Context: an optimization exercise on an open-source flow, tuned for small area. The choices shown serve that exercise and are no tape-out recipe. Only simulation tests tie the RTL to the original design; equivalence was not proved. The series may have gaps, and a smaller design here may also do less where the tests do not look. Power figures rest on the tool's default switching activity, not on a simulated workload.

**Run 1: drive-strength map**

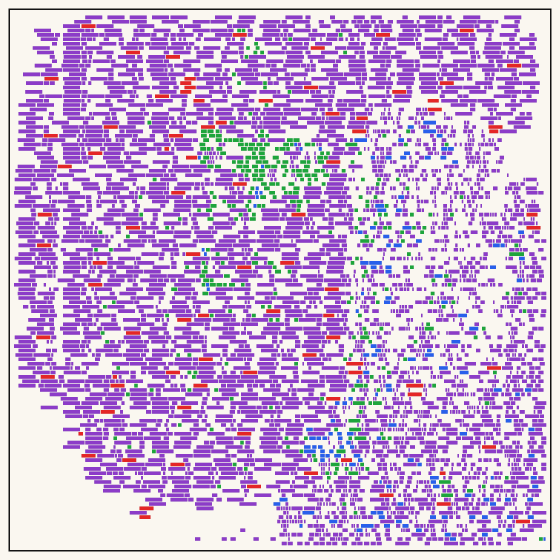
**Run 1: routing congestion map**

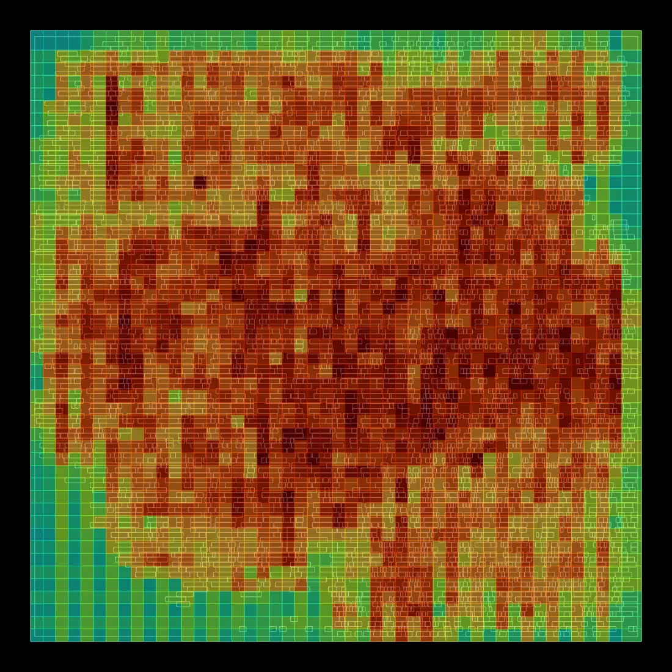
**Run 1: clock distribution**

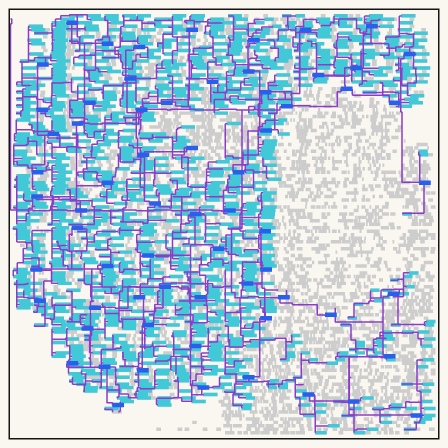
==> design.v <==
module risc_v_core
(
    input clk,
    input reset_n,
    output [31:0] imem_addr,
    input [31:0] imem_rdata,
    output [29:0] dmem_addr,
    output [3:0] dmem_we,
    output [31:0] dmem_wdata,
    input [31:0] dmem_rdata
);
    localparam [3:0] C_NONE  = 4'd0;
    localparam [3:0] C_OPIMM = 4'd1;
    localparam [3:0] C_OP    = 4'd2;
    localparam [3:0] C_LUI   = 4'd3;
    localparam [3:0] C_AUIPC = 4'd4;
    localparam [3:0] C_JAL   = 4'd5;
    localparam [3:0] C_JALR  = 4'd6;
    localparam [3:0] C_BR    = 4'd7;
    localparam [3:0] C_LD    = 4'd8;
    localparam [3:0] C_ST    = 4'd9;
    reg [31:0] pc;
    reg jbr;                        
    reg [3:0] st;                   
    reg [3:0] cls_d;
    reg [31:7] ir_d;
    reg [3:0] cls_e;
    reg [31:7] ir_e;
    reg w_en;                       
    reg byp1, byp2;
    reg w_br;                       
    reg w_ld;
    reg w_jmp;
    reg [2:0] w_f3;
    reg [4:0] w_idx;
    reg [31:0] w_d;
    reg [1:0] w_hi;
    reg [31:0] rf [1:31];
    wire f_e = ~st[2];
    wire f_w = ~st[3];
    wire c2 = pc[1] & (f_w | pc[0]);
    wire [29:0] pcu = c2 ? pc[31:2] : pc[31:2] - 30'd1;
    wire [1:0] pcl_e = pc[1:0] + {f_e, ~f_e};
    wire [1:0] pcl_w = pc[1:0] + {f_w, ~f_w};
    wire [31:0] epc = {pcu, pcl_e};
    wire [31:0] link = {pcu, pcl_w};
    wire [31:0] tgt = {w_hi, w_d[31:2]};
    wire jb = w_br & (tgt != link);
    wire [1:0] lo = w_d[1:0];
    wire [15:0] lh = lo[1] ? dmem_rdata[31:16] : dmem_rdata[15:0];
    wire [7:0] lb = lo[0] ? lh[15:8] : lh[7:0];
    reg [31:0] ldata;
    always @(*) begin
        case (w_f3[1:0])
            2'b00: ldata = {{24{lb[7] & ~w_f3[2]}}, lb};
            2'b01: ldata = {{16{lh[15] & ~w_f3[2]}}, lh};
            default: ldata = dmem_rdata;
        endcase
    end
    wire [31:0] wdata = w_ld ? ldata : (w_jmp ? {link[29:0], 2'b00} : w_d);
    wire [2:0] f3 = ir_e[14:12];
    wire [4:0] rd = ir_e[11:7];
    wire [4:0] rs1 = ir_e[19:15];
    wire [4:0] rs2 = ir_e[24:20];
    wire is_opimm = cls_e == C_OPIMM;
    wire is_op    = cls_e == C_OP;
    wire is_lui   = cls_e == C_LUI;
    wire is_auipc = cls_e == C_AUIPC;
    wire is_jal   = cls_e == C_JAL;
    wire is_jalr  = cls_e == C_JALR;
    wire is_br    = cls_e == C_BR;
    wire is_ld    = cls_e == C_LD;
    wire is_st    = cls_e == C_ST;
    wire [31:0] sel1, sel2;
    wire [31:0] src1, src2;
    integer i;
    genvar g, b;
    assign sel1[0] = byp1;
    assign sel2[0] = byp2;
    generate
        for (g = 1; g < 32; g = g + 1) begin : dec
            assign sel1[g] = ~byp1 & (rs1 == g);
            assign sel2[g] = ~byp2 & (rs2 == g);
        end
        for (b = 0; b < 32; b = b + 1) begin : rd_bit
            wire [31:0] d;
            assign d[0] = wdata[b];
            for (g = 1; g < 32; g = g + 1) begin : dv
                assign d[g] = rf[g][b];
            end
            rdmux32 m1 (.sel(sel1), .d(d), .q(src1[b]));
            rdmux32 m2 (.sel(sel2), .d(d), .q(src2[b]));
        end
    endgenerate
    wire [31:0] imm = (is_lui | is_auipc) ? {ir_e[31:12], 12'h0} :
                      {{21{ir_e[31]}}, ir_e[30:25], is_st ? ir_e[11:7] : ir_e[24:20]};
    reg [29:0] woff;                
    always @(*) begin
        if (is_br)
            woff = {{20{ir_e[31]}}, ir_e[7], ir_e[30:25], ir_e[11:9]};
        else if (is_jal)
            woff = {{12{ir_e[31]}}, ir_e[19:12], ir_e[20], ir_e[30:22]};
        else
            woff = {ir_e[31:12], 10'h0};
    end
    wire [31:0] tsum;
    bkadd #(.N(32)) u_tadd (.a(epc), .b({{2{woff[29]}}, woff}), .cin(1'b0),
                            .s(tsum), .cout(), .p(), .g());
    wire use_rs2 = is_op | is_br;
    wire [31:0] bop = use_rs2 ? src2 : imm;
    wire sub = is_br | ((is_op | is_opimm) & (f3[2:1] == 2'b01)) | (is_op & f3 == 3'b000 & ir_e[30]);
    wire [31:0] aa = {src1[31:2], src1[1:0] & {2{~is_jalr}}};
    wire [31:0] bb = {bop[31:2], bop[1:0] & {2{~is_jalr}}} ^ {32{sub}};
    wire [31:0] sum;
    wire cout;
    wire [31:0] ap, ag;
    bkadd #(.N(32)) u_add (.a(aa), .b(bb), .cin(sub), .s(sum), .cout(cout), .p(ap), .g(ag));
    wire ult = ~cout;
    wire slt = (src1[31] ^ bop[31]) ? src1[31] : sum[31];
    wire eq = sum == 32'h0;
    wire bcond = f3[0] ^ (f3[2] ? (f3[1] ? ult : slt) : eq);
    wire [4:0] sha = is_op ? src2[4:0] : rs2;
    wire left = ~f3[2] | (is_opimm & ir_e[31] & ir_e[30]);
    wire [4:0] amt = (f3[2] & left) ? (~sha + 5'd1) : sha;
    wire arith = f3[2] & ir_e[30] & ~left;
    reg [31:0] src1_rev, shr_rev;
    wire [31:0] sh_in = left ? src1_rev : src1;
    wire [31:0] shr = $signed({arith & src1[31], sh_in}) >>> amt;
    always @(*) begin
        for (i = 0; i < 32; i = i + 1) begin
            src1_rev[i] = src1[31 - i];
            shr_rev[i] = shr[31 - i];
        end
    end
    wire alu = is_op | is_opimm;
    wire s_sum = (alu & f3 == 3'b000) | is_jalr | is_ld;
    wire s_p = alu & (f3 == 3'b100 || f3 == 3'b110);      
    wire s_g = alu & (f3 == 3'b111 || f3 == 3'b110);      
    wire s_shr = alu & f3[1:0] == 2'b01 & ~left;
    wire s_shl = alu & f3[1:0] == 2'b01 & left;
    wire s_t = is_auipc | is_jal | is_br;
    wire s_lt = alu & f3[2:1] == 2'b01;
    wire lt = f3[0] ? ult : slt;
    wire [31:0] res = ({32{s_sum}} & sum) | ({32{s_p}} & ap) | ({32{s_g}} & ag) |
                      ({32{s_shr}} & shr) | ({32{s_shl}} & shr_rev) |
                      ({32{s_t}} & {tsum[29:0], 2'b00}) | ({32{is_lui}} & imm) |
                      {31'h0, s_lt & lt};
    wire [1:0] hi = is_jalr ? {2{src1[31] ^ bop[31] ^ cout}} : tsum[31:30];
    wire wen_e;
    wire writes = is_opimm | is_op | is_lui | is_auipc | is_jal | is_jalr | is_ld;
    assign wen_e = ~jb & writes & (rd != 5'd0);
    wire jumps = is_jal | is_jalr | (is_br & bcond);
    assign dmem_addr = sum[31:2];
    reg [3:0] we;
    always @(*) begin
        case (f3[1:0])
            2'b00: we = 4'b0001 << sum[1:0];
            2'b01: we = sum[1] ? 4'b1100 : 4'b0011;
            default: we = 4'b1111;
        endcase
    end
    assign dmem_we = (is_st & ~jb) ? we : 4'h0;
    assign dmem_wdata = {f3[1] ? src2[31:24] : (f3[0] ? src2[15:8] : src2[7:0]),
                         f3[1] ? src2[23:16] : src2[7:0],
                         (f3[1:0] == 2'b00) ? src2[7:0] : src2[15:8],
                         src2[7:0]};
    assign imem_addr = pc;
    wire [31:0] ir = imem_rdata;
    wire [2:0] df3 = ir[14:12];
    reg [3:0] dcls;
    always @(*) begin
        case (ir[6:0])
            7'b0010011: dcls = (df3 == 3'b001 && ir[30]) ? C_NONE : C_OPIMM;
            7'b0110011: dcls = (ir[30] && df3 != 3'b000 && df3 != 3'b101) ? C_NONE : C_OP;
            7'b0110111: dcls = C_LUI;
            7'b0010111: dcls = C_AUIPC;
            7'b1101111: dcls = C_JAL;
            7'b1100111: dcls = (df3 == 3'b000) ? C_JALR : C_NONE;
            7'b1100011: dcls = (df3[2:1] == 2'b01) ? C_NONE : C_BR;
            7'b0000011: dcls = (df3 == 3'b011 || df3[2:1] == 2'b11) ? C_NONE : C_LD;
            7'b0100011: dcls = (df3[2] || df3[1:0] == 2'b11) ? C_NONE : C_ST;
            default: dcls = C_NONE;
        endcase
    end
    always @(posedge clk, negedge reset_n) begin
        if (!reset_n) begin
            pc <= 32'h0;
            jbr <= 1'b0;
            st <= 4'h0;
            cls_d <= C_NONE;
            cls_e <= C_NONE;
            w_en <= 1'b0;
            w_br <= 1'b0;
        end else begin
            pc <= jb ? tgt : pc + 32'd1;
            jbr <= jb;
            st <= {st[2:0], 1'b1};
            cls_d <= (jb | jbr) ? C_NONE : dcls;
            cls_e <= jb ? C_NONE : cls_d;
            w_en <= wen_e;
            w_br <= ~jb & jumps;
        end
    end
    always @(posedge clk) begin
        ir_d <= ir[31:7];
        ir_e <= ir_d;
        w_ld <= is_ld;
        w_jmp <= is_jal | is_jalr;
        w_f3 <= f3;
        w_idx <= rd;
        w_d <= res;
        w_hi <= hi;
        byp1 <= wen_e & (rd == ir_d[19:15]);
        byp2 <= wen_e & (rd == ir_d[24:20]);
    end
    always @(posedge clk) begin
        for (i = 1; i < 32; i = i + 1)
            if (w_en && w_idx == i)
                rf[i] <= wdata;
    end
endmodule
module rdmux32
(
    input [31:0] sel,
    input [31:0] d,
    output q
);
    wire [10:0] y;
    genvar k;
    generate
        for (k = 0; k < 10; k = k + 1) begin : t
            aoi222 u (.a1(sel[3*k]), .a2(d[3*k]), .b1(sel[3*k+1]), .b2(d[3*k+1]),
                      .c1(sel[3*k+2]), .c2(d[3*k+2]), .y(y[k]));
        end
    endgenerate
    aoi222 u10 (.a1(sel[30]), .a2(d[30]), .b1(sel[31]), .b2(d[31]),
                .c1(sel[31]), .c2(d[31]), .y(y[10]));
    assign q = ~&y;
endmodule
module aoi222
(
    input a1, input a2, input b1, input b2, input c1, input c2,
    output y
);
    assign y = ~((a1 & a2) | (b1 & b2) | (c1 & c2));
endmodule
module bkadd
#(
    parameter N = 32                
)
(
    input [N-1:0] a,
    input [N-1:0] b,
    input cin,
    output [N-1:0] s,
    output cout,
    output [N-1:0] p,
    output [N-1:0] g
);
    reg [N-1:0] gg, pp;
    integer i, d;
    assign p = a ^ b;
    assign g = a & b;
    always @(*) begin
        gg = g;
        pp = p;
        gg[0] = g[0] | (p[0] & cin);
        for (d = 1; d < N; d = d * 2)
            for (i = 2 * d - 1; i < N; i = i + 2 * d) begin
                gg[i] = gg[i] | (pp[i] & gg[i - d]);
                pp[i] = pp[i] & pp[i - d];
            end
        for (d = N / 4; d >= 1; d = d / 2)
            for (i = 3 * d - 1; i < N; i = i + 2 * d) begin
                gg[i] = gg[i] | (pp[i] & gg[i - d]);
                pp[i] = pp[i] & pp[i - d];
            end
    end
    assign s = p ^ {gg[N-2:0], cin};
    assign cout = gg[N-1];
endmodule
==> run.sh <==
#!/bin/bash
# synth_recipe.tcl (not shown) runs the flow's synth.tcl, then flattens the netlist and writes it again
# the make line also repeats each setting of config.mk as NAME=value (left out here)
make -C /OpenROAD-flow-scripts/flow DESIGN_CONFIG=/design/flow/config.mk WORK_HOME=/design/flow/orfs CLKGATE_MAP_FILE= SYNTH_SCRIPT=/design/flow/synth_recipe.tcl finish
==> config.mk <==
export PLATFORM = sky130hd
export DESIGN_NAME = risc_v_core
export DESIGN_NICKNAME = risc_v_core
export VERILOG_FILES = /design/flow/design.v
export SDC_FILE = /design/flow/constraint.sdc
export NUM_CORES = 4
export LEC_CHECK = 0
export CAP_MARGIN = 20
export CORE_MARGIN = 2
export CORE_UTILIZATION = 50
export CTS_BUF_LIST = sky130_fd_sc_hd__clkbuf_16
export CTS_CLUSTER_DIAMETER = 90
export CTS_CLUSTER_SIZE = 22
export PLACE_DENSITY = 0.65
export SETUP_SLACK_MARGIN = 0.3
export SLEW_MARGIN = 20
export SYNTH_HIERARCHICAL = 1
==> constraint.sdc <==
create_clock -name core_clock -period 10.5 [get_ports {clk}]
set_input_delay 2.1000 -clock core_clock [delete_from_list [all_inputs] [get_ports {clk}]]
set_output_delay 2.1000 -clock core_clock [all_outputs]
set_load 0.01 [all_outputs]
==> flow_summary.ini, run 1 <==
[placement]
place_congestion = 1.13
placed_cell_area_sq_um = 60400
portBuffers = 163
place_hpwl_um = 166000
pre_cts_ws_ps = 118

[clock_network]
clkSinkCount = 1135
cts-root-buf = clkbuf_16
postCtsSetupBuffers = 0
clkLatencyLatePin_ps = 710
cts_buffer_depth = 3
cts.clk_slew.worst_paths_ps = 80
numCtsBuffers = 66
cts_tree = built
htreeDepth = 3
cts_hold_buf = 0

[critical_path]
r2r_slack_ps = 1740
start_kind = primary input
crit-reg2reg-capture = w_br
timing.rr.start = pc[5]
path_class = in -> out
cp-startpoint = dmem_rdata[25]
reg2reg_depth = 27
required_ps = 8400
worst-path-max-fanout = 10
cp-endpoint = dmem_addr[21]

[power_and_ir_drop]
p_per_area_nw_per_um2 = 159
p_leak_nw = 21.2
vdd_drop_max_mv = 0.118

[die]
die_x_um = 335
num_rows = 121
ios = 164
coreArea_sq_um = 109000
die_y_um = 335
die_area_sq_um = 112000

[sta]
drv_slew = 0
worst_slack_ps = 416
period_needed_ps = 10080
clock.fmax_mhz = 99.2
period_share_pct = 96.0
maxSlewHeadroom_pct = 21.4
worstMarginPinSlew_ps = 1180
hold_viol = 0

[detailed_routing]
wirelength_um = 246000
drtPass1Iterations = 15
wl_per_cell_um = 41.7
remaining_drc_errors = 0
dr_total_vias = 47200

[global_route]
grt_pass1_wl_um = 335000
grt_pass1_vias = 43400
antenna_found_initial = 19
grt_overflow = 0
track_usage_pct = 42.6

[hold_path]
worstHoldStart = ir_d[25]
min_to = ir_e[25]
holdPathStages = 0
hold_class = reg -> reg

[logic_synthesis]
yosysWarnings = 9
avgSynthCellArea_sq_um = 13.3
syn-cell-area_sq_um = 54800
synthCells = 4120

[finish]
drive_above_1_share_pct = 13.2
nets = 4608

[run_status]
status = complete, no violations
-- 'drive-strength map' (at the start) --
| color | size | cells |
|---|---|---|
| purple | drive 1 or less | 3877 |
| blue | drive 2 | 154 |
| green | drive 3 to 4 | 349 |
| red | drive 6 and up | 88 |

-- 'routing congestion map' (at the start) --
M3 GR Usage: 14.5%
GR Util met1: 52.2%
GRT Max-Usage Layer: met2

-- 'clock distribution' (at the start) --
[purple] clock wires | length: 12000 um
[cyan] flip-flops | count: 1135
[blue] cells driving clock nets | count: 66
flops lie: widely spread

run 1: sequential cells by signal, indices dropped and copies added (netlist names), 2 cells and up:
signal / flops
cls_d: 4
cls_e: 4
ir_d: 25
ir_e: 25
pc: 32
rf: 992
st: 4
w_d: 32
w_f3: 3
w_hi: 2
w_idx: 5
run 1: cell usage in the layout (no fill, tap or decap), types with 67 or more instances in the layout:
master           instances
dfxtp_1                 94
clkdlybuf4s50_1        161
nand2_1                320
mux2i_1                 90
a21oi_1                114
xor2_1                  68
a222oi_1               736
nor2_1                 104
xnor2_1                 80
nor2_4                  82
ha_1                    67
nand3_1                112
nand4_1                153
clkbuf_16               67
or3_1                   68
buf_4                  242
inv_1                  105
o21ai_0                 80
edfxtp_1               992
run 1: cell type report:
type	instances	area (sq um)
fillers	8683	46300
flip-flops and latches	1135	32900
repair buffers	414	3630
well taps	1414	1770
inverters	94	355
clock inverters	29	283
diodes	11	27.5
clock buffers	67	1680
multi-input cells	2729	21900
run 1: layer usage:
metal,global-route usage (%),wire [um],up-vias
met5,0.868,234,-
met2,62.0,103000,4692
met4,32.6,23400,10
met1,52.2,80000,22900
met3,14.5,39100,1035
li1,-,-,18600
run 1: where the power goes:
| group | switching [W] | leakage [nW] | internal, W |
|---|---|---|---|
| logic | 0.00143 | 9.67 | 0.000774 |
| registers | 0.0000816 | 10.6 | 0.00494 |
| clock network | 0.00155 | 0.997 | 0.00120 |
| total | 0.00306 | 21.2 | 0.00691 |
run 1: critical path: stages:
cell and delay, ps:
clkdlybuf4s50_1 440, mux2i_1 160, nor2_1 60, a221oi_1 490
o21ai_4 230, a222oi_1 390, nand4_1 140, or3_1 570
a21oi_1 210, nor2_1 70, xor2_1 210, fa_2 490
a211oi_2 230, o21ai_2 100, o2111ai_4 270, o22ai_2 220
o21ai_2 220, o21ai_1 100, fa_1 420, xor2_2 260
clkdlybuf4s50_1 590
run 1: stage by stage:
step                utilization [%]  cells  hold WS [ps]  total power [W]
floorplan                         -   4120           310          0.00617
global placement               55.5   5786           311          0.00718
detailed placement             55.5   5786           313          0.00718
CTS                            57.3   5882           318          0.00985
global route                   57.4   5883           317           0.0102
finish                         57.5   5893           317          0.00997
--- run 2 (diff from run 1) ---
--- a/design.v
+++ b/design.v
@@ -46,17 +46,10 @@
     wire [31:0] link = {pcu, pcl_w};
     wire [31:0] tgt = {w_hi, w_d[31:2]};
+    wire [31:0] pc_inc;
+    inc32 u_inc (.a(pc), .y(pc_inc));
     wire jb = w_br & (tgt != link);
-    wire [1:0] lo = w_d[1:0];
-    wire [15:0] lh = lo[1] ? dmem_rdata[31:16] : dmem_rdata[15:0];
-    wire [7:0] lb = lo[0] ? lh[15:8] : lh[7:0];
-    reg [31:0] ldata;
-    always @(*) begin
-        case (w_f3[1:0])
-            2'b00: ldata = {{24{lb[7] & ~w_f3[2]}}, lb};
-            2'b01: ldata = {{16{lh[15] & ~w_f3[2]}}, lh};
-            default: ldata = dmem_rdata;
-        endcase
-    end
-    wire [31:0] wdata = w_ld ? ldata : (w_jmp ? {link[29:0], 2'b00} : w_d);
+    wire [31:0] wdata;
+    wbmux u_wb (.q(dmem_rdata), .off(w_d[1:0]), .f3(w_f3), .ld(w_ld), .jmp(w_jmp),
+                .link({link[29:0], 2'b00}), .d(w_d), .y(wdata));
     wire [2:0] f3 = ir_e[14:12];
     wire [4:0] rd = ir_e[11:7];
@@ -105,5 +98,5 @@
     end
     wire [31:0] tsum;
-    bkadd #(.N(32)) u_tadd (.a(epc), .b({{2{woff[29]}}, woff}), .cin(1'b0),
+    bkadd u_tadd (.a(epc), .b({{2{woff[29]}}, woff}), .cin(1'b0),
                             .s(tsum), .cout(), .p(), .g());
     wire use_rs2 = is_op | is_br;
@@ -115,5 +108,5 @@
     wire cout;
     wire [31:0] ap, ag;
-    bkadd #(.N(32)) u_add (.a(aa), .b(bb), .cin(sub), .s(sum), .cout(cout), .p(ap), .g(ag));
+    bkadd u_add (.a(aa), .b(bb), .cin(sub), .s(sum), .cout(cout), .p(ap), .g(ag));
     wire ult = ~cout;
     wire slt = (src1[31] ^ bop[31]) ? src1[31] : sum[31];
@@ -193,5 +186,5 @@
             w_br <= 1'b0;
         end else begin
-            pc <= jb ? tgt : pc + 32'd1;
+            pc <= jb ? tgt : pc_inc;
             jbr <= jb;
             st <= {st[2:0], 1'b1};
@@ -280,2 +273,61 @@
     assign cout = gg[N-1];
 endmodule
+module inc32
+(
+    input [31:0] a,
+    output [31:0] y
+);
+    reg [32:0] c;
+    integer i;
+    always @(*) begin
+        c[0] = 1'b1;
+        for (i = 0; i < 32; i = i + 1)
+            c[i + 1] = c[i] & a[i];
+    end
+    assign y = a ^ c[31:0];
+endmodule
+module wbmux
+(
+    input [31:0] q,
+    input [1:0] off,
+    input [2:0] f3,
+    input ld,
+    input jmp,
+    input [31:0] link,
+    input [31:0] d,
+    output [31:0] y
+);
+    wire w = ld & f3[1];                        
+    wire h = ld & ~f3[1] & f3[0];               
+    wire bt = ld & ~f3[1] & ~f3[0];             
+    wire sj = ~ld & jmp;
+    wire sd = ~ld & ~jmp;
+    wire b0_0 = w | (h & ~off[1]) | (bt & off == 2'd0);
+    wire b0_1 = bt & off == 2'd1;
+    wire b0_2 = (h & off[1]) | (bt & off == 2'd2);
+    wire b0_3 = bt & off == 2'd3;
+    wire b1_1 = w | (h & ~off[1]);
+    wire b1_3 = h & off[1];
+    wire sgn = ~f3[2] & (h ? (off[1] ? q[31] : q[15]) :
+                         (off[1] ? (off[0] ? q[31] : q[23]) : (off[0] ? q[15] : q[7])));
+    wire ext1 = (bt & sgn);                     
+    wire ext2 = ((bt | h) & sgn);               
+    wire [31:0] t;
+    wire [7:0] u;
+    genvar i;
+    generate
+        for (i = 0; i < 8; i = i + 1) begin : lo
+            aoi222 a0 (.a1(b0_0), .a2(q[i]), .b1(b0_1), .b2(q[i + 8]), .c1(b0_2), .c2(q[i + 16]), .y(t[i]));
+            aoi222 a1 (.a1(b0_3), .a2(q[i + 24]), .b1(sj), .b2(link[i]), .c1(sd), .c2(d[i]), .y(u[i]));
+            assign y[i] = ~(t[i] & u[i]);
+        end
+        for (i = 8; i < 16; i = i + 1) begin : mid
+            aoi222 a0 (.a1(b1_1), .a2(q[i]), .b1(b1_3), .b2(q[i + 16]), .c1(sj), .c2(link[i]), .y(t[i]));
+            assign y[i] = ~(t[i] & ~(sd & d[i]) & ~ext1);
+        end
+        for (i = 16; i < 32; i = i + 1) begin : hi
+            aoi222 a0 (.a1(w), .a2(q[i]), .b1(sj), .b2(link[i]), .c1(sd), .c2(d[i]), .y(t[i]));
+            assign y[i] = ~t[i] | ext2;
+        end
+    endgenerate
+endmodule
==> flow/run.sh (new file) <==
#!/bin/bash
# Layout of the design with standard.sh (ORFS, the standard flow's config and
# synthesis script), with these changes:
#  - synthesis: the adder modules (bkadd) are mapped by ABC with ORFS's
#    delay-oriented script as usual; every other module is mapped with the
#    same script but with delay relaxation (&nf -R 1000, no &if -g/&synch2
#    balancing), which gives smaller logic off the critical path. Registers
#    are untouched (ABC runs after flip-flop mapping).
#  - clock tree: no dummy loads; clkbuf_16 clusters of up to 22 sinks.
#  - port buffers: buf_2.
# Each tool's output goes to its own log: ORFS writes per-step logs under
# orfs/logs/, and make's output is kept in flow_make.log.
set -euo pipefail
here=$(pwd)
rm -rf "$here/scripts_local"
cp -r "$FLOW_HOME/scripts" "$here/scripts_local"
python3 "$here/flow/patch_synth.py" "$here/scripts_local" > patch_synth.log 2>&1
export SCRIPTS_DIR="$here/scripts_local"
export CTS_ARGS="-sink_clustering_enable -repair_clock_nets -dont_use_dummy_load -sink_clustering_size 22 -sink_clustering_max_diameter 90 -buf_list sky130_fd_sc_hd__clkbuf_16"
export BUFFER_PORTS_ARGS="-buffer_cell sky130_fd_sc_hd__buf_2"
bash standard.sh > flow_make.log 2>&1
==> flow/patch_synth.py (new file) <==
# Patch a copy of ORFS's scripts folder (argv[1]): map the bkadd modules with
# the usual ABC script and all other modules with a delay-relaxed script.
import sys, os
d = sys.argv[1]
speed = open(os.path.join(d, "abc_speed.script")).read()
relaxed = speed.replace("&if -g -K 6\n&synch2\n", "").replace("&nf\n", "&nf -R 1000\n")
assert relaxed != speed
open(os.path.join(d, "abc_relaxed.script"), "w").write(relaxed)
p = os.path.join(d, "synth.tcl")
s = open(p).read()
old = "  log_cmd abc {*}$abc_args\n} else {"
new = """  log_cmd abc {*}$abc_args bkadd
  set relaxed_args [lreplace $abc_args 1 1 $::env(SCRIPTS_DIR)/abc_relaxed.script]
  log_cmd abc {*}$relaxed_args
} else {"""
assert s.count(old) == 1
s = s.replace(old, new)
open(p, "w").write(s)
print("patched", p)
print(relaxed)
==> standard.sh (new file) <==
#!/bin/bash
# synth_recipe.tcl (not shown) runs the flow's synth.tcl, then flattens the netlist and writes it again
# the make line also repeats each setting of config.mk as NAME=value (left out here)
make -C /OpenROAD-flow-scripts/flow DESIGN_CONFIG=/design/flow/config.mk WORK_HOME=/design/flow/orfs CLKGATE_MAP_FILE= SYNTH_SCRIPT=/design/flow/synth_recipe.tcl "${@:-finish}"
removed: run.sh
**Run 2: drive-strength map**

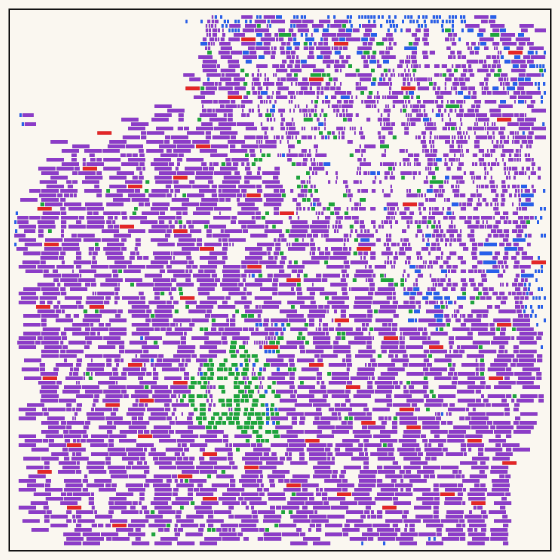
| color | size | cells |
|---|---|---|
| blue | drive 2 | 289 |
| purple | drive 1 or less | 3393 |
| green | drive 3 to 4 | 334 |
| red | drive 6 and up | 61 |
area delta synth->final: 11.8%
Buffers excl. clock: 406
setup ws final: 187 ps

**Run 2: register map, names as in the netlist**

Scale bar: 100 um.
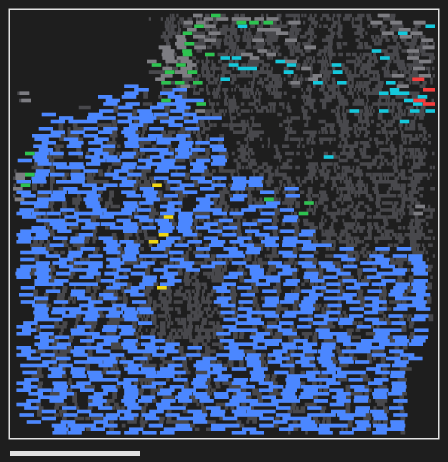
| color | netlist name | sequential cells |
|---|---|---|
| green | ir_e | 25 |
| cyan | w_d | 32 |
| red | st | 4 |
| blue | rf | 992 |
| yellow | w_idx | 5 |
not colored: 77

**Run 2: clock distribution**

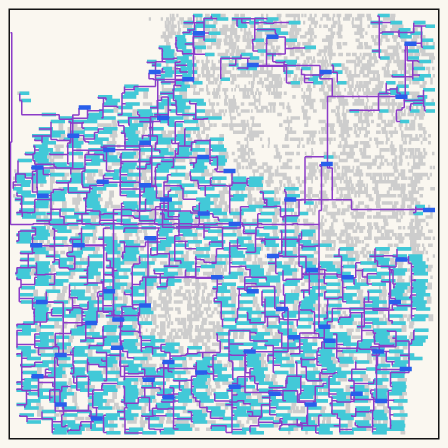
[cyan] flip-flops | count: 1135
[purple] clock wires | length: 11700 um
[blue] cells driving clock nets | count: 61
routed clock nets: 62
flops lie: widely spread

**Run 2: cells colored by class**

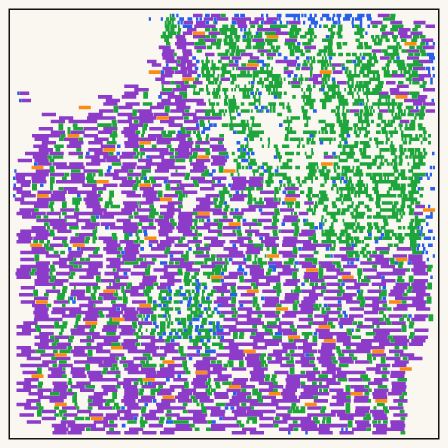
| color | class | cells | share of their area |
|---|---|---|---|
| green | all other logic | 2475 | 35% |
| blue | other buffers and delay cells | 406 | 4.6% |
| purple | flops | 1135 | 57% |
| orange | cells driving clock nets | 61 | 2.7% |
post-layout util: 56.3%
fraction of standard cell area that is sequential: 55.6%
row cnt: 119
Core Area: 105000 sq um
final instance area: 59100 sq um

==> flow_summary.ini, run 2 <==
[logic_synthesis]
avgSynthCellArea_sq_um = 14.2
syn-cell-area_sq_um = 52900
synthCells = 3715
yosysWarnings = 10

[detailed_routing]
drt-initial-drc-count = 13000
drtPass1Iterations = 15
wl_per_cell_um = 41.8
wirelength_um = 229000
remaining_drc_errors = 0
viasPerCell = 8.04
dr_total_vias = 44000
drtAntennaViolNets = 0

[finish]
nets = 4275
stdcell_count = 5474
mostFrequentLayoutCells = edfxtp_1 (992), a222oi_1 (776), buf_4 (241)
nFillCells = 8578
drive_above_1_share_pct = 16.8
multi_input_area_sq_um = 20100
top_regs = rf (992), pc (32), w_d (32)
seqCellArea_sq_um = 32900
top_register = rf
largest_register_ffs = 992
mostFrequentLayoutCell = edfxtp_1

[placement]
dp_cells = 5403
place_hpwl_um = 151000
portBuffers = 163
pre_cts_ws_ps = 588
place_congestion = 1.08

[clock_network]
cts-root-buf = clkbuf_16
cts.clk_slew.worst_paths_ps = 80
clkSinkCount = 1135
cts_hold_buf = 0
cts_tree = built
numCtsBuffers = 61
cts_buffer_depth = 3
htreeDepth = 2
clkLatencyLatePin_ps = 760

[flow_run]
cap_viol_max_count = 0

[sta]
period_share_pct = 98.2
tns_ps = 0
worstMarginPinSlew_ps = 1420
fin_hold_ws_ps = 331
maxSlewHeadroom_pct = 5.12
hold_viol = 0
setup_violations = 0
clock.fmax_mhz = 97.0
drv_slew = 0
final.setup_skew_ps = 111
rsz0062_at_grt = yes
period_needed_ps = 10310

[global_route]
grt_overflow = 0
grt_pass1_wl_um = 312000
antenna_found_initial = 17
grt_pass1_vias = 40100
grt_max_degree = 55
track_usage_pct = 40.9

[critical_path]
cp.buffers_inverters = 5
critical-path-top-delay-family = simple AND/OR/NAND/NOR gates
cp.arrival_ps = 8210
path_class = reg -> out
path_depth = 22
start_kind = flop
cp_slowest_cell = dfxtp_1
end_kind = primary output
max_stage_delay_ps = 890
worst-path-max-fanout = 20
worstPathCellList = nand2b_1, nor2_4, buf_4, a222oi_1, nand4_1, nor2_1, nand4_1, a21oi_1, nor2_1, xor2_1, inv_1, fa_1, inv_1, fa_1, a211o_1, a211oi_2, nor4b_4, nor2_2, inv_1, fa_1, xor2_1, buf_2
reg2reg_depth = 30
required_ps = 8400

[die]
ios = 164
initial_core_util_pct = 50.3
die_y_um = 329
die_x_um = 329
die_area_sq_um = 108000

[power_and_ir_drop]
p_leak_nw = 20.7
vdd_drop_max_mv = 0.132
p_per_area_nw_per_um2 = 158

[run_status]
status = complete, no violations

[hold_path]
holdPathStages = 0
hold_class = reg -> reg
## run 2: changes by cell type in the layout (fill, tap and decap cells not counted), sizes merged, moves of 56 or more
| cell | change |
|---|---|
| clkdlybuf4s50 | -161 |
| nand2 | -121 |
| buf | +152 |
| o21ai | -71 |
| or3 | -68 |
| nand3 | -72 |
| inv | -56 |
| nor2 | +71 |
## run 2: final cells by class
type / instances / area share (%)
inverters: 60 / 0.381
well taps: 1391 / 2.94
repair buffers: 406 / 4.46
clock buffers: 61 / 2.58
multi-input cells: 2415 / 34.0
flip-flops and latches: 1135 / 55.6
diodes: 6 / 0.0254
## run 2: where the power goes
| group | leakage [nW] | total (W) | internal, W | switching [W] |
|---|---|---|---|---|
| clock network | 0.752 | 0.00243 | 0.00102 | 0.00140 |
| logic | 9.24 | 0.00192 | 0.000617 | 0.00131 |
| registers | 10.7 | 0.00501 | 0.00494 | 0.0000708 |
## run 2: final timing paths
kind,start,slack [ps],end
min reg2reg,ir_d[8],330,ir_e[8]
min,ir_d[8],330,ir_e[8]
min in group asynchronous,reset_n,1520,pc[4]
max reg2reg,pc[13],1500,w_br
max in group asynchronous,reset_n,8500,pc[28]
max,ir_e[20],190,dmem_addr[15]
## run 2: per-layer routing
metal | part of all wire, % | track usage [%]
met1 | 33 | 54.2
met2 | 42 | 58.7
met3 | 18 | 15.1
met4 | 7.1 | 21.8
met5 | 0.18 | 1.00
## run 2: metrics by stage
step | total power, W | cell area (sq um)
final | 0.00936 | 59100
after floorplan | 0.00608 | 52900
after detailed placement | 0.00692 | 57500
after global placement | 0.00692 | 57500
after global routing | 0.00955 | 59100
after CTS | 0.00925 | 59000
## run 2: timing repair
item	CTS	global route
setup endpoints to repair	2	10
pin swaps	2	4
setup buffers	0	2
gates resized for setup	2	15
endpoints found under the hold margin	0	0
--- run 3 (diff from run 2) ---
--- a/design.v
+++ b/design.v
@@ -29,4 +29,5 @@
     reg w_en;                       
     reg byp1, byp2;
+    reg en1;                        
     reg w_br;                       
     reg w_ld;
@@ -73,5 +74,5 @@
     generate
         for (g = 1; g < 32; g = g + 1) begin : dec
-            assign sel1[g] = ~byp1 & (rs1 == g);
+            assign sel1[g] = en1 & (rs1 == g);
             assign sel2[g] = ~byp2 & (rs2 == g);
         end
@@ -127,5 +128,5 @@
     end
     wire alu = is_op | is_opimm;
-    wire s_sum = (alu & f3 == 3'b000) | is_jalr | is_ld;
+    wire s_sum = (alu & f3 == 3'b000) | is_jalr | is_ld | is_lui;
     wire s_p = alu & (f3 == 3'b100 || f3 == 3'b110);      
     wire s_g = alu & (f3 == 3'b111 || f3 == 3'b110);      
@@ -137,5 +138,5 @@
     wire [31:0] res = ({32{s_sum}} & sum) | ({32{s_p}} & ap) | ({32{s_g}} & ag) |
                       ({32{s_shr}} & shr) | ({32{s_shl}} & shr_rev) |
-                      ({32{s_t}} & {tsum[29:0], 2'b00}) | ({32{is_lui}} & imm) |
+                      ({32{s_t}} & {tsum[29:0], 2'b00}) |
                       {31'h0, s_lt & lt};
     wire [1:0] hi = is_jalr ? {2{src1[31] ^ bop[31] ^ cout}} : tsum[31:30];
@@ -204,6 +205,7 @@
         w_d <= res;
         w_hi <= hi;
-        byp1 <= wen_e & (rd == ir_d[19:15]);
+        byp1 <= wen_e & (rd == ir_d[19:15]) & (cls_d != C_LUI);
         byp2 <= wen_e & (rd == ir_d[24:20]);
+        en1 <= ~(wen_e & (rd == ir_d[19:15])) & (cls_d != C_LUI);
     end
     always @(posedge clk) begin
--- a/flow/run.sh
+++ b/flow/run.sh
@@ -3,8 +3,7 @@
 # synthesis script), with these changes:
 #  - synthesis: the adder modules (bkadd) are mapped by ABC with ORFS's
-#    delay-oriented script as usual; every other module is mapped with the
-#    same script but with delay relaxation (&nf -R 1000, no &if -g/&synch2
-#    balancing), which gives smaller logic off the critical path. Registers
-#    are untouched (ABC runs after flip-flop mapping).
+#    delay-oriented script as usual; every other module is mapped with an
+#    area-oriented variant of it (see patch_synth.py). Registers are
+#    untouched (ABC runs after flip-flop mapping).
 #  - clock tree: no dummy loads; clkbuf_16 clusters of up to 22 sinks.
 #  - port buffers: buf_2.
--- a/flow/patch_synth.py
+++ b/flow/patch_synth.py
@@ -1,9 +1,14 @@
 # Patch a copy of ORFS's scripts folder (argv[1]): map the bkadd modules with
-# the usual ABC script and all other modules with a delay-relaxed script.
+# the usual ABC script and all other modules with an area-oriented variant of
+# it (delay relaxation, no &if -g/&synch2 balancing, no ABC buffering or
+# upsizing; OpenROAD repairs slew, capacitance and timing after placement).
 import sys, os
 d = sys.argv[1]
 speed = open(os.path.join(d, "abc_speed.script")).read()
-relaxed = speed.replace("&if -g -K 6\n&synch2\n", "").replace("&nf\n", "&nf -R 1000\n")
-assert relaxed != speed
+body = speed[:speed.index("&put")]
+relaxed = (body.replace("&if -g -K 6\n&synch2\n", "")
+               .replace("&st\n&syn2\n", "&st\n&syn2\n&dch\n")
+               .replace("&nf\n", "&nf -R 1000\n")) + "&put\n"
+assert "&nf -R 1000" in relaxed and "&if" not in relaxed
 open(os.path.join(d, "abc_relaxed.script"), "w").write(relaxed)
 p = os.path.join(d, "synth.tcl")
--- a/config.mk
+++ b/config.mk
@@ -6,5 +6,5 @@
 export NUM_CORES = 4
 export LEC_CHECK = 0
-export CAP_MARGIN = 20
+export CAP_MARGIN = 15
 export CORE_MARGIN = 2
 export CORE_UTILIZATION = 50
@@ -14,4 +14,4 @@
 export PLACE_DENSITY = 0.65
 export SETUP_SLACK_MARGIN = 0.3
-export SLEW_MARGIN = 20
+export SLEW_MARGIN = 15
 export SYNTH_HIERARCHICAL = 1
==> flow_summary.ini, run 3 <==
[run_status]
status = complete, no violations

[global_route]
grt_overflow = 0
antenna_found_initial = 11
grt_pass1_vias = 41400
grt_pass1_wl_um = 321000
grt_max_degree = 53
track_usage_pct = 42.8

[critical_path]
critical-path-top-delay-family = simple AND/OR/NAND/NOR gates
worst-path-max-fanout = 24
cp_slowest_cell = nand2_1
max_stage_delay_ps = 700
required_ps = 8400
worstPathCellList = clkinv_1, ha_1, nor2b_2, or4_4, nor2_2, nand2_1, or4_1, o31ai_1, o21ai_0, a222oi_1, nand2_1, buf_4, a222oi_1, nand4_1, nor2_1, nand4_1, ha_1, xor2_1, buf_2
path_class = reg -> out
r2r_slack_ps = 1590
cp.arrival_ps = 8130
start_kind = flop
end_kind = primary output
cp.buffers_inverters = 3

[logic_synthesis]
yosysWarnings = 10
syn-cell-area_sq_um = 52100
synthCells = 3771
avgSynthCellArea_sq_um = 13.8

[sta]
maxSlewHeadroom_pct = 19.6
hold_viol = 0
final.setup_skew_ps = 101
drv_slew = 0
clock.fmax_mhz = 97.7
period_needed_ps = 10230
fin_hold_ws_ps = 331
rsz0062_at_grt = no
period_share_pct = 97.5
setup_violations = 0
tns_ps = 0
worstMarginPinSlew_ps = 1200

[placement]
pre_cts_ws_ps = 655
portBuffers = 163
place_hpwl_um = 158000
placed_cell_area_sq_um = 57100
place_congestion = 1.07

[clock_network]
cts_buffer_depth = 3
clkSinkCount = 1136
htreeDepth = 2
clkLatencyLatePin_ps = 750
cts-root-buf = clkbuf_16
cts.clk_slew.worst_paths_ps = 80
cts_tree = built
cts_hold_buf = 0
numCtsBuffers = 60

[die]
die_y_um = 327
num_rows = 118
coreArea_sq_um = 103000
initial_core_util_pct = 50.3
die_x_um = 327
ios = 164
die_area_sq_um = 107000

[hold_path]
hold_class = reg -> reg

[detailed_routing]
wirelength_um = 235000
drtPass1Iterations = 17
viasPerCell = 7.94
drtAntennaViolNets = 0
remaining_drc_errors = 0
drt-initial-drc-count = 13300
dr_total_vias = 44600

[finish]
drive_above_1_share_pct = 14.6
largest_register_ffs = 992
mostFrequentLayoutCells = edfxtp_1 (992), a222oi_1 (776), nand2_1 (371)
top_register = rf
mostFrequentLayoutCell = edfxtp_1
nets = 4434
top_regs = rf (992), pc (32), w_d (32)

[power_and_ir_drop]
p_per_area_nw_per_um2 = 152
vdd_drop_max_mv = 0.141
total_power_w = 0.00896
p_leak_nw = 20.5

[flow_run]
cap_viol_max_count = 0
## run 3: changes by cell type in the layout (fill, tap and decap cells not counted), moves of 17 or more
cell / delta
nand2_1: +174
nor2_1: +54
clkinv_1: +25
mux2i_1: -77
o21ai_0: +54
o22ai_1: +20
xor2_1: -17
mux2_2: -49
## run 3: area by class of cell
class                      count  area, sq um
sequential                  1136        32900
timing repair buffer         412         2740
clock buffer                  60         1500
multi-input combinational   2558        19700
fill                        8440        44700
inverter                      70          263
tap                         1380         1730
antenna                        3         7.51
## run 3: per-layer routing
layer  GRT usage, %  share of wire (%)  vias to the layer above
met5           1.06              0.096                        -
met4           26.7                8.2                       12
met3           14.1                 17                      865
met2           61.6                 41                     4513
met1           55.9                 33                    21600
li1               -                  -                    17600
## run 3: metrics by stage
| step | utilization, % | instances |
|---|---|---|
| finish | 56.8 | 5619 |
| global route | 56.8 | 5616 |
| CTS | 56.6 | 5609 |
| detailed placement | 55.2 | 5549 |
| global placement | 55.2 | 5549 |
| floorplan | - | 3773 |
## run 3: report_power, final
group          leakage, nW  switching [W]  internal, W
clock                0.739        0.00140      0.00101
combinational         9.11        0.00113     0.000495
sequential            10.7      0.0000458      0.00488
## run 3: worst paths after layout
kind / startpoint / endpoint / cells past startpoint
worst max-delay path: pc[0] / dmem_addr[29] / 19
worst min-delay path: ir_d[13] / ir_e[13] / 0
worst max register to register: pc[0] / w_d[9] / 24
worst min register to register: ir_d[13] / ir_e[13] / 0
max in group asynchronous: reset_n / pc[6] / 2
min in group asynchronous: reset_n / st[2] / 2
## run 3: repair_timing
action / in CTS / in global routing
setup buffers: 0 / 5
setup endpoints to repair: 2 / 14
pin swaps: 3 / 11
resized for setup: 2 / 30
endpoints found under the hold margin: 0 / 0
## run 3: worst reg2reg max path: cells and delay by family, from the launching register on
| family | cells | cell delay [ps] |
|---|---|---|
| adder cells (fa/ha/maj) | 1 | 150 |
| AO/OA/AOI/OAI | 9 | 3060 |
| flip-flops | 1 | 450 |
| buffers and inverters | 2 | 530 |
| AND/OR/NAND/NOR | 12 | 4570 |
**Run 3: routing congestion map**

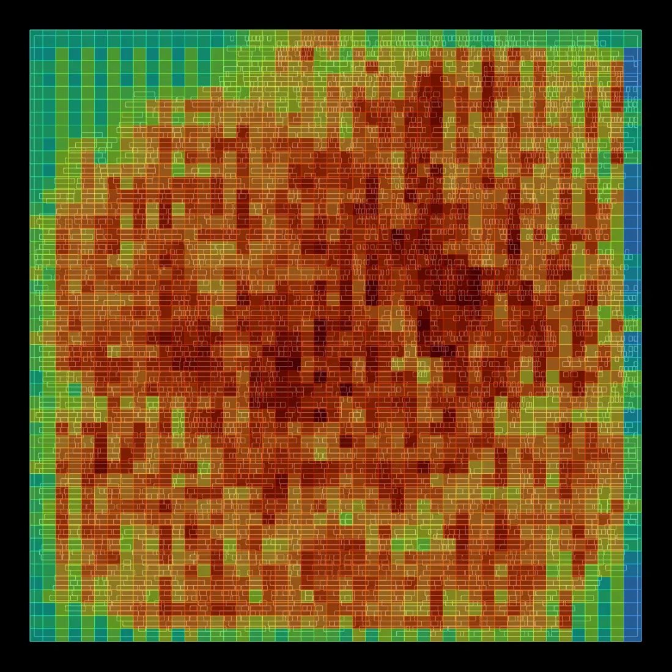
GR Util met1: 55.9%
M3 GR Usage: 14.1%
drt wl/cell: 41.9 um
post-layout util: 56.8%

**Run 3: cells colored by class**

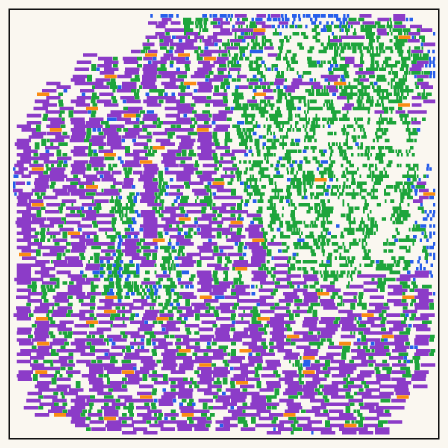
| color | class | cells | share of their area |
|---|---|---|---|
| purple | flops | 1136 | 58% |
| blue | other buffers and delay cells | 412 | 4.8% |
| orange | cells driving clock nets | 60 | 2.6% |
| green | all other logic | 2628 | 35% |

**Run 3: drive-strength map**

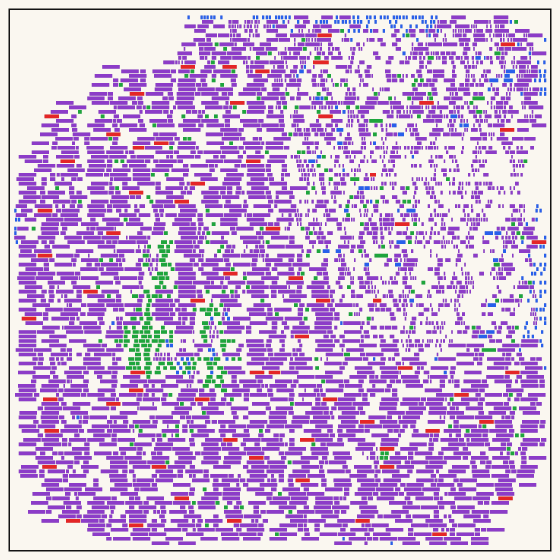
| color | size | cells |
|---|---|---|
| green | drive 3 to 4 | 329 |
| red | drive 6 and up | 65 |
| purple | drive 1 or less | 3616 |
| blue | drive 2 | 226 |
Buffers excl. clock: 412
area delta synth->final: 12.9%
setup ws final: 266 ps
final instance area: 58800 sq um

**Run 3: register map, names as in the netlist**

Scale bar: 100 um.
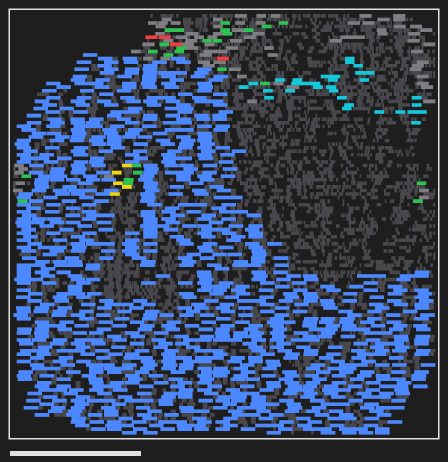
| color | netlist name | sequential cells |
|---|---|---|
| green | ir_e | 25 |
| cyan | w_d | 32 |
| red | st | 4 |
| blue | rf | 992 |
| yellow | w_idx | 5 |
not colored: 78

--- run 4 (diff from run 3) ---
==> flow/run.sh (replaced) <==
#!/bin/bash
# Layout of the design with standard.sh (ORFS, the standard flow's config and
# synthesis script), with these changes:
#  - synthesis: the adders (bkadd) and register read muxes (rdmux32) are
#    mapped by ABC with ORFS's delay-oriented script as usual; every other
#    module is mapped with an
#    area-oriented variant of it (see patch_synth.py). Registers are
#    untouched (ABC runs after flip-flop mapping).
#  - clock tree: no dummy loads; clkbuf_8 clusters of up to 14 sinks.
#  - port buffers: buf_2.
# Each tool's output goes to its own log: ORFS writes per-step logs under
# orfs/logs/, and make's output is kept in flow_make.log.
set -euo pipefail
here=$(pwd)
rm -rf "$here/scripts_local"
cp -r "$FLOW_HOME/scripts" "$here/scripts_local"
python3 "$here/flow/patch_synth.py" "$here/scripts_local" > patch_synth.log 2>&1
export SCRIPTS_DIR="$here/scripts_local"
export CTS_ARGS="-sink_clustering_enable -repair_clock_nets -dont_use_dummy_load -sink_clustering_size 14 -sink_clustering_max_diameter 80 -buf_list sky130_fd_sc_hd__clkbuf_8"
export BUFFER_PORTS_ARGS="-buffer_cell sky130_fd_sc_hd__buf_2"
bash standard.sh > flow_make.log 2>&1
--- a/flow/patch_synth.py
+++ b/flow/patch_synth.py
@@ -1,4 +1,5 @@
-# Patch a copy of ORFS's scripts folder (argv[1]): map the bkadd modules with
-# the usual ABC script and all other modules with an area-oriented variant of
+# Patch a copy of ORFS's scripts folder (argv[1]): map the modules on the
+# critical path (bkadd, rdmux32) with the usual ABC script and all other
+# modules with an area-oriented variant of
 # it (delay relaxation, no &if -g/&synch2 balancing, no ABC buffering or
 # upsizing; OpenROAD repairs slew, capacitance and timing after placement).
@@ -15,5 +16,5 @@
 s = open(p).read()
 old = "  log_cmd abc {*}$abc_args\n} else {"
-new = """  log_cmd abc {*}$abc_args bkadd
+new = """  log_cmd abc {*}$abc_args bkadd rdmux32
   set relaxed_args [lreplace $abc_args 1 1 $::env(SCRIPTS_DIR)/abc_relaxed.script]
   log_cmd abc {*}$relaxed_args
--- a/config.mk
+++ b/config.mk
@@ -9,9 +9,6 @@
 export CORE_MARGIN = 2
 export CORE_UTILIZATION = 50
-export CTS_BUF_LIST = sky130_fd_sc_hd__clkbuf_16
-export CTS_CLUSTER_DIAMETER = 90
-export CTS_CLUSTER_SIZE = 22
 export PLACE_DENSITY = 0.65
-export SETUP_SLACK_MARGIN = 0.3
+export SETUP_SLACK_MARGIN = 0.5
 export SLEW_MARGIN = 15
 export SYNTH_HIERARCHICAL = 1
**Run 4: clock distribution**

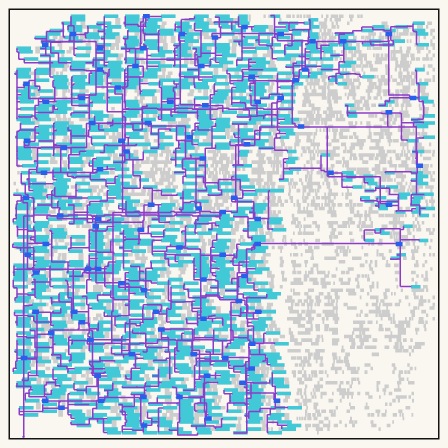
[blue] cells driving clock nets | count: 93
[cyan] flip-flops | count: 1136
[purple] clock wires | length: 12500 um
routed clock nets: 94

**Run 4: cells colored by class**

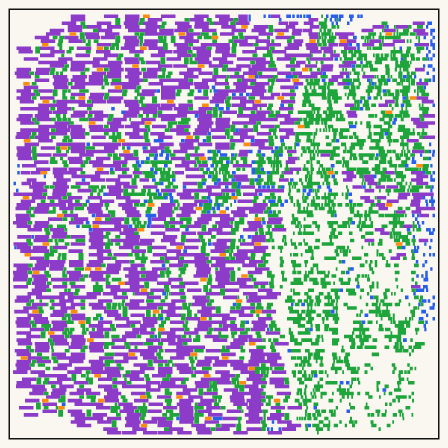
| color | class | cells | share of their area |
|---|---|---|---|
| orange | cells driving clock nets | 93 | 2.3% |
| green | all other logic | 2628 | 36% |
| blue | other buffers and delay cells | 360 | 4.1% |
| purple | flops | 1136 | 58% |

**Run 4: drive-strength map**

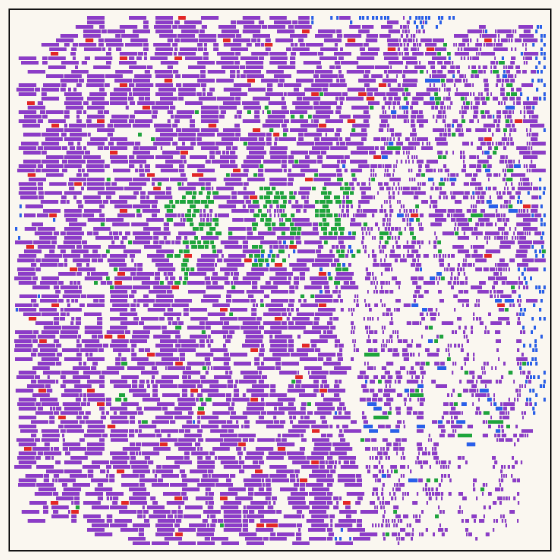
| color | size | cells |
|---|---|---|
| red | drive 6 and up | 97 |
| blue | drive 2 | 225 |
| purple | drive 1 or less | 3596 |
| green | drive 3 to 4 | 299 |
final instance area: 58500 sq um
Buffers excl. clock: 360
area delta synth->final: 12.1%

**Run 4: register map, names as in the netlist**

Scale bar: 100 um.
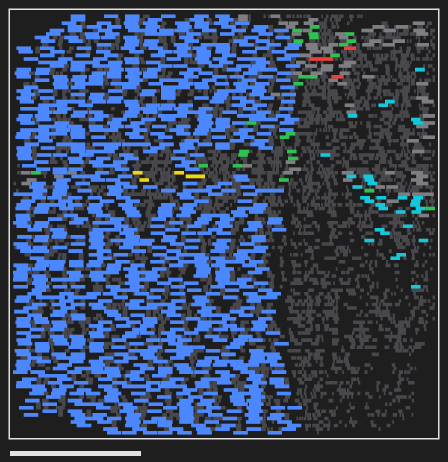
| color | netlist name | sequential cells |
|---|---|---|
| green | ir_e | 25 |
| red | st | 4 |
| cyan | w_d | 32 |
| blue | rf | 992 |
| yellow | w_idx | 5 |
not colored: 78
P_seq: 0.00493 W
Reg area: 32900 sq um
fraction of standard cell area that is sequential: 56.3%
post-layout util: 56.5%

==> flow_summary.ini, run 4 <==
[run_status]
status = complete, no violations

[logic_synthesis]
yosysWarnings = 10
synthCells = 3771
avgSynthCellArea_sq_um = 13.8
syn-cell-area_sq_um = 52200

[global_route]
grt_max_degree = 56
grt_pass1_wl_um = 318000
grt_overflow = 0
track_usage_pct = 42.6
grt_pass1_vias = 40800
antenna_found_initial = 21

[power_and_ir_drop]
power.internal_w = 0.00615
p_leak_nw = 20.5
seq_power_share_pct = 56.3
vdd_drop_max_mv = 0.115
swShare_pct = 29.8
power.net_switching_w = 0.00261
comb_power_share_pct = 18.6
p_clk_share_pct = 25.2
p_per_area_nw_per_um2 = 150
total_power_w = 0.00876

[flow_run]
cap_viol_max_count = 0

[placement]
pre_cts_ws_ps = 994
place_congestion = 1.02
portBuffers = 163
place_hpwl_um = 154000

[die]
ios = 164
coreArea_sq_um = 103000
num_rows = 118
initial_core_util_pct = 50.4
die_x_um = 327
die_area_sq_um = 107000
die_y_um = 327

[sta]
worstMarginPinSlew_ps = 1280
tns_ps = 0
hold_viol = 0
period_share_pct = 93.8
rsz0062_at_grt = yes
final.setup_skew_ps = 83.4
period_needed_ps = 9850
clock.fmax_mhz = 101
setup_violations = 0
worst_slack_ps = 646
drv_slew = 0
maxSlewHeadroom_pct = 14.6
fin_hold_ws_ps = 328

[critical_path]
reg2reg_depth = 22
path_class = reg -> out
end_kind = primary output
start_kind = flop
required_ps = 8400
worst-path-max-fanout = 33
cp.arrival_ps = 7750

[clock_network]
clkSinkCount = 1136
cts-root-buf = clkbuf_8
cts_tree = built
cts.clk_slew.worst_paths_ps = 90
cts_buffer_depth = 3
clkLatencyLatePin_ps = 820
htreeDepth = 3
numCtsBuffers = 93

[finish]
drive_above_1_share_pct = 14.7
top_regs = rf (992), pc (32), w_d (32)
mostFrequentLayoutCell = edfxtp_1
mostFrequentLayoutCells = edfxtp_1 (992), a222oi_1 (776), nand2_1 (373)
top_register = rf
nets = 4415
nFillCells = 8458
largest_register_ffs = 992

[detailed_routing]
dr_total_vias = 44100
drtPass1Iterations = 14
remaining_drc_errors = 0
drtAntennaViolNets = 0
wl_per_cell_um = 41.7
viasPerCell = 7.85
drt-initial-drc-count = 11500
wirelength_um = 234000

[hold_path]
holdPathStages = 0
hold_class = reg -> reg
run 4: path summary, 6_finish.rpt:
check | from | to | slack (ps)
hold reg to reg | ir_d[12] | ir_e[12] | 330
max in group asynchronous | reset_n | pc[0] | 8570
hold / removal | ir_d[12] | ir_e[12] | 330
min in group asynchronous | reset_n | w_en | 1390
setup / recovery | pc[0] | dmem_addr[29] | 650
setup reg to reg | pc[0] | w_d[30] | 1820
run 4: routing by layer:
layer  share of wire, %  GRT usage [%]  vias up
li1                   -              -    17600
met1                 33           52.4    21400
met2                 42           62.3     4200
met3                 15           13.8      877
met4                9.3           32.5       14
met5              0.095           1.11        -
run 4: critical path, cell delays in order (launching register included):
cell and delay [ps]:
dfrtp_2 460, clkinv_1 60, ha_1 130, nor2b_1 80, or4_4 470, nor2_4 140
nand2_1 150, or2_1 320, nor2_1 140, xor2_1 120, a222oi_1 660, nand2_1 240
buf_6 260, a222oi_1 390, nand4_1 150, or3_4 490, nor2_1 140, nor2_1 120
xor2_1 280, ha_2 390, a21oi_1 200, o21ai_2 110, nand2b_1 190, o221ai_4 210
a31oi_2 140, fa_1 480, xor2_2 200, buf_2 160
run 4: power by group through the flow:
stage | logic (W) | registers [W] | clock network (W)
final | 0.00163 | 0.00493 | 0.00220
after global routing | 0.00168 | 0.00493 | 0.00235
after CTS | 0.00153 | 0.00493 | 0.00219
after detailed placement | 0.00152 | 0.00503 | 0
after global placement | 0.00153 | 0.00503 | 0
after floorplan | 0.000789 | 0.00501 | 0
run 4: cell type report:
type                            instances  area, sq um  area share [%]
Clock buffer                           93         1280            2.19
Sequential cell                      1136        32900            56.3
Timing Repair Buffer                  360         2330            3.99
Inverter                               70          263           0.449
Tap cell                             1380         1730            2.95
Antenna cell                           16         40.0          0.0685
Multi-Input combinational cell       2558        19900            34.1
run 4: metrics by stage:
| stage | utilization [%] | instances | area [sq um] |
|---|---|---|---|
| 5_1_grt | 56.5 | 5603 | 58500 |
| 3_5_place_dp | 54.9 | 5502 | 56900 |
| 2_1_floorplan | - | 3773 | 52200 |
| 3_3_place_gp | 54.9 | 5502 | 56900 |
| 4_1_cts | 56.2 | 5595 | 58200 |
| 6_report | 56.5 | 5613 | 58500 |
run 4: repair_timing:
action                                 4_1_cts  5_1_grt
hold buffers                                 0        0
pin swaps                                    0       12
setup endpoints to repair                    6       16
endpoints found under the hold margin        0        0
buffers inserted                             0        2
resized for setup                           12       51
--- run 5 (diff from run 4) ---
--- a/flow/run.sh
+++ b/flow/run.sh
@@ -8,5 +8,5 @@
 #    untouched (ABC runs after flip-flop mapping).
 #  - clock tree: no dummy loads; clkbuf_8 clusters of up to 14 sinks.
-#  - port buffers: buf_2.
+#  - port buffers: buf_1.
 # Each tool's output goes to its own log: ORFS writes per-step logs under
 # orfs/logs/, and make's output is kept in flow_make.log.
@@ -18,4 +18,4 @@
 export SCRIPTS_DIR="$here/scripts_local"
 export CTS_ARGS="-sink_clustering_enable -repair_clock_nets -dont_use_dummy_load -sink_clustering_size 14 -sink_clustering_max_diameter 80 -buf_list sky130_fd_sc_hd__clkbuf_8"
-export BUFFER_PORTS_ARGS="-buffer_cell sky130_fd_sc_hd__buf_2"
+export BUFFER_PORTS_ARGS="-buffer_cell sky130_fd_sc_hd__buf_1"
 bash standard.sh > flow_make.log 2>&1
==> flow_summary.ini, run 5 <==
[run_status]
status = complete, no violations

[finish]
top_register = rf
mostFrequentLayoutCell = edfxtp_1
nets = 4417
nFillCells = 8629
drive_above_1_share_pct = 10.7
largest_register_ffs = 992
top_regs = rf (992), pc (32), w_d (32)
mostFrequentLayoutCells = edfxtp_1 (992), a222oi_1 (776), nand2_1 (372)
stdcell_count = 5605

[critical_path]
cp.arrival_ps = 7790
cp-endpoint = dmem_addr[28]
timing.rr.start = pc[0]
required_ps = 8400
start_kind = flop
end_kind = primary output
r2r_slack_ps = 2080
worst-path-max-fanout = 33
cp-startpoint = pc[0]

[clock_network]
htreeDepth = 3
clkSinkCount = 1136
cts.clk_slew.worst_paths_ps = 100
clkLatencyLatePin_ps = 850
cts_tree = built
numCtsBuffers = 92
cts-root-buf = clkbuf_8

[hold_path]
hold_class = reg -> reg
holdPathStages = 0

[die]
die_area_sq_um = 107000
initial_core_util_pct = 50.4
die_x_um = 327
num_rows = 118
die_y_um = 327
ios = 164

[power_and_ir_drop]
p_leak_nw = 20.0
total_power_w = 0.00873
p_per_area_nw_per_um2 = 150
vdd_drop_max_mv = 0.112

[sta]
clock.fmax_mhz = 101
period_share_pct = 94.2
fin_hold_ws_ps = 323
setup_violations = 0
period_needed_ps = 9890
rsz0062_at_grt = yes
hold_viol = 0
tns_ps = 0
worstMarginPinSlew_ps = 1400
drv_slew = 0
final.setup_skew_ps = 134

[detailed_routing]
viasPerCell = 7.90
remaining_drc_errors = 0
wirelength_um = 237000
drt-initial-drc-count = 12000

[global_route]
antenna_found_initial = 15
grt_pass1_vias = 40900
grt_pass1_wl_um = 322000
track_usage_pct = 43.0
grt_max_degree = 48

[placement]
portBuffers = 163
place_hpwl_um = 153000
dp_cells = 5505

[logic_synthesis]
yosysWarnings = 10
avgSynthCellArea_sq_um = 13.8
[run 5: layout make-up]
class	count	area (sq um)	share of cell area [%]
inverter	70	263	0.452
multi-input combinational	2558	19900	34.2
antenna	6	15.0	0.0258
clock buffer	92	1270	2.18
timing repair buffer	363	2130	3.66
sequential	1136	32900	56.6
tap	1380	1730	2.97
[run 5: worst max-delay path: stages, from the launching register on]
cell	delay (ps)
dfrtp_2	460
clkinv_1	60
ha_1	150
nor2b_2	60
or4_4	460
nor2_2	180
nand2_2	120
or2_4	290
o21ai_0	170
and2_4	190
clkinv_1	90
a222oi_1	570
buf_4	250
nand2_1	100
buf_6	210
a222oi_1	410
nand4_1	160
or3_4	490
a221oi_4	320
xnor2_1	110
ha_1	410
nand4_1	170
or3_4	450
nor2_1	110
o21ai_1	110
a31oi_1	250
fa_1	490
buf_1	150
[run 5: worst min path at each step]
| stage | slack (ps) | endpoint | from |
|---|---|---|---|
| 5_1_grt | 340 | ir_e[13] | ir_d[13] |
| 6_report | 320 | ir_e[12] | ir_d[12] |
| 2_1_floorplan | 310 | ir_e[10] | ir_d[10] |
| 4_1_cts | 320 | ir_e[12] | ir_d[12] |
| 3_3_place_gp | 310 | ir_e[7] | ir_d[7] |
| 3_5_place_dp | 310 | ir_e[28] | ir_d[28] |
[run 5: repair_timing]
item	4_1_cts	5_1_grt
buffers inserted	1	1
resized for setup	11	32
pin swaps	7	15
cloned	0	0
hold endpoints to repair	0	0
endpoints found under the setup margin	9	16
hold buffers	0	0
[run 5: through the flow]
| step | worst slack (ps) | cell area, sq um |
|---|---|---|
| after floorplan | 1680 | 52200 |
| after global placement | 973 | 56700 |
| after detailed placement | 961 | 56700 |
| after CTS | 485 | 58000 |
| after global routing | 446 | 58200 |
| final | 613 | 58200 |
[run 5: per-layer routing]
layer / vias to the layer above / global-route usage, % / wire length [um]
li1: 17600 / - / -
met1: 21500 / 52.7 / 76300
met2: 4366 / 63.1 / 100000
met3: 867 / 14.5 / 37600
met4: 16 / 32.6 / 22500
met5: - / 0 / 122
[run 5: report_power, final]
| group | total, W | leakage (nW) | switching [W] | internal (W) |
|---|---|---|---|---|
| registers | 0.00493 | 10.7 | 0.0000473 | 0.00488 |
| logic | 0.00160 | 8.70 | 0.00115 | 0.000455 |
| clock network | 0.00220 | 0.662 | 0.00142 | 0.000781 |
**Run 5: register map, names as in the netlist**

Scale bar: 100 um.
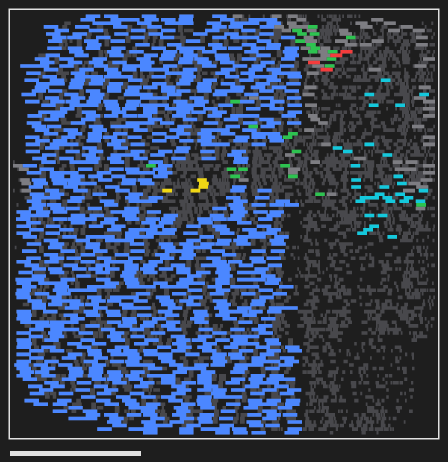
| color | netlist name | sequential cells |
|---|---|---|
| yellow | w_idx | 5 |
| green | ir_e | 25 |
| red | st | 4 |
| blue | rf | 992 |
| cyan | w_d | 32 |
not colored: 78
post-layout util: 56.2%
fraction of standard cell area that is sequential: 56.6%

**Run 5: clock distribution**

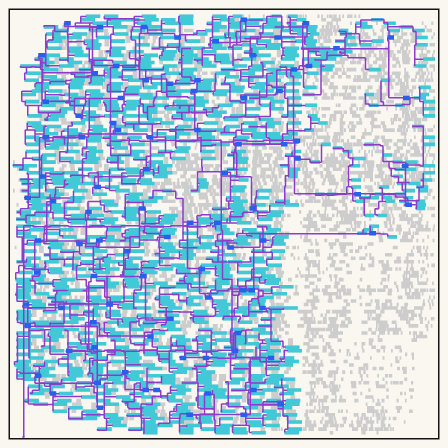
[purple] clock wires | length: 12500 um
[cyan] flip-flops | count: 1136
[blue] cells driving clock nets | count: 92
routed clock nets: 93

**Run 5: cells colored by class**

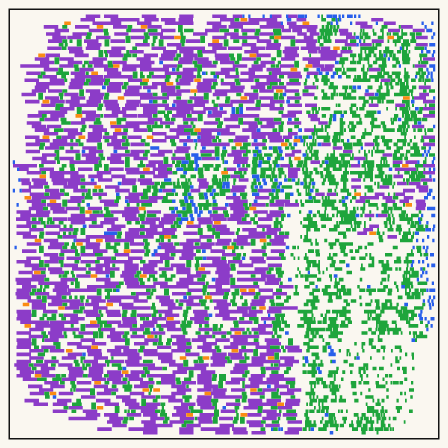
| color | class | cells | share of their area |
|---|---|---|---|
| orange | cells driving clock nets | 92 | 2.2% |
| green | all other logic | 2628 | 36% |
| blue | other buffers and delay cells | 363 | 3.8% |
| purple | flops | 1136 | 58% |
Core Area: 103000 sq um
final instance area: 58200 sq um

**Run 5: routing congestion map**

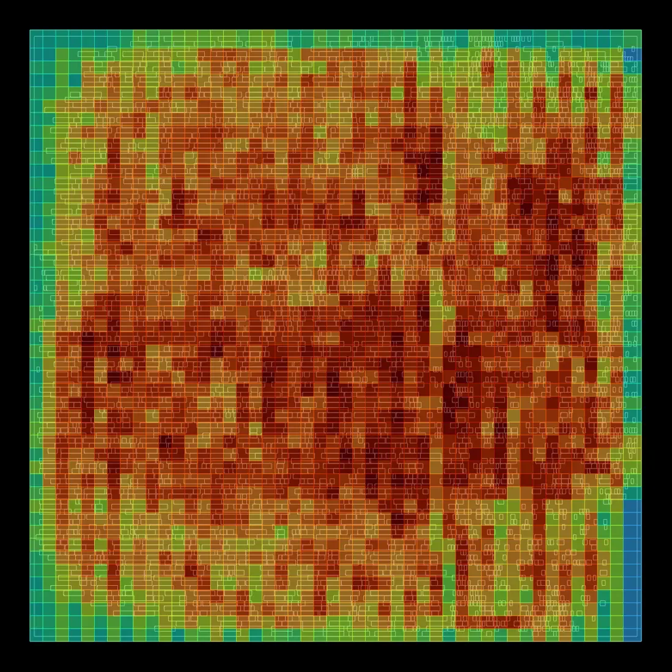
drt wl/cell: 42.3 um
GR Util met1: 52.7%
M3 GR Usage: 14.5%

afterwards: timing with drivers on the ports:
How much do the figures lean on ideal ports? The routed layouts below were timed once more, with nothing changed but the port constraints. Step 1, drivers: a clkbuf_16 drives clk and a buf_2 each remaining input, both assumed. Step 2, shift: input delay + t, output delay - t, t = (earliest + latest rising clock arrival at the registers) / 2. This alone moves slack from input paths to output paths. a / b / c = no drivers / after step 1 / after step 2; a / b = the first two.
run | t, ns | setup slack, ns | hold WS [ns] | worst register clock-pin slew, ns | cell pins on the clock port's net
run 1 | 0.752 | 0.416 / 0.366 / 0.392 | 0.317 / 0.317 / 0.317 | 0.10 / 0.10 | 1
run 2 | 0.763 | 0.187 / 0.116 / 0.254 | 0.331 / 0.331 / 0.331 | 0.10 / 0.10 | 1
run 3 | 0.758 | 0.266 / 0.194 / 0.406 | 0.331 / 0.331 / 0.331 | 0.10 / 0.10 | 1
run 4 | 0.875 | 0.646 / 0.567 / 0.856 | 0.328 / 0.328 / 0.328 | 0.10 / 0.10 | 1
run 5 | 0.864 | 0.613 / 0.536 / 0.704 | 0.323 / 0.323 / 0.323 | 0.10 / 0.10 | 1
After both steps setup and hold are still met in every run listed. The setup slack of run 1, which loses most, moves by -0.050 ns with the drivers and by -0.024 ns with both steps.
